This is an optimization exercise on Yosys and OpenROAD, whose aim is small area, a short achievable clock period and few clock cycles, not a production implementation. Function was checked by simulation only, so behaviour that the tests miss may differ from the original. The series may have gaps, and a smaller design here may also do less where the tests do not look. Power and IR drop assume default switching activity.

Run 1, signal wires on met4:
Scale bar: 100 um. Supply wires on this layer in gray.
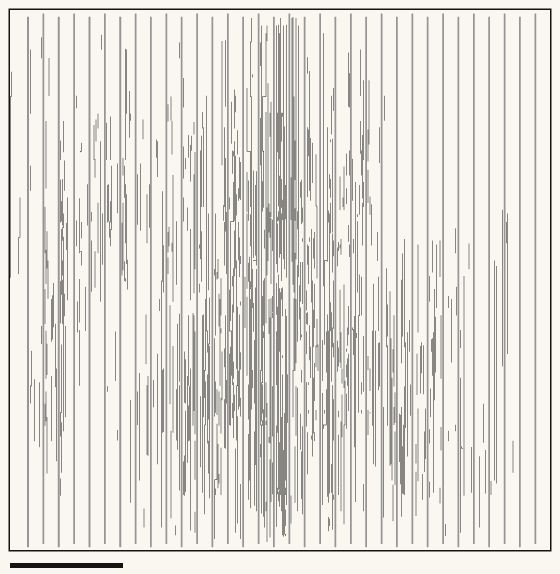
Run 1, signal wires on met3:
Scale bar: 100 um.
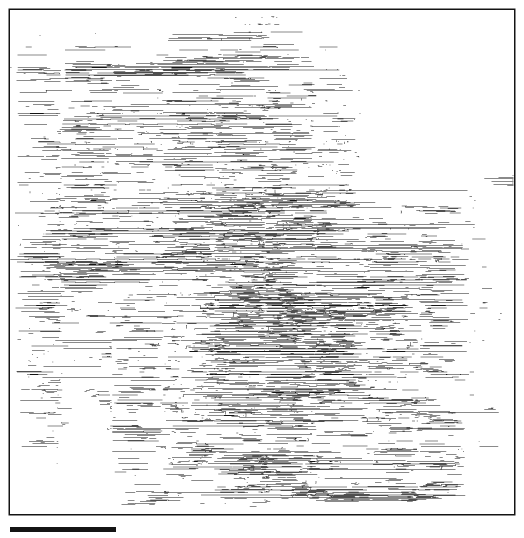
Run 1, met2 routing:
Cells faint in the background.
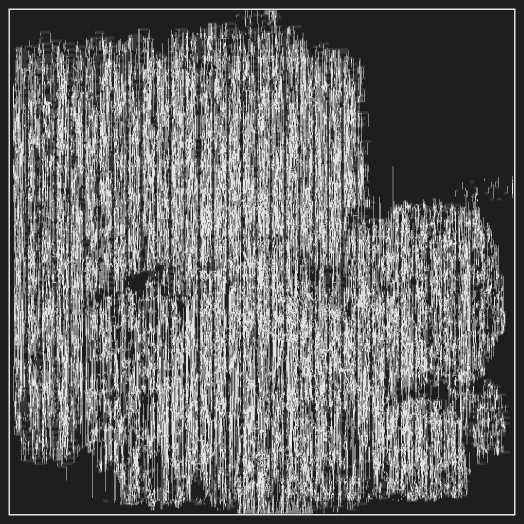
File: config.mk
export PLATFORM = sky130hd
export DESIGN_NAME = coco_cpu
export DESIGN_NICKNAME = coco_cpu
export VERILOG_FILES = /design/flow/design.v
export SDC_FILE = /design/flow/constraint.sdc
export NUM_CORES = 4
export LEC_CHECK = 0
export CAP_MARGIN = 20
export CORE_MARGIN = 2
export CORE_UTILIZATION = 40
export SLEW_MARGIN = 20
File: design.v
module coco_cpu(input clk, reset,
                output [31:0] address, writedata,
                input  [31:0] readdata,
                output WE,
                output [3:0] BE,
                output Req);
wire PrRw;
processor mips(clk, reset, address, writedata, readdata, WE, BE, Req, PrRw,
               1'b1, 5'b00000);
endmodule
module processor(input clk,reset,
                 output [31:0] address,writedata,input [31:0] readdata,
                 output WE,output [3:0] BE,output Req,PrRw,input Ready,
                 input [4:0] HW_Int);
wire [31:0] IR,instr;
wire [3:0] Aluop;
wire [1:0] SHTOp,RFSource,AluSrcB,RegDst,CP0Muxctrl;
wire [2:0] PCSrc,AluOutSrc,DExtFunct; 
wire [5:0] IM;
wire [4:0] PrExcCode;
wire MemWrite,MemRead;
assign instr=readdata;
assign Req=MemRead|MemWrite;
assign PrRw=(MemWrite)?0:1;
Controller ctr(IR[31:26],IR[5:0],IR[20:16],IR[25:21],clk,reset, Zero,Overflow,Compare,Ready,
                   PCWrite,MemRead,MemWrite,IRWrite,RegWrite,ExtFunct,
                   Aluop, SHTOp,
                   MulSelMD,MulStart,MulSelHL,MulWrite,Sign,mulready, 
                   CP0Write, IE,IM,{1'b0,HW_Int}, PrExcEnter, PrExcCode, CP0Muxctrl,
                  IorD,AluSrcA,SHTNumSrc,CP0Src, RFSource,AluSrcB,RegDst,
                   PCSrc,AluOutSrc,DExtFunct);
DataPath    dp(reset,clk,IR,
              PCWrite,MemRead,MemWrite,IRWrite,RegWrite,ExtFunct,
              Aluop,SHTOp,
              MulSelMD,MulStart,MulSelHL,MulWrite,Sign,mulready, 
              CP0Write, IE,IM,PrExcEnter,PrExcCode,HW_Int, CP0Muxctrl,
              IorD,AluSrcA,SHTNumSrc,CP0Src,RFSource,AluSrcB,RegDst,
              PCSrc,AluOutSrc,DExtFunct,
              Zero,Overflow,Compare,
              WE, BE, address,writedata,
              readdata,
              instr);
endmodule
module Controller(input [5:0] op,funct,input [4:0] RT,RS,input clk,reset,input Zero,Overflow,Compare,Ready,
                  output PCEn,MemRead,MemWrite,IRWrite,RegWrite,ExtFunct,
                  output [3:0] Aluop,
                  output [1:0] SHTOp,
                  output MulSelMD,MulStart,MulSelHL,MulWrite,Sign,input mulready, 
                  output CP0Write,input IE,input [5:0]IM,HW_Int,output PrExcEnter,output [4:0] PrExcCode,output [1:0] CP0Muxctrl,
                  output IorD,AluSrcA,SHTNumSrc,CP0Src,output[1:0] RFSource,AluSrcB,RegDst,
                  output[2:0] PCSrc,AluOutSrc,DExtFunct);
wire [3:0] Alufun;
wire PCWrite,BR,Branch;
assign PCEn=PCWrite|Branch;
Mainctrl  mctrl(op,funct,RT,RS, clk,reset,Ready,
                PCWrite,MemRead,MemWrite,IRWrite,RegWrite,ExtFunct,
                CP0Write,IE,IM,HW_Int, PrExcEnter, PrExcCode, CP0Muxctrl,
                Branch,
                IorD,AluSrcA,SHTNumSrc,CP0Src,RFSource,AluSrcB,RegDst,
                PCSrc,AluOutSrc,
                Alufun,DExtFunct,
                MulSelMD,MulStart,MulSelHL,MulWrite,Sign,mulready,
                Zero,Compare);               
Aludec  aludec(op,funct,Alufun,Aluop,
               SHTOp); 
endmodule
module Mainctrl(input [5:0] op,funct,input [4:0] RT,RS,input clk,reset,Ready,
                output PCWrite,MemRead,MemWrite,IRWrite,RegWrite,ExtFunct,
                output CP0Write,input IE,input [5:0]IM,HW_Int,output PrExcEnter,output [4:0] PrExcCode,output [1:0] CP0Muxctrl,
                output BrEn,
                output IorD,AluSrcA,SHTNumSrc,CP0Src,output[1:0] RFSource,AluSrcB,RegDst,
                output[2:0] PCSrc,AluOutSrc,
                output [3:0] Alufun,output [2:0] DExtFunct,
                output MulMode,MulStart,MulSelHL,MulWrite,Sign,input mulready, 
                input Zero,Compare);
parameter FetchMuxC=16'b0000_0001_000_00_000,DecMuxC=16'b0000_0011_000_00_000,
          FetchMctr=11'b1101_000_0000,DecMctr=11'b0000_000_0000,
          MemAdrMuxc=16'b0100_0010_000_00_000,MemAdrctr=11'b0000_000_0000,
          RTExeMuxc=16'b0100_0000_000_00_000,RTExectrl=11'b0000_000_1111,
          BEQMuxc=16'b0100_0000_000_00_001,BEQctrl=11'b0000_001_0010,
          JMuxc=16'b0000_0000_000_00_010,Jctrl=11'b1000_000_0000,
          MemWBmc=16'b0000_0100_000_00_000,MemWBc=11'b0000_100_0000,
          Fetch=8'h00,
          Dec=8'h01,
          MemAdr=8'h02,
         Exe=8'h05,ADDIE=8'h06,BEQ=8'h08,Jump=8'h09,MemRB=8'h03,
         SaveM=8'h0d,RFinsh=8'h0f,IRFinsh=8'h10,MemRx=8'h11,Interupt=8'h12,SC=8'h13,BP=8'h14;
wire Breq,Brne,Brbgtz,Brbgez,Brblez,Brbltz,Inrupt;                   
reg [7:0] state;  
wire [4:0] Brctl;        
wire [10:0] Mctrl;
wire [15:0] Muxctrl;
wire [4:0] mulctrl;
reg [26:0] ctrl;
assign BrEn=(Breq&Zero)|(Brne&~Zero)|((Brbgtz|Brbgez|Brblez|Brbltz)&Compare);
assign {PCWrite,MemRead,MemWrite,IRWrite,RegWrite,CP0Write,Breq,Alufun}=Mctrl;
assign {IorD,AluSrcA,SHTNumSrc,CP0Src,RFSource,AluSrcB,AluOutSrc,RegDst,PCSrc}=Muxctrl;
assign {MulMode,MulStart,MulSelHL,MulWrite,Sign}=mulctrl;
assign {Brne,Brbgtz,Brbgez,Brblez,Brbltz}=Brctl;
assign {Mctrl,Muxctrl}=ctrl;
assign Inrupt=IE&
((HW_Int[5]&IM[5])|(HW_Int[4]&IM[4])|(HW_Int[3]&IM[3])|(HW_Int[2]&IM[2])|(HW_Int[1]&IM[1])|(HW_Int[0]&IM[0]));
always @(posedge clk)
 if(reset)
   begin
   state<=Fetch;
   end
 else
   case(state)
     Fetch:
     if(Ready)
     state<=Dec;
     else state<=Fetch;
     Dec:
     begin
     if(op==6'b100011||op==6'b101011||op==6'b100100||op==6'b100000||op==6'b100101||op==6'b100001||op==6'b101000||op==6'b101001)
         state<=MemAdr;
     if(op==6'b000000&&funct!=6'b001000&&funct!=6'b001001&&funct!=6'b001101&&funct!=6'b001100) 
         state<=Exe;
     if(op==6'b000100||op==6'b000001||op==6'b000111||op==6'b000110||op==6'b000101) 
        state<=BEQ;
     if(op==6'b001000||op==6'b001100||op==6'b001101||op==6'b001110||op==6'b001010||op==6'b001011||op==6'b001001
        ||op==6'b001111||(op==6'b010000&&RS==5'b00000)||(op==6'b010000&&RS==5'b00100))
       state<=ADDIE;
     if(op==6'b000010||op==6'b000011||(op==6'b000000&&funct==6'b001000)||(op==6'b000000&&funct==6'b001001)||(op==6'b010000&&RS==5'b10000)) 
         state<=Jump;
     if(op==6'b000000&&funct==6'b001101) 
       state<=BP;
     if(op==6'b000000&&funct==6'b001100) 
       state<=SC;
     end
    MemAdr:
      if(op==6'b100011||op==6'b100100||op==6'b100000||op==6'b100101||op==6'b100001) 
        state<=MemRx;
      else
      state<=SaveM;
    MemRx:
    if(Ready)
      state<=MemRB;
    else state<=MemRx;
    Exe:
    state<=((funct==6'b011010||funct==6'b011011||funct==6'b011000||funct==6'b011001)&&~mulready)?state:RFinsh;
    ADDIE:
    state<=IRFinsh;
  MemRB:
  if(Inrupt)
    state<=Interupt;
  else
  state<=Fetch;
  SaveM:
  if(Ready)
    begin
      if(Inrupt)
        state<=Interupt;
      else
        state<=Fetch;
      end
  else
  state<=SaveM;
  RFinsh:
  if(Inrupt)
    state<=Interupt;
  else
  state<=Fetch;
  IRFinsh:
  if(Inrupt)
    state<=Interupt;
  else
  state<=Fetch;
  BEQ:
  if(Inrupt)
    state<=Interupt;
  else
  state<=Fetch;
  Jump:
  if(Inrupt)
    state<=Interupt;
  else
  state<=Fetch;
  default: state<=Fetch;
  endcase
  always @(*)
  case (state)
    Fetch:
    ctrl<={FetchMctr,FetchMuxC};
    Dec:
    ctrl<={DecMctr,DecMuxC};
    MemAdr:
    ctrl<={MemAdrctr,MemAdrMuxc};
    RFinsh:
    case(funct)
      6'b010000:ctrl<={11'b0000_100_0000,16'b0000_0000_000_01_000}; 
      6'b010010:ctrl<={11'b0000_100_0000,16'b0000_0000_000_01_000}; 
      6'b010001:ctrl<={11'b0000_000_0000,16'b0000_0000_000_00_000}; 
      6'b010011:ctrl<={11'b0000_000_0000,16'b0000_0000_000_00_000}; 
    default:
    ctrl<={11'b0000_100_0000,16'b0000_0000_000_01_000};
    endcase
    IRFinsh:
    if(op==6'b010000&&RS==5'b00000)  ctrl<={11'b0000_100_0000,16'b0001_0000_000_00_000}; 
    else if(op==6'b010000&&RS==5'b00100) ctrl<={11'b0000_010_0000,16'b0001_0000_000_00_000}; 
    else
    ctrl<={11'b0000_100_0000,16'b0000_0000_000_00_000};
    Jump:
    case(op)
      6'b000011: ctrl<={11'b1000_100_0000,16'b0000_1000_000_10_010}; 
      6'b000010: ctrl<={Jctrl,JMuxc};
      default:
      if(funct==6'b001000)
        ctrl<={11'b1000_000_0000,16'b0000_0000_000_00_011}; 
      else if(funct==6'b001001)
        ctrl<={11'b1000_100_0000,16'b0000_1000_000_10_011}; 
      else if((op==6'b010000&&RS==5'b10000))
        ctrl<={11'b1000_000_0000,16'b0000_0000_000_00_111}; 
      else
       ctrl<={Jctrl,JMuxc};
    endcase
    ADDIE:
    case(op)
      6'b001100: ctrl<={11'b0000_000_0100,16'b0100_0010_000_00_000}; 
      6'b001101: ctrl<={11'b0000_000_0101,16'b0100_0010_000_00_000}; 
      6'b001110: ctrl<={11'b0000_000_0111,16'b0100_0010_000_00_000}; 
      6'b001010: ctrl<={11'b0000_000_1001,16'b0100_0010_000_00_000}; 
      6'b001011: ctrl<={11'b0000_000_1000,16'b0100_0010_000_00_000}; 
      6'b001001: ctrl<={11'b0000_000_0000,16'b0100_0010_000_00_000}; 
      6'b001111: ctrl<={11'b0000_000_1110,16'b0100_0010_000_00_000}; 
      6'b010000: if(RS==5'b00000) ctrl<={11'b0000_000_0000,16'b0001_0000_100_00_000}; 
      else ctrl<={11'b0000_000_0000,16'b0001_0000_100_00_000};
      default:
    ctrl<={11'b0000_000_0001,16'b0100_0010_000_00_000}; 
    endcase
    BEQ:
    case(op)
      6'b000001: ctrl<=(RT==5'b00001)?{11'b0000_000_1101,BEQMuxc}:{11'b0000_000_1010,BEQMuxc}; 
      6'b000111: ctrl<={11'b0000_000_1100,BEQMuxc};
      6'b000110: ctrl<={11'b0000_000_1011,BEQMuxc};
      6'b000101: ctrl<={11'b0000_000_0010,BEQMuxc};
    default:
           ctrl<={BEQctrl,BEQMuxc};
    endcase
    Exe:
    case(funct)
    6'b000000: ctrl<={11'b0000_000_1111,16'b0010_0000_001_00_000};
    6'b000010: ctrl<={11'b0000_000_1111,16'b0010_0000_001_00_000};
    6'b000011: ctrl<={11'b0000_000_1111,16'b0010_0000_001_00_000}; 
    6'b000110: ctrl<={11'b0000_000_1111,16'b0000_0000_001_00_000};
    6'b000111: ctrl<={11'b0000_000_1111,16'b0000_0000_001_00_000};
    6'b000100: ctrl<={11'b0000_000_1111,16'b0000_0000_001_00_000};
    6'b010001: ctrl<={11'b0000_000_1111,16'b0000_0000_001_00_000}; 
    6'b010011: ctrl<={11'b0000_000_1111,16'b0000_0000_001_00_000}; 
    6'b010010: ctrl<={11'b0000_000_1111,16'b0000_0000_010_00_000}; 
    6'b010000: ctrl<={11'b0000_000_1111,16'b0000_0000_010_00_000}; 
    6'b011010: ctrl<={11'b0000_000_1111,16'b0000_0000_000_00_000}; 
    6'b011011: ctrl<={11'b0000_000_1111,16'b0000_0000_000_00_000}; 
    6'b011000: ctrl<={11'b0000_000_1111,16'b0000_0000_000_00_000}; 
    6'b011001: ctrl<={11'b0000_000_1111,16'b0000_0000_000_00_000}; 
    default:
    ctrl<={RTExectrl,RTExeMuxc};
    endcase
    MemAdr:
    ctrl<={MemAdrctr,MemAdrMuxc};
    MemRB:
    ctrl<={MemWBc,MemWBmc}; 
    MemRx:
    case(op)     
     default
     ctrl<={11'b0100_000_0000,16'b1000_0000_0000_0000};
    endcase
    SaveM:
    ctrl<={11'b0010_000_0000,16'b1000_0000_0000_0000};
    Interupt:
    ctrl<={Jctrl,16'b0000_0000_000_00_100};
    BP:
    ctrl<={Jctrl,16'b0000_0000_000_00_100};
    SC:
    ctrl<={Jctrl,16'b0000_0000_000_00_100};
    default:
    ctrl<={FetchMctr,FetchMuxC};
    endcase 
    assign DExtFunct=(state==MemRx)?((op==6'b100100)?3'b001:
                                (op==6'b100000)?3'b011:
                                (op==6'b100101)?3'b010:
                                (op==6'b100001)?3'b100:3'b111):3'b111;
    assign ExtFunct=(op==6'b001100||op==6'b001101||op==6'b001110)?0:1;
    assign mulctrl=(state==Exe)?((funct==6'b011010)?5'b11001: 
                                 (funct==6'b011011)?5'b11000: 
                                 (funct==6'b011000)?5'b01001: 
                                 (funct==6'b011001)?5'b01000: 
                                 (funct==6'b010000)?5'b00100: 
                                 5'b00000): 
                                 (state==RFinsh)?(
                                 (funct==6'b010001)?5'b00110: 
                                 (funct==6'b010011)?5'b00010:5'b00000):5'b00000; 
    assign  CP0Muxctrl=(state==IRFinsh&&op==6'b010000&&RS==5'b00100)?2'b00:2'b01; 
    assign  PrExcEnter=(state==Interupt||state==SC||state==BP)?1:0;
    assign  PrExcCode=(state==Interupt)?5'b00000:(state==BP)?5'b01001:(state==SC)?5'b01000:5'b00000;
    assign Brctl=(state==BEQ)?((op==6'b000001)?((RT==5'b00001)?5'b00100:(RT==5'b00000)?5'b00001:5'b00000):
                               (op==6'b000111)?5'b01000:
                               (op==6'b000110)?5'b00010:
                               (op==6'b000101)?5'b10000:5'b00000):5'b00000;
endmodule
module Aludec(input [5:0] op,funct,input [3:0] Alufun,output [3:0] Aluop,
              output reg [1:0] SHTOp); 
reg [3:0] controls;
assign Aluop=controls;
always@(*)
begin
controls=4'b1111;
SHTOp=2'b00;
case (Alufun)
  4'b0000:controls=4'b0000; 
  4'b0001:controls=4'b0001; 
  4'b0010:controls=4'b0010; 
  4'b0100:controls=4'b0100; 
  4'b0101:controls=4'b0101; 
  4'b0111:controls=4'b0111; 
  4'b1001:controls=4'b1001; 
  4'b1000:controls=4'b1000; 
  4'b1110:controls=4'b1110; 
  4'b1010:controls=4'b1010;
  4'b1011:controls=4'b1011;
  4'b1100:controls=4'b1100;
  4'b1101:controls=4'b1101;
  default: case (funct)
    6'b100000:controls=4'b0001; 
    6'b100001:controls=4'b0000; 
    6'b100010:controls=4'b0011; 
    6'b100011:controls=4'b0010; 
    6'b100100:controls=4'b0100; 
    6'b100101:controls=4'b0101; 
    6'b101010:controls=4'b1001; 
    6'b101011:controls=4'b1000; 
    6'b100110:controls=4'b0111; 
    6'b100111:controls=4'b0110; 
    6'b000000:SHTOp=2'b01;
    6'b000100:SHTOp=2'b01;  
    6'b000010:SHTOp=2'b10;
    6'b000110:SHTOp=2'b10; 
    6'b000011:SHTOp=2'b11;
    6'b000111:SHTOp=2'b11; 
    default controls=4'b1111;
  endcase
endcase
end
endmodule
module DataPath(input reset,clk,output [31:0] IR,
                input PCWrite,MemRead,MemWrite,IRWrite,RegWrite,ExtFunct,
                input [3:0] Aluop,
                input [1:0] SHTOp,
                input MulSelMD,MulStart,MulSelHL,MulWrite,Sign,output mulready, 
                input CP0Write,output SR_IE,output [5:0]IM,input PrExcEnter,input [4:0] PrExcCode,HW_Int,input [1:0] CP0Muxctrl,
                input IorD,AluSrcA,SHTNumSrc,CP0Src,input[1:0] RFSource,AluSrcB,RegDst,
                input [2:0] PCSrc,AluOutSrc,DExtFunct,
                output Zero,Overflow,Compare,
                output WE,output [3:0] BE,output [31:0] address,writedata,
                input [31:0] readdata,
                input[31:0] instr);
wire [31:0] RFB,PC,PCOut,MemW;
wire [31:0] NextPC,AluOut,WData,RData1,RData2,ExtOut,RFA,aluA,aluB,Dataout,DExtout,
           SHout,MulDout,CPOut,AluIn,AluoutF,ExtVector,EPC,CPWriteData,CP0Out;
wire [4:0] RD,shift,CP0Index,ExcCode,HWInt;
wire [7:0] SR_IM;
wire [1:0] A1_A0; 
assign WE=MemWrite;
assign writedata=MemW; 
assign address=(IRWrite)?PCOut:AluoutF;
assign A1_A0=AluoutF[1:0];
assign BE=(IR[31:26]==6'b101011)?4'b1111: 
          (IR[31:26]==6'b101001)?(AluoutF[1]?4'b1100:4'b0011): 
          (IR[31:26]==6'b101000)?( 
          (AluoutF[0]&&AluoutF[1])?4'b1000:
          (~AluoutF[0]&&AluoutF[1])?4'b0100:
          (AluoutF[0]&&~AluoutF[1])?4'b0010:
          (~AluoutF[0]&&~AluoutF[1])?4'b0001:
          4'b0000):4'b0000;
MemExtion MExt(RFB,BE,MemW);          
MUX2 #(32) MUX1(PC,AluoutF,IorD,PCOut);          
ProgramCounter  pc(clk,reset,PCWrite,NextPC,PC); 
InstructionRegister  IRf(clk,reset,IRWrite,instr,IR);
mux3 #(32) MUX3(AluoutF,DExtout,PC,RFSource,WData);
mux3 #(5)  MUX2(IR[20:16],IR[15:11],5'b11111,RegDst,RD);
RegisterFile rf(clk,reset,RegWrite,IR[25:21],IR[20:16],RD,WData,RData1,RData2);  
Extension   Ext(IR[15:0],ExtFunct,ExtOut);  
flopr #(32) rfA(clk,reset,RData1,RFA); 
flopr #(32) rfB(clk,reset,RData2,RFB); 
MUX2  #(32) MUX4(PC,RFA,AluSrcA,aluA);
mux4  MUX5(RFB,32'b00000000000000000000000000000100,ExtOut,ExtOut<<2,AluSrcB,aluB);
DataExtension  DEt(readdata,DExtFunct,A1_A0,Dataout); 
flopr #(32) DataR(clk,reset,Dataout,DExtout);
MUX2 #(5) MUX6(RFA[4:0],IR[10:6],SHTNumSrc,shift);
Shifter shifter(SHTOp,shift,RFB,SHout);
MulDiv  muldiv(clk,reset,RFA,RFB,MulSelMD,MulStart,MulSelHL,MulWrite,Sign,MulDout,mulready);  
ALU alu(aluA,aluB,Aluop,AluOut,Zero,Overflow,Compare); 
mux5 MUX7(AluOut,SHout,MulDout,ExtOut,CP0Out,AluOutSrc,AluIn);
flopr #(32) AluFF(clk,reset,AluIn,AluoutF);
MUX2 #(5) MUX8(5'b01110,IR[15:11],CP0Src,CP0Index);
mux8 MUX9(AluOut,AluoutF,{PC[31:28],IR[27:0]<<2},RFA,ExtVector,EPC,EPC,EPC,PCSrc,NextPC);
mux3 #(32) MUX10(RFB,PC,PC,CP0Muxctrl,CPWriteData);
Vector   vect(PrExcCode,ExtVector);
CP0 cp0(clk,reset,CP0Write,PrExcEnter, CPWriteData,CP0Index,PrExcCode,HW_Int, CP0Out,EPC, SR_IM,SR_IE);
assign IM=SR_IM[6:2];
endmodule
module ALU(input [31:0] A,B,input [3:0] Ctrl,output [31:0] C,output Zero,Overflow,Compare);
  assign C=(Ctrl==4'b1110)?{B[15:0],16'h0000}: 
           (Ctrl==4'b0000)?(A+B):
           (Ctrl==4'b0001)?(A+B):
           (Ctrl==4'b0010)?(A-B):
           (Ctrl==4'b0011)?(A-B):
           (Ctrl==4'b0100)?A&B:
           (Ctrl==4'b0101)?A|B:
           (Ctrl==4'b0110)?~(A|B): 
           (Ctrl==4'b0111)?A^B:
           (Ctrl==4'b1000)?((A<B)?1:0):  
           (Ctrl==4'b1001)?    
           (((A[31]==0&&B[31]==0)||(A[31]==1&&B[31]==1))?((A<B)?32'h00000001:32'h00000000):
           (A[31]==1&&B[31]==0)?32'h00000001:
           (A[31]==0&&B[31]==1)?32'h00000000:32'hffffffff)
           :32'hffffffff;
  assign Compare=(Ctrl==4'b1010)?((A[31]==1)?1:0):
                 (Ctrl==4'b1011)?(((A[31]==1)||(|A[31:0]==0))?1:0):
                 (Ctrl==4'b1100)?(((A[31]==0)&&(|A[31:0]!=0))?1:0):
                 (Ctrl==4'b1101)?((A[31]==0)?1:0):0;
  assign Zero=~(|C[31:0]);
  assign Overflow=(Ctrl==4'b0001)?(((A[31]==0&&B[31]==0&&C[31]==1)||(A[31]==1&&B[31]==1&&C[31]==0))?1:0):
                  (Ctrl==4'b0011)?(((A[31]==0&&B[31]==1&&C[31]==1)||(A[31]==1&&B[31]==0&&C[31]==1))?1:0):0;
endmodule
module CP0(input clk,reset,we,ExcEnter,input [31:0] Din,input [4:0] CP0Index,ExcCode,HWInt,
          output [31:0] DOut,EPC,output [7:0] SR_IM,output SR_IE);
reg [31:0] SR,cause,EPCreg,PRId;
assign SR_IM={SR[15:10] ,SR[1],SR[0]};  
assign SR_IE=SR[0];    
assign EPC=EPCreg;
assign DOut=(CP0Index==5'b01100)?{16'h0000,SR[15:10],8'b00000000,SR[1:0]}:
            (CP0Index==5'b01101)?{16'h0000,cause[15:10],3'b000,cause[6:2],2'b00}:
            (CP0Index==5'b01110)?EPC:
            (CP0Index==5'b01111)?PRId:32'h11111111;
always @(posedge clk)
if(reset)
  begin
  PRId<=32'h00000000;
  SR<=32'h0000ffff;
  cause<=32'h00000000;
  EPCreg<=32'h00000000;
  end
else
  if(we)   
    case(CP0Index)
      5'b01100: SR<=Din;
      5'b01101: cause<=Din;
      5'b01110: EPCreg<=Din;
      5'b01111: PRId<=Din;
    endcase
  else if(ExcEnter)
    begin
      cause[6:2]<=ExcCode; 
      SR[0]<=0; 
       if(ExcCode!=5'd0) SR[1]<=1; 
         else SR[1]<=0; 
      cause[14:10]<=HWInt; 
      EPCreg<=Din;            
    end
endmodule
module MulDiv(input clk,reset,input [31:0] a,b,input MorD,Start,MulSelHL,MulWrite,sign,output [31:0] Cout,output ready);
reg [63:0] HILO;
wire [31:0] temp,temp1,a1,b1;
assign a1=(sign)?(a[31]?(~a+32'h00000001):a):a; 
assign b1=(sign)?(b[31]?(~b+32'h00000001):b):b;
assign temp=HILO[63:32]+b1;
assign Cout=(MulSelHL)?HILO[63:32]:HILO[31:0];
assign temp1=HILO[63:32]-b1;
integer i;
assign ready=(i<=35&&MorD)?0:(i<=33&&~MorD)?0:1;
always @(posedge clk)
if(reset)
  begin
  HILO<=0;
  i=0;
  end
else
  begin
     HILO<=Start?((~MorD)?((Start&&i==0)?{32'h00000000,a1}: 
     (Start&&i!=0&&i<=32&&~ready)?({HILO[0]?temp:HILO[63:32],HILO[31:0]}>>1'b1):
     (i==33&&sign&&(a[31]^b[31]))?(~HILO+64'h0000000000000001):HILO):
     ((Start&&i==0&&~ready)?{32'h00000000,a1}: 
      (Start&&i!=0&&i<=33&&~ready)?
      (temp1[31]?HILO<<1'b1:{{temp1[30:0],HILO[31:0]},1'b1}):
      (i==34)?
      ({HILO[63:32]>>1'b1,HILO[31:0]}):
      (i==35&&sign&&(a[31]^b[31]))?
      ({(a[31]?(~HILO[63:32]+32'h00000001):HILO[63:32]),~HILO[31:0]+32'h00000001}):
      HILO)):
      (MulWrite)?(MulSelHL?{a,HILO[31:0]}:{HILO[63:32],a}):HILO; 
     i=Start?((~MorD)?((i<=33)?i+1:i):(i<=35)?i+1:i):0;
  end
endmodule
module Shifter(input [1:0] SHTOp,input [4:0] shift,input [31:0] a,output[31:0] out);
  wire [31:0] temp;
  wire [31:0] tem;
  assign tem=32'hfffffffe;
  assign temp=a>>shift;
  assign out=(SHTOp==2'b00)?32'h00000000:
             (SHTOp==2'b01)?a<<shift:
             (SHTOp==2'b10)?temp:
             (SHTOp==2'b11)?((a[31])?(temp|(tem<<~(shift))):temp)
             :32'h11111111;
endmodule
module DataExtension(input [31:0] Din,input [2:0] ExtFunct,input [1:0] A1_A0,output [31:0] ExtDout);
  assign ExtDout=(ExtFunct==3'b001)?
                ((A1_A0==2'b00)?{24'b00000000_00000000_00000000,Din[7:0]}:
                (A1_A0==2'b01)?{24'b00000000_00000000_00000000,Din[15:8]}:
                (A1_A0==2'b10)?{24'b00000000_00000000_00000000,Din[23:16]}:
                (A1_A0==2'b11)?{24'b00000000_00000000_00000000,Din[31:24]}:Din)
                :
                (ExtFunct==3'b010)?
                ((A1_A0==2'b00)?{16'b00000000_00000000,Din[15:0]}:
                (A1_A0==2'b10)?{16'b00000000_00000000,Din[31:16]}:Din)
                :
                (ExtFunct==3'b011)?
                ((A1_A0==2'b00)?{{24{Din[7]}},Din[7:0]}:
                (A1_A0==2'b01)?{{24{Din[15]}},Din[15:8]}:
                (A1_A0==2'b10)?{{24{Din[23]}},Din[23:16]}:
                (A1_A0==2'b11)?{{24{Din[31]}},Din[31:24]}:Din)
                :
                (ExtFunct==3'b100)?
                ((A1_A0==2'b00)?{{16{Din[15]}},Din[15:0]}:
                (A1_A0==2'b10)?{{16{Din[31]}},Din[31:16]}:Din)
                :Din;           
endmodule
module Extension(input [15:0] Imm16w,input ExtFunct,output [31:0] ExtImm32);
  assign ExtImm32=(ExtFunct==0)?{16'b0000_0000_0000_0000,Imm16w}:
  (Imm16w[15]==0)?{16'b0000_0000_0000_0000,Imm16w}:
  {16'b1111_1111_1111_1111,Imm16w};
endmodule
module flopr #(parameter WIDTH=8)
  (input clk,reset,input[WIDTH-1:0] d,output reg [WIDTH-1:0] q);
  always@(posedge clk)
  if(reset)
    q<=0;
  else
    q<=d;
  endmodule
module InstructionRegister(input clk,reset,IRWr,input [31:0] IMData,output reg [31:0] IR);
 always @(posedge clk)
 if(reset)
   IR<=0;
else
  if(IRWr)
    IR<=IMData;
 endmodule   
module MUX2 #(parameter WIDTH=8)
            (input [WIDTH-1:0] In0,In1,
             input sel,output [WIDTH-1:0] Out);
assign Out=sel ? In1:In0;
endmodule
module mux3 #(parameter WIDTH=8)
            (input [WIDTH-1:0] In0,In1,In2,
             input [1:0]  sel,output [WIDTH-1:0] Out);
  assign Out=(sel==2'b00)?In0:
             (sel==2'b01)?In1:
             (sel==2'b10)?In2:In0;
  endmodule
module mux4(input [31:0] In0,In1,In2,In3,input [1:0] sel,output [31:0] out);
  assign out=(sel==2'b00)?In0:
             (sel==2'b01)?In1:
             (sel==2'b10)?In2:
             (sel==2'b11)?In3:In0;
  endmodule
module mux8(input [31:0] In0,In1,In2,In3,In4,In5,In6,In7,input [2:0] sel,output [31:0] out);
  assign out=(sel==3'b000)?In0:
             (sel==3'b001)?In1:
             (sel==3'b010)?In2:
             (sel==3'b011)?In3:
             (sel==3'b100)?In4:
             (sel==3'b101)?In5:
             (sel==3'b110)?In6:
             (sel==3'b111)?In7:In0;
endmodule
module mux5(input [31:0] In0,In1,In2,In3,In4,input [2:0] sel,output [31:0] out);
  assign out=(sel==3'b000)?In0:
             (sel==3'b001)?In1:
             (sel==3'b010)?In2:
             (sel==3'b011)?In3:
             (sel==3'b100)?In4:In0;
endmodule
module Vector(input [4:0] ExcCode,output [31:0] ExtVector);
  assign ExtVector=(ExcCode==5'b00000)?32'hbfc00400:
                   (ExcCode==5'b01000||ExcCode==5'b01001||ExcCode==5'b01010)?32'hbfc00380:
                   32'hbfc00380;
endmodule
module MemExtion(input [31:0] a,input [3:0] BE,output [31:0] c);
  assign c=(BE==4'b0001)?{24'h000000,a[7:0]}:
           (BE==4'b0010)?{16'h0000,a[7:0],8'h00}:
           (BE==4'b0100)?{8'h00,a[7:0],16'h00}:
           (BE==4'b1000)?{a[7:0],24'h000000}:
           (BE==4'b0011)?{16'h0000,a[15:0]}:
           (BE==4'b1100)?{a[15:0],16'h0000}:
           a;
 endmodule
module ProgramCounter(input clk,reset,PCWr,input [31:0] NextPC,output reg [31:0] PC);
  always@(posedge clk)
  if(reset)
    PC<=32'b1011_1111_1100_00000000000000000000;
  else
    if(PCWr)
      PC<=NextPC;
endmodule
module RegisterFile(input clk,reset,regwrite,input [4:0] RS1,RS2,RD,
                  input [31:0] WData,output [31:0] RData1,RData2);
reg [31:0] rf[31:0];
integer i;
always @(posedge clk)
begin
if(reset)
  for(i=0;i<32;i=i+1)
  rf[i]<=0;
else
if(regwrite)
  rf[RD]<=WData;
end
assign RData1=(RS1!=0)?rf[RS1]:0;
assign RData2=(RS2!=0)?rf[RS2]:0;
endmodule
File: run.sh
#!/bin/bash
# synth_recipe.tcl (not shown) runs the flow's synth.tcl, then flattens the netlist and writes it again
# the make line also repeats each setting of config.mk as NAME=value (left out here)
make -C /OpenROAD-flow-scripts/flow DESIGN_CONFIG=/design/flow/config.mk WORK_HOME=/design/flow/orfs CLKGATE_MAP_FILE= SYNTH_SCRIPT=/design/flow/synth_recipe.tcl finish
File: constraint.sdc
create_clock -name core_clock -period 10.0 [get_ports {clk}]
set_input_delay 2.0000 -clock core_clock [delete_from_list [all_inputs] [get_ports {clk}]]
set_output_delay 2.0000 -clock core_clock [all_outputs]
set_load 0.01 [all_outputs]
==> flow_metrics.env, run 1 <==
export IMPL_cts_buffers=159
export IMPL_insertion_delay_ps=860
export IMPL_pin_count=104
export IMPL_stdcell_count=11670
export IMPL_clockRootBuffer="clkbuf_16"
export IMPL_utilization_pct=44.92
export IMPL_drt_iter0_drc=11720
export IMPL_grt_max_degree=174
export IMPL_hold_viol=0
export IMPL_power_total_mw=32.35
export IMPL_fmax_mhz=107.4
export IMPL_finalNetCount=8728
export IMPL_p_sw_mw=16.01
export IMPL_max_stage_delay_ps=650
export IMPL_post_route_min_period_ps=9307
export IMPL_cp_startpoint="mips.ctr.mctrl.state[4]"
export IMPL_powerComb_mw=18.7
export IMPL_gr_total_overflow=0
export IMPL_met3WireLength_um=53260
export IMPL_clock_skew_ps=87.01
export IMPL_wl_per_cell_um=35.28
export IMPL_core_area_um2=222100
export IMPL_syn_avg_cell_area_um2=10.15
export IMPL_top_layer_used="met5"
export IMPL_antenna_found_initial=31
export IMPL_outcome="finished clean"
export IMPL_cts_tree="built"
export IMPL_async_reset_ff_share_pct=0
export IMPL_min_to="mips.dp.cp0.PRId[25]"
export IMPL_finalWeightedCongestion=1.033
export IMPL_min_from="mips.dp.cp0.PRId[25]"
export IMPL_start_util_pct=40.24
export IMPL_slew_viol_final=0
export IMPL_whs_ps=460.1
export IMPL_final_common_cell="nor2_1"
export IMPL_pwr_share_comb_pct=57.9
export IMPL_top_power_group="combinational logic"
export IMPL_setup_violations_final=0
export IMPL_tightest_slew_ps=1269
export IMPL_cts_sinks=1410
export IMPL_critPathSlowestCell="a41oi_1"
export IMPL_ctsHtreeMaxLevel=4
export IMPL_synth_warnings=28
export IMPL_synthCells=8802
Testbench counts for the RTL of run 1, summed over its fixed seeds: cycles 123,702.
Back to the opening pictures, 'signal wires on met4':
share of all routed wire = 7.6%
nets with wire on the layer = 365
main direction = vertical
longest straight run = 304 um
wire length on this layer = 31.3 mm
vias: 77.90k
total wire length: 411600 um

Back to the opening pictures, 'signal wires on met3':
wire length on this layer = 53.3 mm
nets with wire on the layer = 1172
longest straight run = 270 um

Back to the opening pictures, 'met2 routing':
nets with wire on the layer = 7173
longest straight run = 159 um
met2 Use GR: 51.58%

==> run 1: cells by family after synthesis <==
logic type | after synthesis | share of synthesized area, %
flip-flops | 1410 | 43.06
adder cells (fa/ha/maj) | 166 | 2.358
AO/OA/AOI/OAI | 1762 | 12.67
XOR/XNOR | 235 | 2.312
buffers and inverters | 1033 | 4.374
multiplexers | 970 | 19.96
AND/OR/NAND/NOR | 3226 | 15.27
==> run 1: sequential cells by signal (all words and copies together), names as in the netlist, named ones only <==
signal                cells
mips.dp.rf.rf          1024
mips.dp.muldiv.HILO      64
mips.dp.AluFF.q          32
mips.dp.DataR.q          32
mips.dp.IRf.IR           32
mips.dp.cp0.EPCreg       32
mips.dp.cp0.PRId         32
mips.dp.muldiv.i         32
mips.dp.pc.PC            32
mips.dp.rfA.q            32
mips.dp.rfB.q            32
mips.dp.cp0.cause        11
mips.dp.cp0.SR            8
mips.ctr.mctrl.state      5
==> run 1: cells in the mapped netlist (all sizes together), types with 60 or more instances <==
cell type / instances / share of area, %
edfxtp: 1024 / 34
a211oi: 83 / 0.70
nor3: 148 / 0.87
or3: 61 / 0.46
mux2i: 307 / 3.4
a221oi: 60 / 0.60
nand2: 820 / 3.5
a21oi: 523 / 2.9
xor2: 97 / 0.95
nand2b: 66 / 0.46
inv: 180 / 0.76
clkbuf: 730 / 3.1
mux4: 648 / 16
nand3: 128 / 0.72
o21ai: 384 / 2.2
xnor2: 138 / 1.4
nor2: 1744 / 7.3
o22ai: 79 / 0.55
buf: 123 / 0.55
dfxtp: 386 / 8.6
o211ai: 143 / 1.2
ha: 162 / 2.3
==> run 1: layer usage <==
layer / global-route usage, % / up-vias
met1: 44.80 / 38810
li1: - / 32090
met5: 1.681 / -
met2: 51.58 / 5683
met4: 22.93 / 20
met3: 10.60 / 1307
==> run 1: final cells by class <==
cell class	count	area (um2)
flip-flops and latches	1410	38520
fillers	20760	122300
diodes	31	77.57
multi-input cells	6359	47730
repair buffers	418	3757
inverters	180	678.2
well taps	2975	3722
clock buffers	220	4420
clock inverters	72	858.3
==> run 1: critical path: cells and delay by family, from the launching register on <==
kind	cells	cell delay, ps
AOI/OAI and AO/OA	12	3810
and+or+nand+nor	8	2220
buffers and inverters	3	1080
muxes	2	780
adders and majority gates	2	740
DFF	1	550
Run 1, routing congestion map:
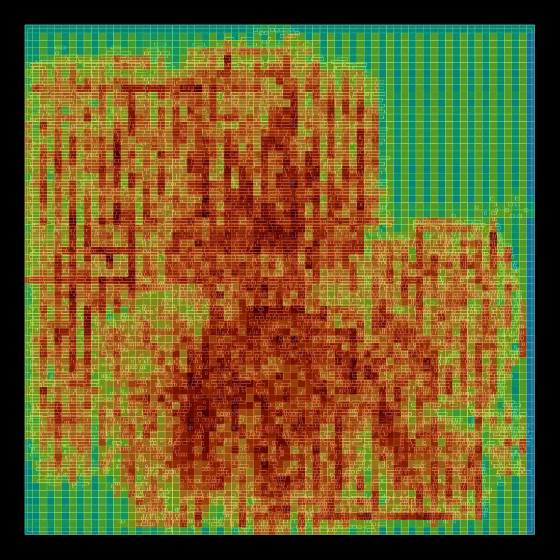

==> run 2: a larger rewrite; changed files in full <==
==> design.v <==
module coco_cpu(input clk, reset,
                output [31:0] address, writedata,
                input  [31:0] readdata,
                output WE,
                output [3:0] BE,
                output Req);
reg  [31:0] pc;           
reg  [31:0] ir;           
reg         iv;           
reg  [31:0] ra, rb;       
reg         mcyc;         
reg         mload;        
reg         mwr;          
reg  [2:0]  mtype;        
reg  [4:0]  mrt;
reg  [31:0] mar, sdr;
reg         e_wr;         
reg  [4:0]  e_wreg;
reg         e_imm, e_zext, e_sub;
reg  [3:0]  e_rsel;
reg         e_mem, e_store, e_md, e_br, e_j, e_jr, e_eret, e_exc;
reg         e_mthi, e_mtlo, e_mtc0;
localparam R_ADD=4'd0, R_SLT=4'd1, R_SLTU=4'd2, R_AND=4'd3, R_OR=4'd4, R_XOR=4'd5,
           R_NOR=4'd6, R_SH=4'd7, R_LUI=4'd8, R_LINK=4'd9, R_HI=4'd10, R_LO=4'd11,
           R_CP0=4'd12;
wire [31:0] fi = readdata;
wire [5:0]  f_op = fi[31:26], f_fn = fi[5:0];
wire [4:0]  f_rs = fi[25:21], f_rt = fi[20:16], f_rd = fi[15:11];
wire f_R     = f_op == 6'b000000;
wire f_alur  = f_R & (f_fn[5:3] == 3'b100 | f_fn == 6'b101010 | f_fn == 6'b101011);
wire f_shift = f_R & (f_fn[5:3] == 3'b000) & (f_fn[1:0] != 2'b01);
wire f_jr    = f_R & f_fn == 6'b001000;
wire f_jalr  = f_R & f_fn == 6'b001001;
wire f_sys   = f_R & f_fn == 6'b001100;
wire f_brk   = f_R & f_fn == 6'b001101;
wire f_mfhi  = f_R & f_fn == 6'b010000;
wire f_mthi  = f_R & f_fn == 6'b010001;
wire f_mflo  = f_R & f_fn == 6'b010010;
wire f_mtlo  = f_R & f_fn == 6'b010011;
wire f_mdop  = f_R & f_fn[5:2] == 4'b0110;
wire f_alui  = f_op[5:3] == 3'b001;
wire f_load  = f_op == 6'b100000 | f_op == 6'b100001 | f_op == 6'b100011 |
               f_op == 6'b100100 | f_op == 6'b100101;
wire f_store = f_op == 6'b101000 | f_op == 6'b101001 | f_op == 6'b101011;
wire f_br    = f_op == 6'b000001 | f_op[5:2] == 4'b0001;
wire f_j     = f_op == 6'b000010;
wire f_jal   = f_op == 6'b000011;
wire f_cop0  = f_op == 6'b010000;
wire f_mfc0  = f_cop0 & f_rs == 5'b00000;
wire f_mtc0  = f_cop0 & f_rs == 5'b00100;
wire f_eret  = f_cop0 & f_rs == 5'b10000;
wire f_wrd   = f_alur | f_shift | f_mfhi | f_mflo;
wire f_wrt   = f_alui | f_mfc0;
wire f_w31   = f_jal | f_jalr;
wire [4:0] f_wreg = f_w31 ? 5'd31 : f_wrd ? f_rd : f_rt;
wire f_wr    = f_w31 | (f_wrd & f_rd != 5'd0) | (f_wrt & f_rt != 5'd0);
reg [3:0] f_rsel;
always @(*) begin
  f_rsel = R_ADD;
  if (f_alur)
    case (f_fn)
      6'b100100: f_rsel = R_AND;
      6'b100101: f_rsel = R_OR;
      6'b100110: f_rsel = R_XOR;
      6'b100111: f_rsel = R_NOR;
      6'b101010: f_rsel = R_SLT;
      6'b101011: f_rsel = R_SLTU;
      default:   f_rsel = R_ADD;
    endcase
  else if (f_alui)
    case (f_op[2:0])
      3'b010: f_rsel = R_SLT;
      3'b011: f_rsel = R_SLTU;
      3'b100: f_rsel = R_AND;
      3'b101: f_rsel = R_OR;
      3'b110: f_rsel = R_XOR;
      3'b111: f_rsel = R_LUI;
      default: f_rsel = R_ADD;
    endcase
  else if (f_shift) f_rsel = R_SH;
  else if (f_w31)   f_rsel = R_LINK;
  else if (f_mfhi)  f_rsel = R_HI;
  else if (f_mflo)  f_rsel = R_LO;
  else if (f_mfc0)  f_rsel = R_CP0;
end
wire f_sub = (f_alur & (f_fn == 6'b100010 | f_fn == 6'b100011 | f_fn == 6'b101010 | f_fn == 6'b101011)) |
             (f_alui & f_op[2:1] == 2'b01);
wire        rf_we;
wire [4:0]  rf_wa;
wire [31:0] rf_wd;
wire [31:0] rf_q [0:31];
assign rf_q[0] = 32'd0;
wire [31:0] rf_wd0 = rf_wd & {32{~reset}};
genvar gi;
generate
  for (gi = 1; gi < 32; gi = gi + 1) begin : regs
    reg [31:0] r;
    always @(posedge clk)
      if (reset | (rf_we & rf_wa == gi)) r <= rf_wd0;
    assign rf_q[gi] = r;
  end
endgenerate
wire [5:0]  e_op = ir[31:26];
wire [4:0]  e_rs = ir[25:21], e_rt = ir[20:16];
wire [31:0] immx = {{16{ir[15] & ~e_zext}}, ir[15:0]};
wire [31:0] opb  = e_imm ? immx : rb;
wire [31:0] opbx = opb ^ {32{e_sub}};
wire [32:0] sum  = {1'b0, ra} + {1'b0, opbx} + {32'd0, e_sub};
wire        lt_u = ~sum[32];
wire        lt_s = (ra[31] ^ opb[31]) ? ra[31] : sum[31];
wire [1:0]  shop = ir[1:0];                   
wire [4:0]  shamt = ir[2] ? ra[4:0] : ir[10:6];
wire        shl = shop == 2'b00;
wire [31:0] shin;
genvar gj;
generate for (gj = 0; gj < 32; gj = gj + 1) begin : rev1
  assign shin[gj] = shl ? rb[31-gj] : rb[gj];
end endgenerate
wire        shfill = (shop == 2'b11) & rb[31];
wire [63:0] shx = {{32{shfill}}, shin} >> shamt;
wire [31:0] shr = shx[31:0];
wire [31:0] shout;
generate for (gj = 0; gj < 32; gj = gj + 1) begin : rev2
  assign shout[gj] = shl ? shr[31-gj] : shr[gj];
end endgenerate
reg  [31:0] hi, lo, mb;
reg  [2:0]  mdph;
reg  [5:0]  mdcnt;
reg         md_div, md_s, md_a31, md_c;
wire        md_busy = mdph != 3'd0;
reg  [5:0]  sr_h;        
reg  [1:0]  sr_l;        
reg  [5:0]  ca_h;        
reg  [4:0]  ca_x;        
reg  [31:0] epc, prid;
wire [4:0]  cp0i = ir[15:11];
wire [31:0] cp0out = cp0i == 5'd12 ? {16'h0, sr_h, 8'h0, sr_l} :
                     cp0i == 5'd13 ? {16'h0, ca_h, 3'b000, ca_x, 2'b00} :
                     cp0i == 5'd14 ? epc :
                     cp0i == 5'd15 ? prid : 32'h11111111;
reg [31:0] eres;
always @(*)
  case (e_rsel)
    R_ADD:  eres = sum[31:0];
    R_SLT:  eres = {31'd0, lt_s};
    R_SLTU: eres = {31'd0, lt_u};
    R_AND:  eres = ra & opb;
    R_OR:   eres = ra | opb;
    R_XOR:  eres = ra ^ opb;
    R_NOR:  eres = ~(ra | opb);
    R_SH:   eres = shout;
    R_LUI:  eres = {ir[15:0], 16'h0};
    R_LINK: eres = pc;
    R_HI:   eres = hi;
    R_LO:   eres = lo;
    default: eres = cp0out;
  endcase
wire a_eq_b = ra == rb;
wire a_zero = ra == 32'd0;
reg  br_t;
always @(*)
  case (e_op[2:0])
    3'b100: br_t = a_eq_b;                        
    3'b101: br_t = ~a_eq_b;                       
    3'b110: br_t = ra[31] | a_zero;               
    3'b111: br_t = ~ra[31] & ~a_zero;             
    default: br_t = (e_rt == 5'd0) ? ra[31] : (e_rt == 5'd1) ? ~ra[31] : 1'b0;  
  endcase
wire        stall  = iv & e_md & md_busy;
wire        go     = ~mcyc & ~stall;          
wire        ex     = go & iv;                 
wire        take   = e_br & br_t;
wire        redir  = ex & (take | e_j | e_jr | e_eret | e_exc);
wire [31:0] brtgt  = pc + {{14{ir[15]}}, ir[15:0], 2'b00};
wire [31:0] tgt    = e_exc  ? 32'hBFC00380 :
                     e_eret ? epc :
                     e_jr   ? ra :
                     e_j    ? {pc[31:28], ir[25:0], 2'b00} : brtgt;
wire [7:0]  ldb = mar[1] ? (mar[0] ? readdata[31:24] : readdata[23:16])
                         : (mar[0] ? readdata[15:8]  : readdata[7:0]);
wire [15:0] ldh = mar[1] ? readdata[31:16] : readdata[15:0];
wire [31:0] ldext = mtype[1] ? {{24{ldb[7] & ~mtype[0]}}, ldb} :
                    mtype[2] ? {{16{ldh[15] & ~mtype[0]}}, ldh} : readdata;
wire        mldw = mcyc & mwr;
assign rf_we = mldw | (ex & e_wr);
assign rf_wa = mcyc ? mrt : e_wreg;
assign rf_wd = mcyc ? ldext : eres;
wire        fwa = ex & e_wr & (e_wreg == f_rs);
wire        fwb = ex & e_wr & (e_wreg == f_rt);
wire [31:0] rda = fwa ? eres : rf_q[f_rs];
wire [31:0] rdb = fwb ? eres : rf_q[f_rt];
always @(posedge clk) begin
  if (reset) begin
    pc   <= 32'hBFC00000;
    iv   <= 1'b0;
    mcyc <= 1'b0;
  end else begin
    if (go) begin
      pc <= redir ? tgt : {pc[31:2] + 30'd1, pc[1:0]};
      iv <= ~redir;
    end
    mcyc <= ex & e_mem;
  end
end
always @(posedge clk) begin
  if (go) begin
    ir      <= readdata;
    ra      <= rda;
    rb      <= rdb;
    e_wr    <= f_wr;
    e_wreg  <= f_wreg;
    e_imm   <= f_alui | f_load | f_store;
    e_zext  <= f_alui & f_op[2];
    e_sub   <= f_sub;
    e_rsel  <= f_rsel;
    e_mem   <= f_load | f_store;
    e_store <= f_store;
    e_md    <= f_mdop | f_mfhi | f_mflo | f_mthi | f_mtlo;
    e_br    <= f_br;
    e_j     <= f_j | f_jal;
    e_jr    <= f_jr | f_jalr;
    e_eret  <= f_eret;
    e_exc   <= f_sys | f_brk;
    e_mthi  <= f_mthi;
    e_mtlo  <= f_mtlo;
    e_mtc0  <= f_mtc0;
  end else if (mcyc & mwr) begin
    if (ir[25:21] == mrt) ra <= ldext;
    if (ir[20:16] == mrt) rb <= ldext;
  end
  if (ex & e_mem) begin
    mar   <= sum[31:0];
    mload <= ~e_store;
    mwr   <= ~e_store & (e_rt != 5'd0);
    mrt   <= e_rt;
    mtype <= {e_op[1:0] == 2'b01, e_op[1:0] == 2'b00, e_op[2]};
    sdr   <= e_op[1:0] == 2'b00 ? {4{rb[7:0]}} :
             e_op[1:0] == 2'b01 ? {2{rb[15:0]}} : rb;
  end
end
assign address   = mcyc ? mar : pc;
assign writedata = sdr;
assign WE        = mcyc & ~mload;
assign BE        = mtype[1] ? (4'b0001 << mar[1:0]) :
                   mtype[2] ? (mar[1] ? 4'b1100 : 4'b0011) : 4'b1111;
assign Req       = 1'b1;
always @(posedge clk) begin
  if (reset) begin
    sr_h <= 6'h3f; sr_l <= 2'b11; ca_h <= 6'd0; ca_x <= 5'd0;
    epc <= 32'd0; prid <= 32'd0;
  end else if (ex & e_mtc0) begin
    case (cp0i)
      5'd12: begin sr_h <= rb[15:10]; sr_l <= rb[1:0]; end
      5'd13: begin ca_h <= rb[15:10]; ca_x <= rb[6:2]; end
      5'd14: epc <= rb;
      5'd15: prid <= rb;
      default: ;
    endcase
  end else if (ex & e_exc) begin
    ca_x    <= ir[0] ? 5'd9 : 5'd8;
    ca_h[4:0] <= 5'd0;
    sr_l    <= 2'b10;
    epc     <= pc;
  end
end
localparam P_IDLE=3'd0, P_NEGA=3'd1, P_STEP=3'd2, P_MNL=3'd3, P_MNH=3'd4,
           P_DSH=3'd5, P_DNH=3'd6, P_DNL=3'd7;
wire        md_negb = md_s & mb[31];
wire        md_fix  = md_s & (md_a31 ^ mb[31]);
wire        st      = mdph == P_STEP;
wire [31:0] mx      = st ? hi : 32'd0;
wire [31:0] my      = st ? mb : (mdph == P_MNH || mdph == P_DNH) ? hi : lo;
wire        minv    = st ? (md_div ^ md_negb) : 1'b1;
wire        mcin    = st ? minv : (mdph == P_MNH) ? md_c : 1'b1;
wire [32:0] msum    = {1'b0, mx} + {1'b0, my ^ {32{minv}}} + {32'd0, mcin};
wire [31:0] mhsel   = lo[0] ? msum[31:0] : hi;
wire        mlast   = md_div ? (mdcnt == 6'd32) : (mdcnt == 6'd31);
wire        e_mdgo  = ex & e_md;
always @(posedge clk) begin
  if (reset) begin
    hi <= 32'd0; lo <= 32'd0; mdph <= P_IDLE;
  end else if (e_mdgo & e_mthi) hi <= ra;
  else if (e_mdgo & e_mtlo) lo <= ra;
  else if (e_mdgo & ir[3]) begin       
    hi     <= 32'd0;
    lo     <= ra;
    mb     <= rb;
    md_div <= ir[1];
    md_s   <= ~ir[0];
    md_a31 <= ra[31];
    mdcnt  <= 6'd0;
    mdph   <= (~ir[0] & ra[31]) ? P_NEGA : P_STEP;
  end else
    case (mdph)
      P_NEGA: begin lo <= msum[31:0]; mdph <= P_STEP; end
      P_STEP: begin
        mdcnt <= mdcnt + 6'd1;
        if (md_div) begin
          if (msum[31]) begin hi <= {hi[30:0], lo[31]};    lo <= {lo[30:0], 1'b0}; end
          else          begin hi <= {msum[30:0], lo[31]};  lo <= {lo[30:0], 1'b1}; end
        end else begin
          hi <= {1'b0, mhsel[31:1]};
          lo <= {mhsel[0], lo[31:1]};
        end
        if (mlast) mdph <= md_div ? P_DSH : (md_fix ? P_MNL : P_IDLE);
      end
      P_MNL: begin lo <= msum[31:0]; md_c <= msum[32]; mdph <= P_MNH; end
      P_MNH: begin hi <= msum[31:0]; mdph <= P_IDLE; end
      P_DSH: begin hi <= {1'b0, hi[31:1]}; mdph <= md_fix ? (md_a31 ? P_DNH : P_DNL) : P_IDLE; end
      P_DNH: begin hi <= msum[31:0]; mdph <= P_DNL; end
      P_DNL: begin lo <= msum[31:0]; mdph <= P_IDLE; end
      default: ;
    endcase
end
endmodule
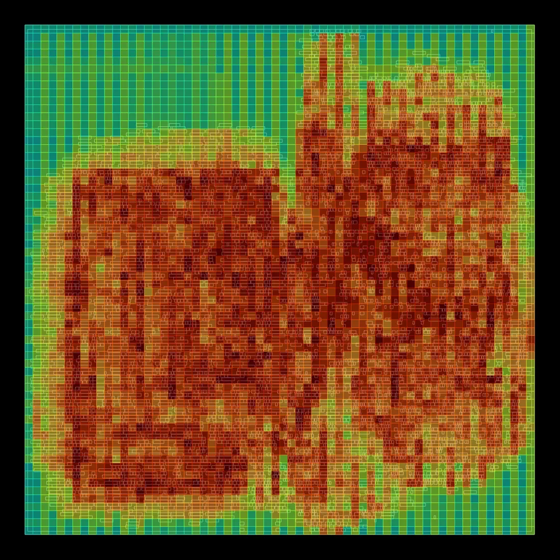
Run 2: routing congestion map
final core occ: 45.84%
routed wire length per instance: 41.83 um
met2 Use GR: 56.52%
met1 Use GR: 47.43%
met3 Usage GRT: 15.69%

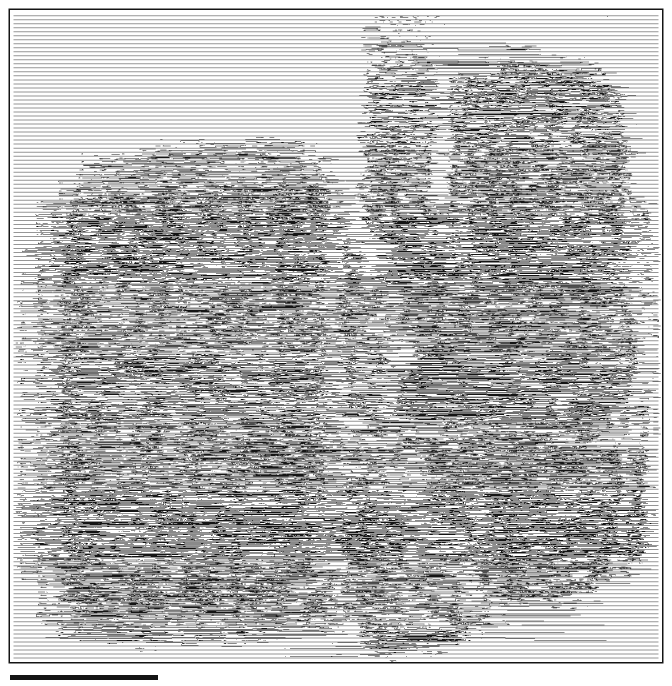
Run 2: the metal 1 layer
Scale bar: 100 um. Supply wires on this layer in gray.
wire length on this layer = 135 mm
main direction = horizontal
nets with wire on the layer = 6867
longest straight run = 82.3 um
share of all routed wire = 33%
vias: 72.91k
total wire length: 405000 um

==> flow_metrics.env, run 2 <==
export IMPL_outcome="failed layout checks"
export IMPL_so_violations="capacitance limit, slew limit"
export IMPL_synth_edf_count=1225
export IMPL_dr_pass1_iters=11
export IMPL_ir_drop_uv=201.3
export IMPL_insertion_delay_ps=850
export IMPL_power_total_mw=23.63
export IMPL_holdBufCountCts=0
export IMPL_async_reset_ff_share_pct=0
export IMPL_cp_common_cell="a21oi_1"
export IMPL_tightest_slew_ps=1519
export IMPL_synth_top_area_share_pct=47.99
export IMPL_ys_flop_type="edfxtp_1"
export IMPL_drive_gt1_share_pct=11.87
export IMPL_ys_ff_latch=1409
export IMPL_ys_seq_area_share_pct=52.80
export IMPL_hold_viol=0
export IMPL_cts_sinks=1409
export IMPL_cts_resized=0
export IMPL_arrival_ps=7710
export IMPL_dpl_cell_area_um2=81880
export IMPL_antenna_found_initial=33
export IMPL_syn_nets=7221
export IMPL_place_inst=9377
export IMPL_endpoint_kind="flip-flop"
export IMPL_synth_area_leader_cell="edfxtp_1"
export IMPL_syn_to_final_growth_pct=13.73
export IMPL_yosysMostFrequentCell="edfxtp_1"
export IMPL_slew_headroom_pct=-2.062
export IMPL_cp_startpoint="mdph[0]"
export IMPL_pwr_share_comb_pct=32.7
export IMPL_syn_avg_cell_area_um2=10.91
export IMPL_endpoint="hi[9]"
export IMPL_clock_skew_ps=44.68
export IMPL_routed_via_density=7.531
export IMPL_ctsHtreeMaxLevel=4
export IMPL_hp_class="flip-flop to flip-flop"
export IMPL_dp_hpwl_um=247300
export IMPL_die_area_um2=195100
export IMPL_postCtsSetupBuffers=0
export IMPL_place_ws_ps=3223
export IMPL_worstReg2RegEnd="hi[9]"
export IMPL_p_clk_share_pct=25.0
export IMPL_grt_max_degree=68
export IMPL_grt_pass1_vias=67320
export IMPL_setup_violations_final=0
export IMPL_rsz0062_at_grt="false"
export IMPL_start_util_pct=40.30
export IMPL_post_route_period_util_pct=70.51
export IMPL_design_area_um2=87180
export IMPL_reg2regPathDepth=19
export IMPL_finalWeightedCongestion=1.054
export IMPL_p_seq_share_pct=42.3
export IMPL_tns_ps=0
export IMPL_grt_use_total_pct=39.76
export IMPL_cts_buffers=155
export IMPL_synth_warnings=1
export IMPL_largest_reg_flops=992
export IMPL_clk_pin_slew_ps=60
export IMPL_crit_type="flip-flop to flip-flop"
export IMPL_finalNetCount=7221
export IMPL_core_area_um2=190200
export IMPL_port_buffers=102
export IMPL_synth_area_leaders="edfxtp_1 (48%), dfxtp_1 (4.8%), a22oi_1 (4.2%)"
export IMPL_start_kind="flip-flop"
export IMPL_path_cells="clkinv_1 -> nand2_1 -> buf_4 -> nand2_1 -> a21oi_1 -> a21oi_1 -> xor2_1 -> fa_1 -> a211oi_1 -> o21ai_1 -> o211ai_1 -> nand3_1 -> nand3_1 -> nor4b_2 -> or2_1 -> buf_4 -> mux2_2 -> a21oi_1 -> o22ai_1"
export IMPL_mostFrequentLayoutCells="edfxtp_1 (1225), nand2_1 (589), a21oi_1 (464)"
export IMPL_final_common_cell="edfxtp_1"
export IMPL_grt_pass1_wl_um=546700
export IMPL_die_h_um=441.8
export IMPL_gr_total_overflow=0
export IMPL_reg2reg_slack_ps=2950
export IMPL_p_leak_nw=30.45
export IMPL_synth_area_um2=76650
export IMPL_worst_slack_ps=2949
export IMPL_slew_viol_final=3
export IMPL_drc=0
export IMPL_clockRootBuffer="clkbuf_16"
export IMPL_whs_ps=450.7
export IMPL_critPathSlowestCell="dfxtp_1"
export IMPL_ant_nets=0
export IMPL_post_route_min_period_ps=7051
export IMPL_crit_fanout=26
export IMPL_drt_iter0_drc=16300
export IMPL_p_sw_share_pct=39.99
export IMPL_cts_buffer_depth=3
export IMPL_pin_count=104
export IMPL_r2r_start="mdph[0]"
export IMPL_synth_common_cells="edfxtp_1 (1225), nand2_1 (615), clkbuf_1 (474)"
export IMPL_p_sw_mw=9.450
export IMPL_max_stage_delay_ps=880
export IMPL_synthCells=7026
export IMPL_synth_distinct_cells=92
export IMPL_regMostFlops="regs.r"
export IMPL_die_w_um=441.8
export IMPL_required_ps=10660
export IMPL_cts_tree="built"
export IMPL_placement_rows=160
export IMPL_p_int_mw=14.18
export IMPL_fill_cells=17410
export IMPL_cap_viol_max_count=1
export IMPL_fmax_mhz=141.8
export IMPL_p_per_area_nw_per_um2=271.1
export IMPL_stdcell_count=9681
Testbench counts for the RTL of run 2, summed over its fixed seeds: cycles 44,984.
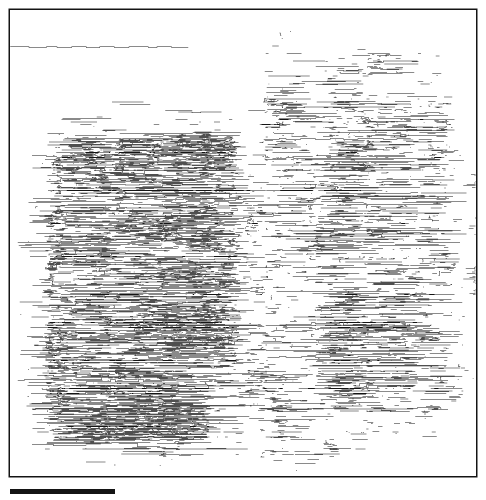
Run 2: signal wires on met3
Scale bar: 100 um.
nets with wire on the layer = 1488
wire length on this layer = 63.8 mm
longest straight run = 180 um
share of all routed wire = 16%

## run 2: cells by family after synthesis
kind of cell             share of synthesized area [%]
buffers and inverters                            3.519
flip-flops                                       52.80
XOR/XNOR                                         2.377
AO/OA/AOI/OAI                                    22.99
other                                         0.004892
multiplexers                                     4.949
AND/OR/NAND/NOR                                  10.69
adder cells (fa/ha/maj)                          2.667
## run 2: how the worst min path moves through the flow
stage | startpoint | end | slack [ps] | depth (start not counted)
2_1_floorplan | rb[21] | mb[21] | 420 | 0
3_3_place_gp | prid[24] | prid[24] | 430 | 2
3_5_place_dp | prid[20] | prid[20] | 440 | 2
4_1_cts | prid[20] | prid[20] | 450 | 2
5_1_grt | prid[22] | prid[22] | 470 | 2
6_report | prid[20] | prid[20] | 450 | 2
## run 2: cell type report
cell class              count  area [um2]  share of cell area (%)
clock buffers             194        4170                   4.784
clock inverters            91       962.2                   1.104
well taps                2511        3142                   3.604
diodes                     16       40.04                 0.04593
flip-flops and latches   1409       40470                   46.42
inverters                 130       493.0                  0.5655
repair buffers            412        3395                   3.894
multi-input cells        4918       34510                   39.58
## run 2: layer usage
metal  track usage, %  wire (um)  vias to the layer above
li1                 -          -                    27950
met1            47.43     134900                    34880
met2            56.52     163100                     7703
met3            15.69      63800                     2349
met4            32.17      42880                       26
met5            1.343        328                        -
## run 2: power groups by stage
stage	sequential [mW]	combinational (mW)	clock, mW
final	9.99	7.74	5.90
after global routing	10.0	7.92	6.12
after CTS	9.87	7.26	5.88
after detailed placement	9.97	7.23	0
after global placement	9.97	7.19	0
after floorplan	9.42	4.11	0
## run 2: worst max-delay path, delay by kind of cell (launching register included)
family	cells	cell delay, ps
buf+inv	3	1340
compound gates	7	1290
xor+xnor	1	200
mux	1	380
flops	1	880
simple gates	6	2260
fa+ha+maj	1	490
Run 2, met2 routing:
Cells faint in the background.
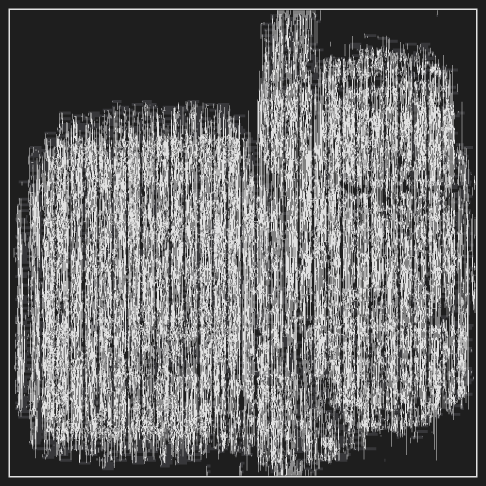

==> run 3: a larger rewrite; changed files in full <==
removed: run.sh
==> design.v <==
module coco_cpu(input clk, reset,
                output [31:0] address, writedata,
                input  [31:0] readdata,
                output WE,
                output [3:0] BE,
                output Req);
reg  [31:0] pc;           
reg  [31:0] ir;           
reg         iv;           
reg  [31:0] ra, rb;       
reg  [31:0] rbx;          
reg         mcyc;         
reg         mwe;          
reg  [3:0]  mbe;          
reg         mwr;          
reg  [2:0]  mtype;        
reg  [4:0]  mrt;
reg  [31:0] abus;         
reg  [31:0] sdr;
reg         e_wr;         
reg  [4:0]  e_wreg;
reg         e_imm, e_sub;
reg  [4:0]  e_sham;        
reg         e_shl, e_sra;
reg  [3:0]  e_rsel;
reg         e_mem, e_store, e_md, e_br, e_jr, e_eret, e_exc;
reg         e_mthi, e_mtlo, e_mtc0, e_link, e_mdw;
localparam R_ADD=4'd0, R_SLT=4'd1, R_SLTU=4'd2, R_AND=4'd3, R_OR=4'd4, R_XOR=4'd5,
           R_NOR=4'd6, R_SH=4'd7, R_LUI=4'd8, R_LINK=4'd9, R_HI=4'd10, R_LO=4'd11,
           R_CP0=4'd12;
wire [31:0] fi = readdata;
wire [5:0]  f_op = fi[31:26], f_fn = fi[5:0];
wire [4:0]  f_rs = fi[25:21], f_rt = fi[20:16], f_rd = fi[15:11];
wire f_R     = f_op == 6'b000000;
wire f_alur  = f_R & (f_fn[5:3] == 3'b100 | f_fn == 6'b101010 | f_fn == 6'b101011);
wire f_shift = f_R & (f_fn[5:3] == 3'b000) & (f_fn[1:0] != 2'b01);
wire f_jr    = f_R & f_fn == 6'b001000;
wire f_jalr  = f_R & f_fn == 6'b001001;
wire f_sys   = f_R & f_fn == 6'b001100;
wire f_brk   = f_R & f_fn == 6'b001101;
wire f_mfhi  = f_R & f_fn == 6'b010000;
wire f_mthi  = f_R & f_fn == 6'b010001;
wire f_mflo  = f_R & f_fn == 6'b010010;
wire f_mtlo  = f_R & f_fn == 6'b010011;
wire f_mdop  = f_R & f_fn[5:2] == 4'b0110;
wire f_alui  = f_op[5:3] == 3'b001;
wire f_load  = f_op == 6'b100000 | f_op == 6'b100001 | f_op == 6'b100011 |
               f_op == 6'b100100 | f_op == 6'b100101;
wire f_store = f_op == 6'b101000 | f_op == 6'b101001 | f_op == 6'b101011;
wire f_br    = f_op == 6'b000001 | f_op[5:2] == 4'b0001;
wire f_j     = f_op == 6'b000010;
wire f_jal   = f_op == 6'b000011;
wire f_cop0  = f_op == 6'b010000;
wire f_mfc0  = f_cop0 & f_rs == 5'b00000;
wire f_mtc0  = f_cop0 & f_rs == 5'b00100;
wire f_eret  = f_cop0 & f_rs == 5'b10000;
wire f_wrd   = f_alur | f_shift | f_mfhi | f_mflo;
wire f_wrt   = f_alui | f_mfc0;
wire f_w31   = f_jal | f_jalr;
wire [4:0] f_wreg = f_w31 ? 5'd31 : f_wrd ? f_rd : f_rt;
wire f_wr    = f_w31 | (f_wrd & f_rd != 5'd0) | (f_wrt & f_rt != 5'd0);
reg [3:0] f_rsel;
always @(*) begin
  f_rsel = R_ADD;
  if (f_alur)
    case (f_fn)
      6'b100100: f_rsel = R_AND;
      6'b100101: f_rsel = R_OR;
      6'b100110: f_rsel = R_XOR;
      6'b100111: f_rsel = R_NOR;
      6'b101010: f_rsel = R_SLT;
      6'b101011: f_rsel = R_SLTU;
      default:   f_rsel = R_ADD;
    endcase
  else if (f_alui)
    case (f_op[2:0])
      3'b010: f_rsel = R_SLT;
      3'b011: f_rsel = R_SLTU;
      3'b100: f_rsel = R_AND;
      3'b101: f_rsel = R_OR;
      3'b110: f_rsel = R_XOR;
      3'b111: f_rsel = R_LUI;
      default: f_rsel = R_ADD;
    endcase
  else if (f_shift) f_rsel = R_SH;
  else if (f_w31)   f_rsel = R_LINK;
  else if (f_mfhi)  f_rsel = R_HI;
  else if (f_mflo)  f_rsel = R_LO;
  else if (f_mfc0)  f_rsel = R_CP0;
end
wire f_imm  = f_alui | f_load | f_store;
wire [31:0] f_immx = {{16{fi[15] & ~(f_alui & f_op[2])}}, fi[15:0]};
wire f_sub = (f_alur & (f_fn == 6'b100010 | f_fn == 6'b100011 | f_fn == 6'b101010 | f_fn == 6'b101011)) |
             (f_alui & f_op[2:1] == 2'b01);
wire        rf_we;
wire [4:0]  rf_wa;
wire [31:0] rf_wd;
wire [31:0] rf_q [0:31];
assign rf_q[0] = 32'd0;
wire [31:0] rf_wd0 = rf_wd & {32{~reset}};
genvar gi;
generate
  for (gi = 1; gi < 32; gi = gi + 1) begin : regs
    reg [31:0] r;
    always @(posedge clk)
      if (reset | (rf_we & rf_wa == gi)) r <= rf_wd0;
    assign rf_q[gi] = r;
  end
endgenerate
wire [5:0]  e_op = ir[31:26];
wire [4:0]  e_rs = ir[25:21], e_rt = ir[20:16];
wire [32:0] sum  = {1'b0, ra} + {1'b0, rbx} + {32'd0, e_sub};
wire        lt_u = ~sum[32];
wire        lt_s = (ra[31] ^ rbx[31] ^ e_sub) ? ra[31] : sum[31];
wire [4:0]  shamt = e_sham;
wire        shl = e_shl;
wire [31:0] shin;
genvar gj;
generate for (gj = 0; gj < 32; gj = gj + 1) begin : rev1
  assign shin[gj] = shl ? rb[31-gj] : rb[gj];
end endgenerate
wire        shfill = e_sra & rb[31];
wire [63:0] shx = {{32{shfill}}, shin} >> shamt;
wire [31:0] shr = shx[31:0];
wire [31:0] shout;
generate for (gj = 0; gj < 32; gj = gj + 1) begin : rev2
  assign shout[gj] = shl ? shr[31-gj] : shr[gj];
end endgenerate
reg  [31:0] hi, lo, mbx;
reg  [2:0]  mdph;
reg  [5:0]  mdcnt;
reg         md_div, md_s, md_a31, md_b31;
reg         m_st, m_inv;        
reg         m_xn, m_yl, m_cin;  
reg         pend_v, pend_hi;     
reg  [31:0] pend_d;
wire        md_busy = mdph != 3'd0;
reg  [5:0]  sr_h;        
reg  [1:0]  sr_l;        
reg  [5:0]  ca_h;        
reg  [4:0]  ca_x;        
reg  [31:0] epc, prid;
wire [4:0]  cp0i = ir[15:11];
wire [31:0] cp0out = cp0i == 5'd12 ? {16'h0, sr_h, 8'h0, sr_l} :
                     cp0i == 5'd13 ? {16'h0, ca_h, 3'b000, ca_x, 2'b00} :
                     cp0i == 5'd14 ? epc :
                     cp0i == 5'd15 ? prid : 32'h11111111;
reg [31:0] eres;
always @(*)
  case (e_rsel)
    R_ADD:  eres = sum[31:0];
    R_SLT:  eres = {31'd0, lt_s};
    R_SLTU: eres = {31'd0, lt_u};
    R_AND:  eres = ra & rbx;      
    R_OR:   eres = ra | rbx;
    R_XOR:  eres = ra ^ rbx;
    R_NOR:  eres = ~(ra | rbx);
    R_SH:   eres = shout;
    R_LUI:  eres = {ir[15:0], 16'h0};
    R_LINK: eres = rb;
    R_HI:   eres = hi;
    R_LO:   eres = lo;
    default: eres = cp0out;
  endcase
wire a_eq_b = ra == rb;
wire a_zero = ra == 32'd0;
reg  br_t;
always @(*)
  case (e_op[2:0])
    3'b100: br_t = a_eq_b;                        
    3'b101: br_t = ~a_eq_b;                       
    3'b110: br_t = ra[31] | a_zero;               
    3'b111: br_t = ~ra[31] & ~a_zero;             
    default: br_t = (e_rt == 5'd0) ? ra[31] : (e_rt == 5'd1) ? ~ra[31] : 1'b0;  
  endcase
wire        stall  = iv & ((e_mdw & ~e_mthi & ~e_mtlo & (md_busy | pend_v)) |
                           ((e_mthi | e_mtlo) & pend_v));
wire        go     = ~mcyc & ~stall;          
wire        ex     = go & iv;                 
wire        nottk  = e_br & ~br_t;               
wire        redir  = ex & (nottk | e_jr | e_eret);
wire        f_eretf = f_eret & ~(iv & (e_mtc0 | e_exc));
wire [31:0] pc4    = {pc[31:2] + 30'd1, pc[1:0]};
wire        fjump  = f_j | f_jal;                
wire [31:0] fbtgt  = pc4 + {{14{fi[15]}}, fi[15:0], 2'b00};    
wire [31:0] tgt    = e_eret ? epc :
                     e_jr   ? ra : rbx;         
wire [7:0]  ldb = abus[1] ? (abus[0] ? readdata[31:24] : readdata[23:16])
                          : (abus[0] ? readdata[15:8]  : readdata[7:0]);
wire [15:0] ldh = abus[1] ? readdata[31:16] : readdata[15:0];
wire [31:0] ldext = mtype[1] ? {{24{ldb[7] & ~mtype[0]}}, ldb} :
                    mtype[2] ? {{16{ldh[15] & ~mtype[0]}}, ldh} : readdata;
wire        mldw = mcyc & mwr;
assign rf_we = mldw | (ex & e_wr);
assign rf_wa = mcyc ? mrt : e_wreg;
assign rf_wd = mcyc ? ldext : eres;
wire        fwa = ex & e_wr & (e_wreg == f_rs);
wire        fwb = ex & e_wr & (e_wreg == f_rt);
wire [31:0] rda = fwa ? eres : rf_q[f_rs];
wire [31:0] rdb = fwb ? eres : rf_q[f_rt];
wire        f_pcx = f_br | f_sys | f_brk;    
wire        s_jmp  = ~redir & fjump;
wire        s_br   = ~redir & f_br;
wire        s_exc  = ~redir & (f_sys | f_brk);
wire        s_ert  = ~redir & f_eretf;
wire        s_seq  = ~redir & ~fjump & ~f_br & ~f_sys & ~f_brk & ~f_eretf;
wire [31:0] pcn_e  = ({32{redir}} & tgt) | ({32{s_jmp}} & {pc4[31:28], fi[25:0], 2'b00}) |
                     ({32{s_exc}} & 32'hBFC00380) | ({32{s_ert}} & epc) | ({32{s_seq}} & pc4);
wire [31:0] pcn    = pcn_e | ({32{s_br}} & fbtgt);
wire        a_m    = ex & e_mem;           
wire        a_go   = go & ~a_m;
wire [31:0] abusn  = ({32{a_m}} & sum[31:0]) | ({32{~go}} & pc) | ({32{a_go}} & pcn_e) |
                     ({32{a_go & s_br}} & fbtgt);
always @(posedge clk) begin
  if (reset) begin
    pc   <= 32'hBFC00000;
    abus <= 32'hBFC00000;
    iv   <= 1'b0;
    mcyc <= 1'b0;
    mwe  <= 1'b0;
  end else begin
    if (go) begin
      pc <= pcn;
      iv <= ~redir;
    end
    abus <= abusn;
    mcyc <= ex & e_mem;
    mwe  <= ex & e_mem & e_store;
  end
end
always @(posedge clk) begin
  if (go) begin
    ir      <= readdata;
    ra      <= rda;
    rb      <= f_w31 ? pc4 : rdb;      
    e_wr    <= f_wr;
    e_wreg  <= f_wreg;
    e_imm   <= f_imm;
    e_sham  <= fi[2] ? rda[4:0] : fi[10:6];
    e_shl   <= fi[1:0] == 2'b00;
    e_sra   <= fi[1:0] == 2'b11;
    rbx     <= ({32{f_pcx}} & pc4) | ({32{f_imm}} & (f_immx ^ {32{f_sub}})) |
               ({32{~f_pcx & ~f_imm}} & (rdb ^ {32{f_sub}}));
    e_sub   <= f_sub;
    e_rsel  <= f_rsel;
    e_mem   <= f_load | f_store;
    e_store <= f_store;
    e_md    <= f_mdop | f_mfhi | f_mflo | f_mthi | f_mtlo;
    e_mdw   <= f_mfhi | f_mflo | f_mthi | f_mtlo;
    e_br    <= f_br;
    e_jr    <= f_jr | f_jalr;
    e_eret  <= f_eret & ~f_eretf;
    e_exc   <= f_sys | f_brk;
    e_mthi  <= f_mthi;
    e_mtlo  <= f_mtlo;
    e_mtc0  <= f_mtc0;
    e_link  <= f_w31;
  end else if (mcyc & mwr) begin
    if (ir[25:21] == mrt) ra <= ldext;
    if (ir[25:21] == mrt & ir[2]) e_sham <= ldext[4:0];
    if (ir[20:16] == mrt & ~e_link) rb <= ldext;
    if (ir[20:16] == mrt & ~e_link & ~e_imm & ~e_br & ~e_exc) rbx <= ldext ^ {32{e_sub}};
  end
  begin    
    mbe   <= e_op[1:0] == 2'b00 ? (4'b0001 << sum[1:0]) :
             e_op[1:0] == 2'b01 ? (sum[1] ? 4'b1100 : 4'b0011) : 4'b1111;
    mwr   <= ~e_store & (e_rt != 5'd0);
    mrt   <= e_rt;
    mtype <= {e_op[1:0] == 2'b01, e_op[1:0] == 2'b00, e_op[2]};
    sdr   <= e_op[1:0] == 2'b00 ? {4{rb[7:0]}} :
             e_op[1:0] == 2'b01 ? {2{rb[15:0]}} : rb;
  end
end
assign address   = abus;
assign writedata = sdr;
assign WE        = mwe;
assign BE        = mbe;
assign Req       = 1'b1;
always @(posedge clk) begin
  if (reset) begin
    sr_h <= 6'h3f; sr_l <= 2'b11; ca_h <= 6'd0; ca_x <= 5'd0;
    epc <= 32'd0; prid <= 32'd0;
  end else if (ex & e_mtc0) begin
    case (cp0i)
      5'd12: begin sr_h <= rb[15:10]; sr_l <= rb[1:0]; end
      5'd13: begin ca_h <= rb[15:10]; ca_x <= rb[6:2]; end
      5'd14: epc <= rb;
      5'd15: prid <= rb;
      default: ;
    endcase
  end else if (ex & e_exc) begin
    ca_x    <= ir[0] ? 5'd9 : 5'd8;
    ca_h[4:0] <= 5'd0;
    sr_l    <= 2'b10;
    epc     <= rbx;      
  end
end
localparam P_IDLE=3'd0, P_NEGA=3'd1, P_STEP=3'd2, P_MNL=3'd3, P_MNH=3'd4,
           P_DSH=3'd5, P_DNH=3'd6, P_DNL=3'd7;
wire        md_fix  = md_s & (md_a31 ^ md_b31);
wire [31:0] mx      = ({32{m_st}} & hi) | ({32{m_xn}} & ~hi);
wire [31:0] myx     = ({32{m_st}} & mbx) | ({32{m_yl}} & ~lo);
wire [32:0] msum    = {1'b0, mx} + {1'b0, myx} + {32'd0, m_cin};
wire        i_inv   = ir[1] ^ (~ir[0] & rb[31]);
wire [31:0] mhsel   = lo[0] ? msum[31:0] : hi;
wire        mlast   = md_div ? (mdcnt == 6'd32) : (mdcnt == 6'd31);
wire        e_mdgo  = ex & e_md;
wire        md_iss  = e_mdgo & ir[3];                   
wire        md_mv   = e_mdgo & (e_mthi | e_mtlo);       
wire        md_app  = pend_v & ~md_busy;                
reg  [2:0]  nph;
always @(*) begin
  nph = mdph;
  if (md_iss) nph = (~ir[0] & ra[31]) ? P_NEGA : P_STEP;
  else if (~md_mv & ~md_app)
    case (mdph)
      P_NEGA: nph = P_STEP;
      P_STEP: if (mlast) nph = md_div ? P_DSH : (md_fix ? P_MNL : P_IDLE);
      P_MNL:  nph = P_MNH;
      P_DSH:  nph = md_fix ? (md_a31 ? P_DNH : P_DNL) : P_IDLE;
      P_DNH:  nph = P_DNL;
      default: nph = P_IDLE;       
    endcase
end
always @(posedge clk) begin
  if (reset) begin
    mdph <= P_IDLE; m_st <= 1'b0; m_xn <= 1'b0; m_yl <= 1'b0; m_cin <= 1'b1;
  end else begin
    mdph  <= nph;
    m_st  <= nph == P_STEP;
    m_xn  <= nph == P_MNH || nph == P_DNH;
    m_yl  <= nph == P_NEGA || nph == P_MNL || nph == P_DNL;
    m_cin <= nph == P_STEP ? (md_iss ? i_inv : m_inv) :
             nph == P_MNH  ? msum[32] : 1'b1;
  end
end
wire        c_run   = ~md_mv & ~md_iss & ~md_app;
wire        c_step  = c_run & (mdph == P_STEP);
wire        h_ra    = md_mv & ~md_busy & e_mthi;
wire        l_ra    = (md_mv & ~md_busy & ~e_mthi) | md_iss;
wire        h_pd    = md_app & ~md_mv & ~md_iss & pend_hi;
wire        l_pd    = md_app & ~md_mv & ~md_iss & ~pend_hi;
wire        h_sum   = c_run & (mdph == P_MNH || mdph == P_DNH);
wire        l_sum   = c_run & (mdph == P_NEGA || mdph == P_MNL || mdph == P_DNL);
wire        h_sh    = c_run & (mdph == P_DSH);
wire        h_dv    = c_step & md_div;
wire        h_ml    = c_step & ~md_div;
wire        h_hold  = ~(h_ra | h_pd | h_sum | h_sh | c_step | md_iss);
wire        l_hold  = ~(l_ra | l_pd | l_sum | c_step);
wire [31:0] div_hi  = msum[31] ? {hi[30:0], lo[31]} : {msum[30:0], lo[31]};
wire [31:0] hin     = ({32{h_ra}} & ra) | ({32{h_pd}} & pend_d) | ({32{h_sh}} & {1'b0, hi[31:1]}) |
                      ({32{h_hold}} & hi) | ({32{h_sum}} & msum[31:0]) |
                      ({32{h_ml}} & {1'b0, mhsel[31:1]}) | ({32{h_dv}} & div_hi);
wire [31:0] lin     = ({32{l_ra}} & ra) | ({32{l_pd}} & pend_d) | ({32{l_hold}} & lo) |
                      ({32{l_sum}} & msum[31:0]) |
                      ({32{h_ml}} & {mhsel[0], lo[31:1]}) | ({32{h_dv}} & {lo[30:0], ~msum[31]});
always @(posedge clk) begin
  if (reset) begin
    hi <= 32'd0; lo <= 32'd0; pend_v <= 1'b0;
  end else begin
    hi <= hin;
    lo <= lin;
    if (md_mv & md_busy) begin
      pend_v  <= 1'b1;
      pend_hi <= e_mthi;
      pend_d  <= ra;
    end else if (md_iss | md_app) pend_v <= 1'b0;
  end
end
always @(posedge clk) begin
  if (md_iss) begin
    mbx    <= rb ^ {32{i_inv}};
    m_inv  <= i_inv;
    md_b31 <= rb[31];
    md_div <= ir[1];
    md_s   <= ~ir[0];
    md_a31 <= ra[31];
    mdcnt  <= 6'd0;
  end else if (c_step)
    mdcnt <= mdcnt + 6'd1;
end
endmodule
==> flow/run.sh <==
#!/bin/bash
set -euo pipefail
bash standard.sh SETUP_SLACK_MARGIN=6 "BUFFER_PORTS_ARGS=-buffer_cell sky130_fd_sc_hd__buf_4" finish > make_finish.log 2>&1
==> standard.sh <==
#!/bin/bash
# synth_recipe.tcl (not shown) runs the flow's synth.tcl, then flattens the netlist and writes it again
# the make line also repeats each setting of config.mk as NAME=value (left out here)
make -C /OpenROAD-flow-scripts/flow DESIGN_CONFIG=/design/flow/config.mk WORK_HOME=/design/flow/orfs CLKGATE_MAP_FILE= SYNTH_SCRIPT=/design/flow/synth_recipe.tcl "${@:-finish}"
==> config.mk <==
export PLATFORM = sky130hd
export DESIGN_NAME = coco_cpu
export DESIGN_NICKNAME = coco_cpu
export VERILOG_FILES = /design/flow/design.v
export SDC_FILE = /design/flow/constraint.sdc
export NUM_CORES = 4
export LEC_CHECK = 0
export ABC_CLOCK_PERIOD_IN_PS = 4000
export CAP_MARGIN = 20
export CORE_MARGIN = 2
export CORE_UTILIZATION = 50
export SLEW_MARGIN = 20
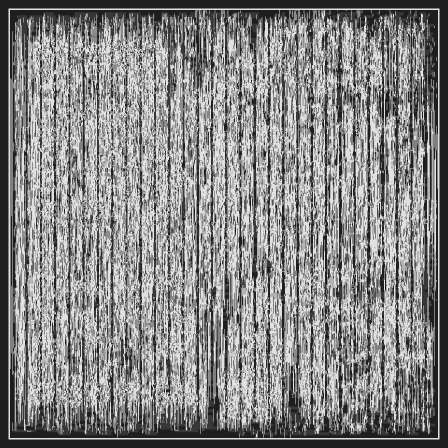
Run 3: met2 routing
Cells faint in the background.
wire length on this layer = 188 mm
share of all routed wire = 39%
total wire length: 477200 um
vias: 82.93k
met2 Use GR: 76.12%

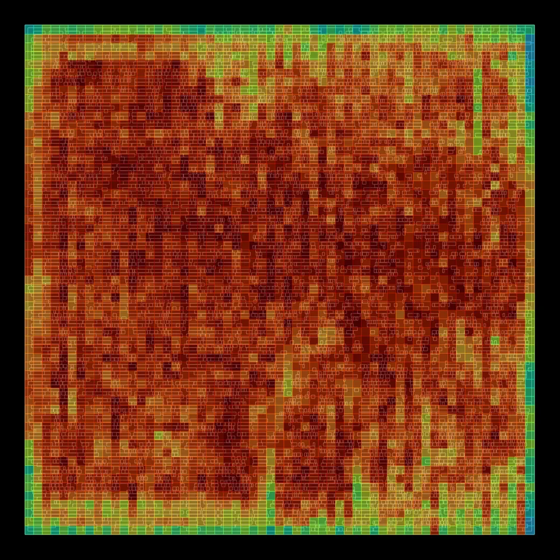
Run 3: routing congestion map
GR Util All Layers: 54.64%
routed wire length per instance: 46.24 um
met3 Usage GRT: 24.70%

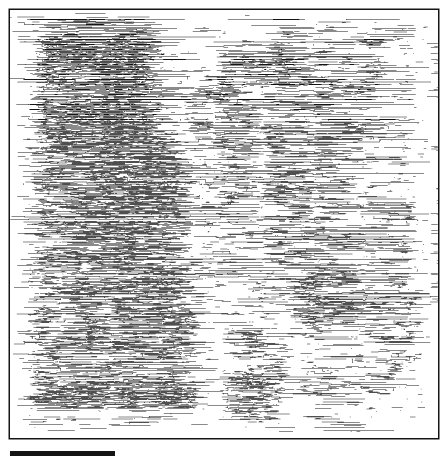
Run 3: signal wires on met3
Scale bar: 100 um.
longest straight run = 167 um
nets with wire on the layer = 1925

==> flow_metrics.env, run 3 <==
export IMPL_outcome="finished clean"
export IMPL_clk_pin_slew_ps=60
export IMPL_synth_area_um2=81420
export IMPL_min_from="ir[20]"
export IMPL_tns_ps=0
export IMPL_slew_viol_final=0
export IMPL_clockRootBuffer="clkbuf_16"
export IMPL_routed_via_density=8.037
export IMPL_finalNetCount=8133
export IMPL_ir_drop_uv=263.2
export IMPL_pwr_share_comb_pct=34.5
export IMPL_reg2regPathDepth=12
export IMPL_r2r_start="e_rsel[3]"
export IMPL_synthCells=7598
export IMPL_cap_viol_max_count=0
export IMPL_drt_iter0_drc=19620
export IMPL_power_clock_mw=6.73
export IMPL_crit_type="primary input to flip-flop"
export IMPL_syn_avg_cell_area_um2=10.72
export IMPL_syn_to_final_growth_pct=23.98
export IMPL_holdBufCountCts=0
export IMPL_setup_violations_final=0
export IMPL_cts_buffers=164
export IMPL_top_power_group="sequential cells"
export IMPL_cp_startpoint="readdata[22]"
export IMPL_grt_pass1_wl_um=626000
export IMPL_fmax_mhz=233.5
export IMPL_p_sw_share_pct=38.43
export IMPL_die_area_um2=166100
export IMPL_cts_buffer_depth=3
export IMPL_drive_gt1_share_pct=23.73
export IMPL_hold_viol=0
export IMPL_pin_count=104
export IMPL_antenna_found_initial=43
export IMPL_endpoint_kind="flip-flop"
export IMPL_cts_sinks=1491
export IMPL_largest_reg_flops=992
export IMPL_grt_pass1_vias=74320
export IMPL_core_area_um2=162200
export IMPL_crit_fanout=11
export IMPL_path_cells="buf_4 -> or2_4 -> nor2_4 -> buf_6 -> a22oi_1 -> nand4_1 -> nor3_2 -> nand2_2 -> a22o_1 -> nand2_1 -> o211ai_1"
export IMPL_synth_area_leader_cell="edfxtp_1"
export IMPL_p_leak_nw=36.63
export IMPL_rsz0062_at_grt="true"
export IMPL_cts_tree="built"
export IMPL_regMostFlops="regs.r"
export IMPL_tightest_slew_ps=1293
export IMPL_critPathSlowestCell="o211ai_1"
export IMPL_ctsHtreeMaxLevel=4
export IMPL_dp_hpwl_um=275800
export IMPL_port_buffers=102
export IMPL_yosysMostFrequentCell="edfxtp_1"
export IMPL_arrival_ps=4810
export IMPL_synth_distinct_cells=106
export IMPL_p_int_mw=15.36
export IMPL_max_stage_delay_ps=820
export IMPL_post_route_period_util_pct=42.83
export IMPL_ys_flop_type="edfxtp_1"
export IMPL_synth_edf_count=1217
export IMPL_synth_area_leaders="edfxtp_1 (45%), a22oi_1 (8.6%), dfxtp_1 (6.7%)"
export IMPL_die_w_um=407.5
export IMPL_async_reset_ff_share_pct=0
export IMPL_syn_nets=7763
export IMPL_worstReg2RegEnd="rbx[20]"
export IMPL_powerComb_mw=8.60
export IMPL_p_sw_mw=9.587
export IMPL_slew_headroom_pct=13.49
export IMPL_synth_top_area_share_pct=44.89
export IMPL_endpoint="e_sham[0]"
export IMPL_start_util_pct=50.19
export IMPL_clock_skew_ps=38.21
export IMPL_power_total_mw=24.94
export IMPL_mostFrequentLayoutCells="edfxtp_1 (1217), a22oi_1 (909), nand2_1 (846)"
export IMPL_p_per_area_nw_per_um2=247.1
export IMPL_synth_warnings=1
export IMPL_ant_nets=0
export IMPL_p_clk_share_pct=27.0
export IMPL_dr_pass1_iters=17
export IMPL_required_ps=10530
export IMPL_drc=0
export IMPL_post_route_min_period_ps=4283
export IMPL_hp_class="flip-flop to flip-flop"
export IMPL_synth_common_cells="edfxtp_1 (1217), a22oi_1 (932), nand2_1 (871)"
export IMPL_die_h_um=407.5
export IMPL_grt_max_degree=105
export IMPL_finalWeightedCongestion=1.074
export IMPL_insertion_delay_ps=880
export IMPL_whs_ps=410.3
export IMPL_final_common_cell="edfxtp_1"
export IMPL_ys_ff_latch=1491
export IMPL_seq_power_mw=9.61
export IMPL_gr_total_overflow=0
export IMPL_reg2reg_slack_ps=5750
export IMPL_ys_seq_area_share_pct=51.62
export IMPL_p_seq_share_pct=38.5
export IMPL_start_kind="primary input"
export IMPL_placement_rows=148
Testbench counts for the RTL of run 3, summed over its fixed seeds: cycles 36,222.
==> run 3: cell types whose count changed in the layout (fill, tap and decap cells not counted), moves of 108 or more <==
cell      before  now
a22o_1       296   53
buf_12         0  108
a21oi_1      464  263
buf_4        306  554
a221oi_1     320   90
nand2_1      589  846
a22oi_1      426  909
==> run 3: per-stage QoR <==
step | instances | setup WS [ps] | cell area (um2) | util [%]
2_1_floorplan | 7598 | 5533 | 82280 | -
3_3_place_gp | 9521 | 4131 | 85960 | 52.99
3_5_place_dp | 9525 | 4093 | 86030 | 53.03
4_1_cts | 10140 | 5828 | 97730 | 60.25
5_1_grt | 10290 | 5699 | 100900 | 62.18
6_report | 10320 | 5717 | 100900 | 62.23
==> run 3: how the worst min path moves through the flow <==
stage | end | slack (ps) | cells after the start
3_3_place_gp | mrt[4] | 390 | 0
3_5_place_dp | mrt[4] | 400 | 0
4_1_cts | mrt[4] | 400 | 0
2_1_floorplan | sdr[1] | 350 | 0
5_1_grt | mrt[4] | 420 | 0
6_report | mrt[4] | 410 | 0
==> run 3: repair_timing <==
item,4_1_cts,5_1_grt
pin swaps,164,117
buffers inserted,275,122
resized for setup,558,360
gates cloned,38,15
endpoints found under the setup margin,2261,2034
==> run 3: logic make-up after synthesis <==
group,Yosys count,synth area share (%)
xor+xnor,271,2.915
other cells,1,0.004606
simple gates,2018,11.24
buf+inv,775,3.776
compound gates,2529,22.33
flops,1491,51.62
fa+ha+maj,131,2.059
mux,382,6.046
==> run 3: area by class of cell <==
cell class / instances / area (um2)
Tap cell: 2175 / 2721
Antenna cell: 44 / 110.1
Inverter: 142 / 571.8
Fill cell: 13100 / 61270
Timing Repair Buffer: 809 / 8600
Clock inverter: 103 / 1438
Timing Repair inverter: 1 / 8.758
Clock buffer: 195 / 4431
Sequential cell: 1491 / 42070
Multi-Input combinational cell: 5359 / 40990
==> run 3: per-layer routing <==
layer | vias to the layer above | track usage [%] | part of all wire (%)
met5 | - | 2.328 | 0.15
met4 | 44 | 49.55 | 13
met3 | 3251 | 24.70 | 17
met2 | 9492 | 76.12 | 39
met1 | 39390 | 62.44 | 31
li1 | 30750 | - | -
==> run 3: critical path: cells and delay by family <==
family / cells / cell delay (ps)
AO/OA/AOI/OAI: 3 / 1120
AND/OR/NAND/NOR: 6 / 1140
buffers and inverters: 2 / 480
Run 3, signal wires on met4:
Scale bar: 100 um. Supply wires on this layer in gray.
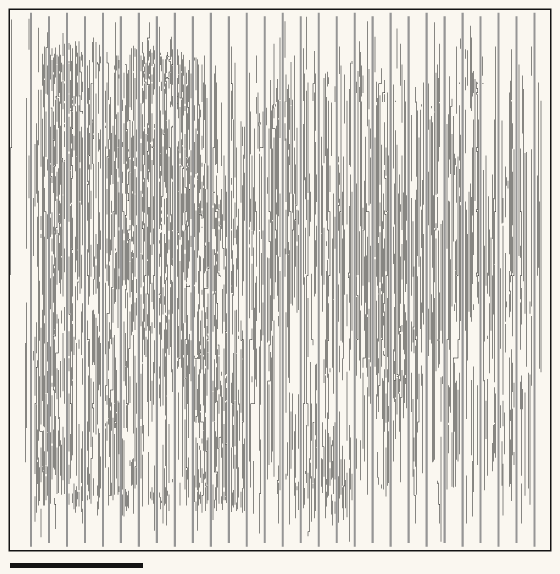

==> run 3 -> run 4 <==
==> run.sh (new file) <==
#!/bin/bash
# synth_recipe.tcl (not shown) runs the flow's synth.tcl, then flattens the netlist and writes it again
# the make line also repeats each setting of config.mk as NAME=value (left out here)
make -C /OpenROAD-flow-scripts/flow DESIGN_CONFIG=/design/flow/config.mk WORK_HOME=/design/flow/orfs CLKGATE_MAP_FILE= SYNTH_SCRIPT=/design/flow/synth_recipe.tcl finish
--- a/config.mk
+++ b/config.mk
@@ -9,4 +9,5 @@
 export CAP_MARGIN = 20
 export CORE_MARGIN = 2
 export CORE_UTILIZATION = 50
+export SETUP_SLACK_MARGIN = 5
 export SLEW_MARGIN = 20
removed: flow/run.sh
removed: standard.sh
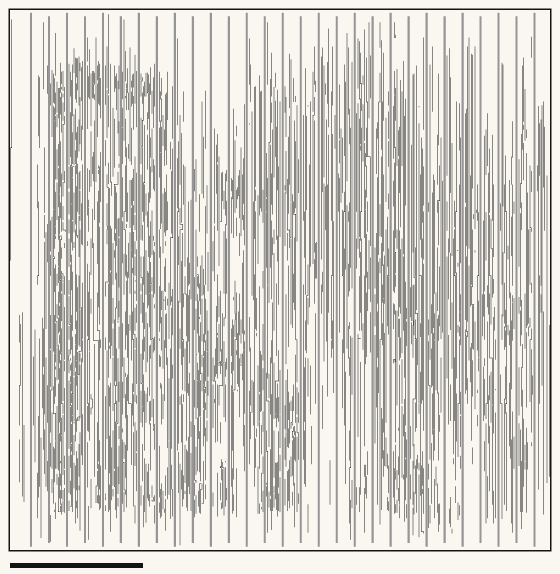
Run 4: signal wires on met4
Scale bar: 100 um. Supply wires on this layer in gray.
share of all routed wire = 13%
wire length on this layer = 58.4 mm
longest straight run = 289 um
main direction = vertical
total wire length: 460200 um
vias: 80.07k

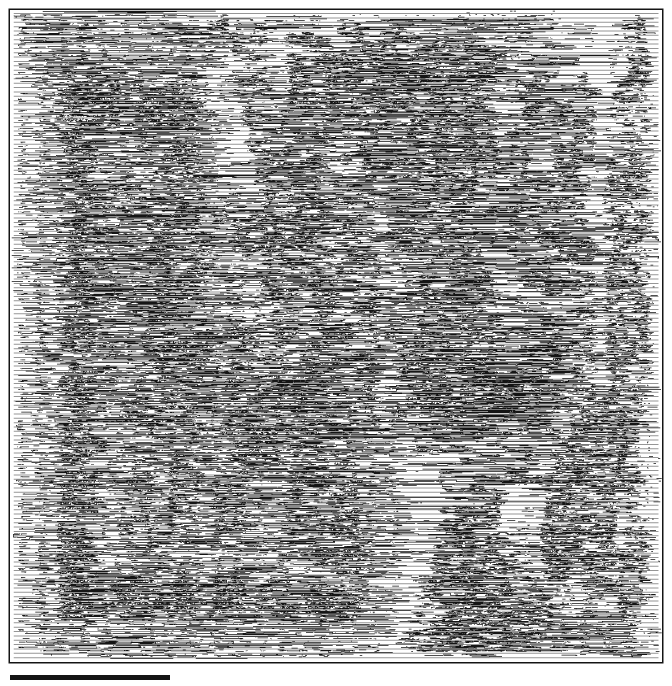
Run 4: the metal 1 layer
Scale bar: 100 um. Supply wires on this layer in gray.
met1 Use GR: 60.41%

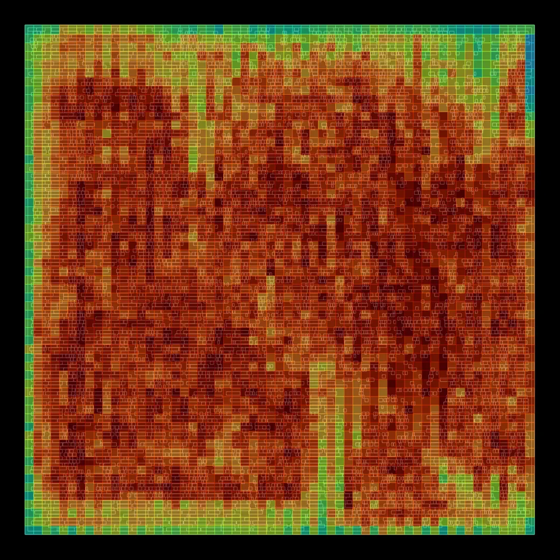
Run 4: routing congestion map
GR Util All Layers: 53.46%
final core occ: 57.58%
met2 Use GR: 75.08%
met3 Usage GRT: 23.32%
busiest grt layer: met2

==> flow_metrics.env, run 4 <==
export IMPL_tns_ps=0
export IMPL_cts_buffers=158
export IMPL_clock_skew_ps=62.31
export IMPL_grt_max_degree=150
export IMPL_post_route_period_util_pct=52.00
export IMPL_p_per_area_nw_per_um2=247.1
export IMPL_setup_violations_final=0
export IMPL_placement_rows=148
export IMPL_ys_flop_type="edfxtp_1"
export IMPL_drive_gt1_share_pct=14.88
export IMPL_finalWeightedCongestion=1.084
export IMPL_core_area_um2=162200
export IMPL_die_h_um=407.5
export IMPL_synth_mux_area_share_pct=6.046
export IMPL_outcome="finished clean"
export IMPL_holdBufCountCts=0
export IMPL_wl_per_cell_um=45.99
export IMPL_hold_viol=0
export IMPL_tightest_slew_ps=1294
export IMPL_synth_area_leaders="edfxtp_1 (45%), a22oi_1 (8.6%), dfxtp_1 (6.7%)"
export IMPL_crit_fanout=31
export IMPL_ys_ff_latch=1491
export IMPL_clk_pin_slew_ps=60
export IMPL_regMostFlops="regs.r"
export IMPL_synth_top_family_by_area="compound AO/OA/AOI/OAI gates"
export IMPL_routed_via_density=8.002
export IMPL_synth_top_area_share_pct=44.89
export IMPL_cts_sinks=1491
export IMPL_endpoint_kind="flip-flop"
export IMPL_fmax_mhz=192.3
export IMPL_synth_area_um2=81420
export IMPL_required_ps=10640
export IMPL_gr_total_overflow=0
export IMPL_synthAdderAreaFrac_pct=2.059
export IMPL_synth_area_leader_cell="edfxtp_1"
export IMPL_slew_viol_final=0
export IMPL_synth_distinct_cells=106
export IMPL_yosysMostFrequentCell="edfxtp_1"
export IMPL_rsz0062_at_grt="true"
export IMPL_synth_warnings=1
export IMPL_async_reset_ff_share_pct=0
export IMPL_dr_pass1_iters=15
export IMPL_synth_compound_area_share_pct=22.33
export IMPL_clockRootBuffer="clkbuf_16"
export IMPL_start_util_pct=50.19
export IMPL_p_leak_nw=33.72
export IMPL_drc=0
export IMPL_dp_hpwl_um=295600
export IMPL_syn_nets=7763
export IMPL_start_kind="flip-flop"
export IMPL_arrival_ps=5840
export IMPL_synthXorXnorAreaFrac_pct=2.915
export IMPL_syn_avg_cell_area_um2=10.72
export IMPL_pin_count=104
export IMPL_cts_tree="built"
export IMPL_syn_to_final_growth_pct=14.73
export IMPL_synth_edf_count=1217
export IMPL_insertion_delay_ps=880
export IMPL_slew_headroom_pct=13.71
export IMPL_ant_nets=0
export IMPL_cts_buffer_depth=3
export IMPL_hp_class="flip-flop to flip-flop"
export IMPL_antenna_found_initial=44
export IMPL_largest_reg_flops=992
export IMPL_mostFrequentLayoutCells="edfxtp_1 (1217), a22oi_1 (927), nand2_1 (868)"
export IMPL_ir_drop_uv=212.1
export IMPL_synthCells=7598
export IMPL_ys_seq_area_share_pct=51.62
export IMPL_final_common_cell="edfxtp_1"
export IMPL_ctsHtreeMaxLevel=4
export IMPL_drt_iter0_drc=19850
export IMPL_yosys_area_share_simple_pct=11.24
export IMPL_crit_type="flip-flop to flip-flop"
export IMPL_reg2reg_slack_ps=4800
export IMPL_finalNetCount=7840
export IMPL_grt_pass1_wl_um=615000
export IMPL_cap_viol_max_count=0
export IMPL_synth_common_cells="edfxtp_1 (1217), a22oi_1 (932), nand2_1 (871)"
## run 4: cell counts after synthesis
Identical to the previous run, type by type.
## run 4: kinds of logic after synthesis
logic type / after synthesis
mux: 382
simple gates: 2018
fa+ha+maj: 131
other cells: 1
flops: 1491
xor+xnor: 271
compound gates: 2529
buf+inv: 775
## run 4: report_power, final
group / total (mW) / internal, mW / switching [mW] / leakage [nW]
clock network: 6.04 / 3.33 / 2.71 / 2.51
registers: 9.89 / 8.66 / 1.23 / 14.8
logic: 7.15 / 1.98 / 5.16 / 16.5
total: 23.1 / 14.0 / 9.11 / 33.7
## run 4: layout make-up
type	instances	area [um2]
fill	13730	68810
sequential	1491	42040
multi-input combinational	5342	38230
timing repair buffer	540	4589
clock buffer	204	4248
tap	2175	2721
clock inverter	83	958.4
inverter	142	545.5
antenna	29	72.57
## run 4: what timing repair did
item | 4_1_cts | 5_1_grt
cloned | 9 | 1
endpoints found under the hold margin | 0 | 0
setup buffers | 47 | 45
resized for setup | 96 | 85
pin swaps | 29 | 24
setup endpoints to repair | 958 | 771
## run 4: per-layer routing
metal	GRT usage [%]	part of all wire [%]	vias to the layer above
li1	-	-	30040
met1	60.41	31	37700
met2	75.08	40	9076
met3	23.32	16	3204
met4	50.24	13	56
met5	2.443	0.25	-
## run 4: critical path: stages (launching register included)
cell and delay [ps]:
edfxtp_1 520, buf_4 300, inv_1 70, ha_1 420, inv_1 70, o31ai_1 730
a31o_2 280, xor2_1 580, a21oi_1 330, o22ai_1 800, nor2_1 200, a211oi_4 270
buf_4 360
## run 4: through the flow
| step | cell area [um2] | hold WS (ps) | total power, mW | std cells | setup WS [ps] |
|---|---|---|---|---|---|
| after CTS | 92500 | 411.9 | 22.14 | 9931 | 4989 |
| after detailed placement | 86390 | 399.8 | 16.02 | 9588 | 3542 |
| after global placement | 86360 | 396.1 | 16.03 | 9587 | 3551 |
| after floorplan | 81480 | 346.2 | 12.41 | 7598 | 5188 |
| final | 93410 | 408.3 | 23.08 | 10010 | 4800 |
| after global routing | 93350 | 419.1 | 23.19 | 9985 | 4737 |
## run 4: final timing paths
path / from / depth (start not counted) / end
worst min register to register: ir[18] / 0 / mrt[2]
worst max register to register: ra[4] / 12 / regs[23].r[9]
worst max-delay path: ra[4] / 12 / regs[23].r[9]
worst min-delay path: ir[18] / 0 / mrt[2]

afterwards: timing with drivers on the ports:
No port has a modelled driver above. Below, the same layouts with a new extraction and two added sets of constraints. Step 1: set_driving_cell puts a clkbuf_16 on clk and a buf_2 on each other input, an assumption about the parent block. Step 2 moves the port delays by t, midway between the first and last clock arrival at a register: inputs arrive t later, outputs are due t later. That takes back most of the time a late clock gives input paths. a / b / c = no drivers / after step 1 / after step 2; a / b = the first two.
run | t, ns | slack for setup (ns) | worst hold slack (ns)
run 1 | 0.903 | 0.693 / 0.693 / 0.693 | 0.460 / 0.460 / 0.460
run 2 | 0.914 | 2.949 / 2.949 / 2.949 | 0.451 / 0.451 / 0.451
run 3 | 0.952 | 5.717 / 5.750 / 4.836 | 0.410 / 0.410 / 0.410
run 4 | 0.935 | 4.800 / 4.800 / 3.928 | 0.408 / 0.408 / 0.408
For run 3, which loses most, drivers alone change the setup slack by +0.033 ns; drivers and shift together by -0.881 ns.
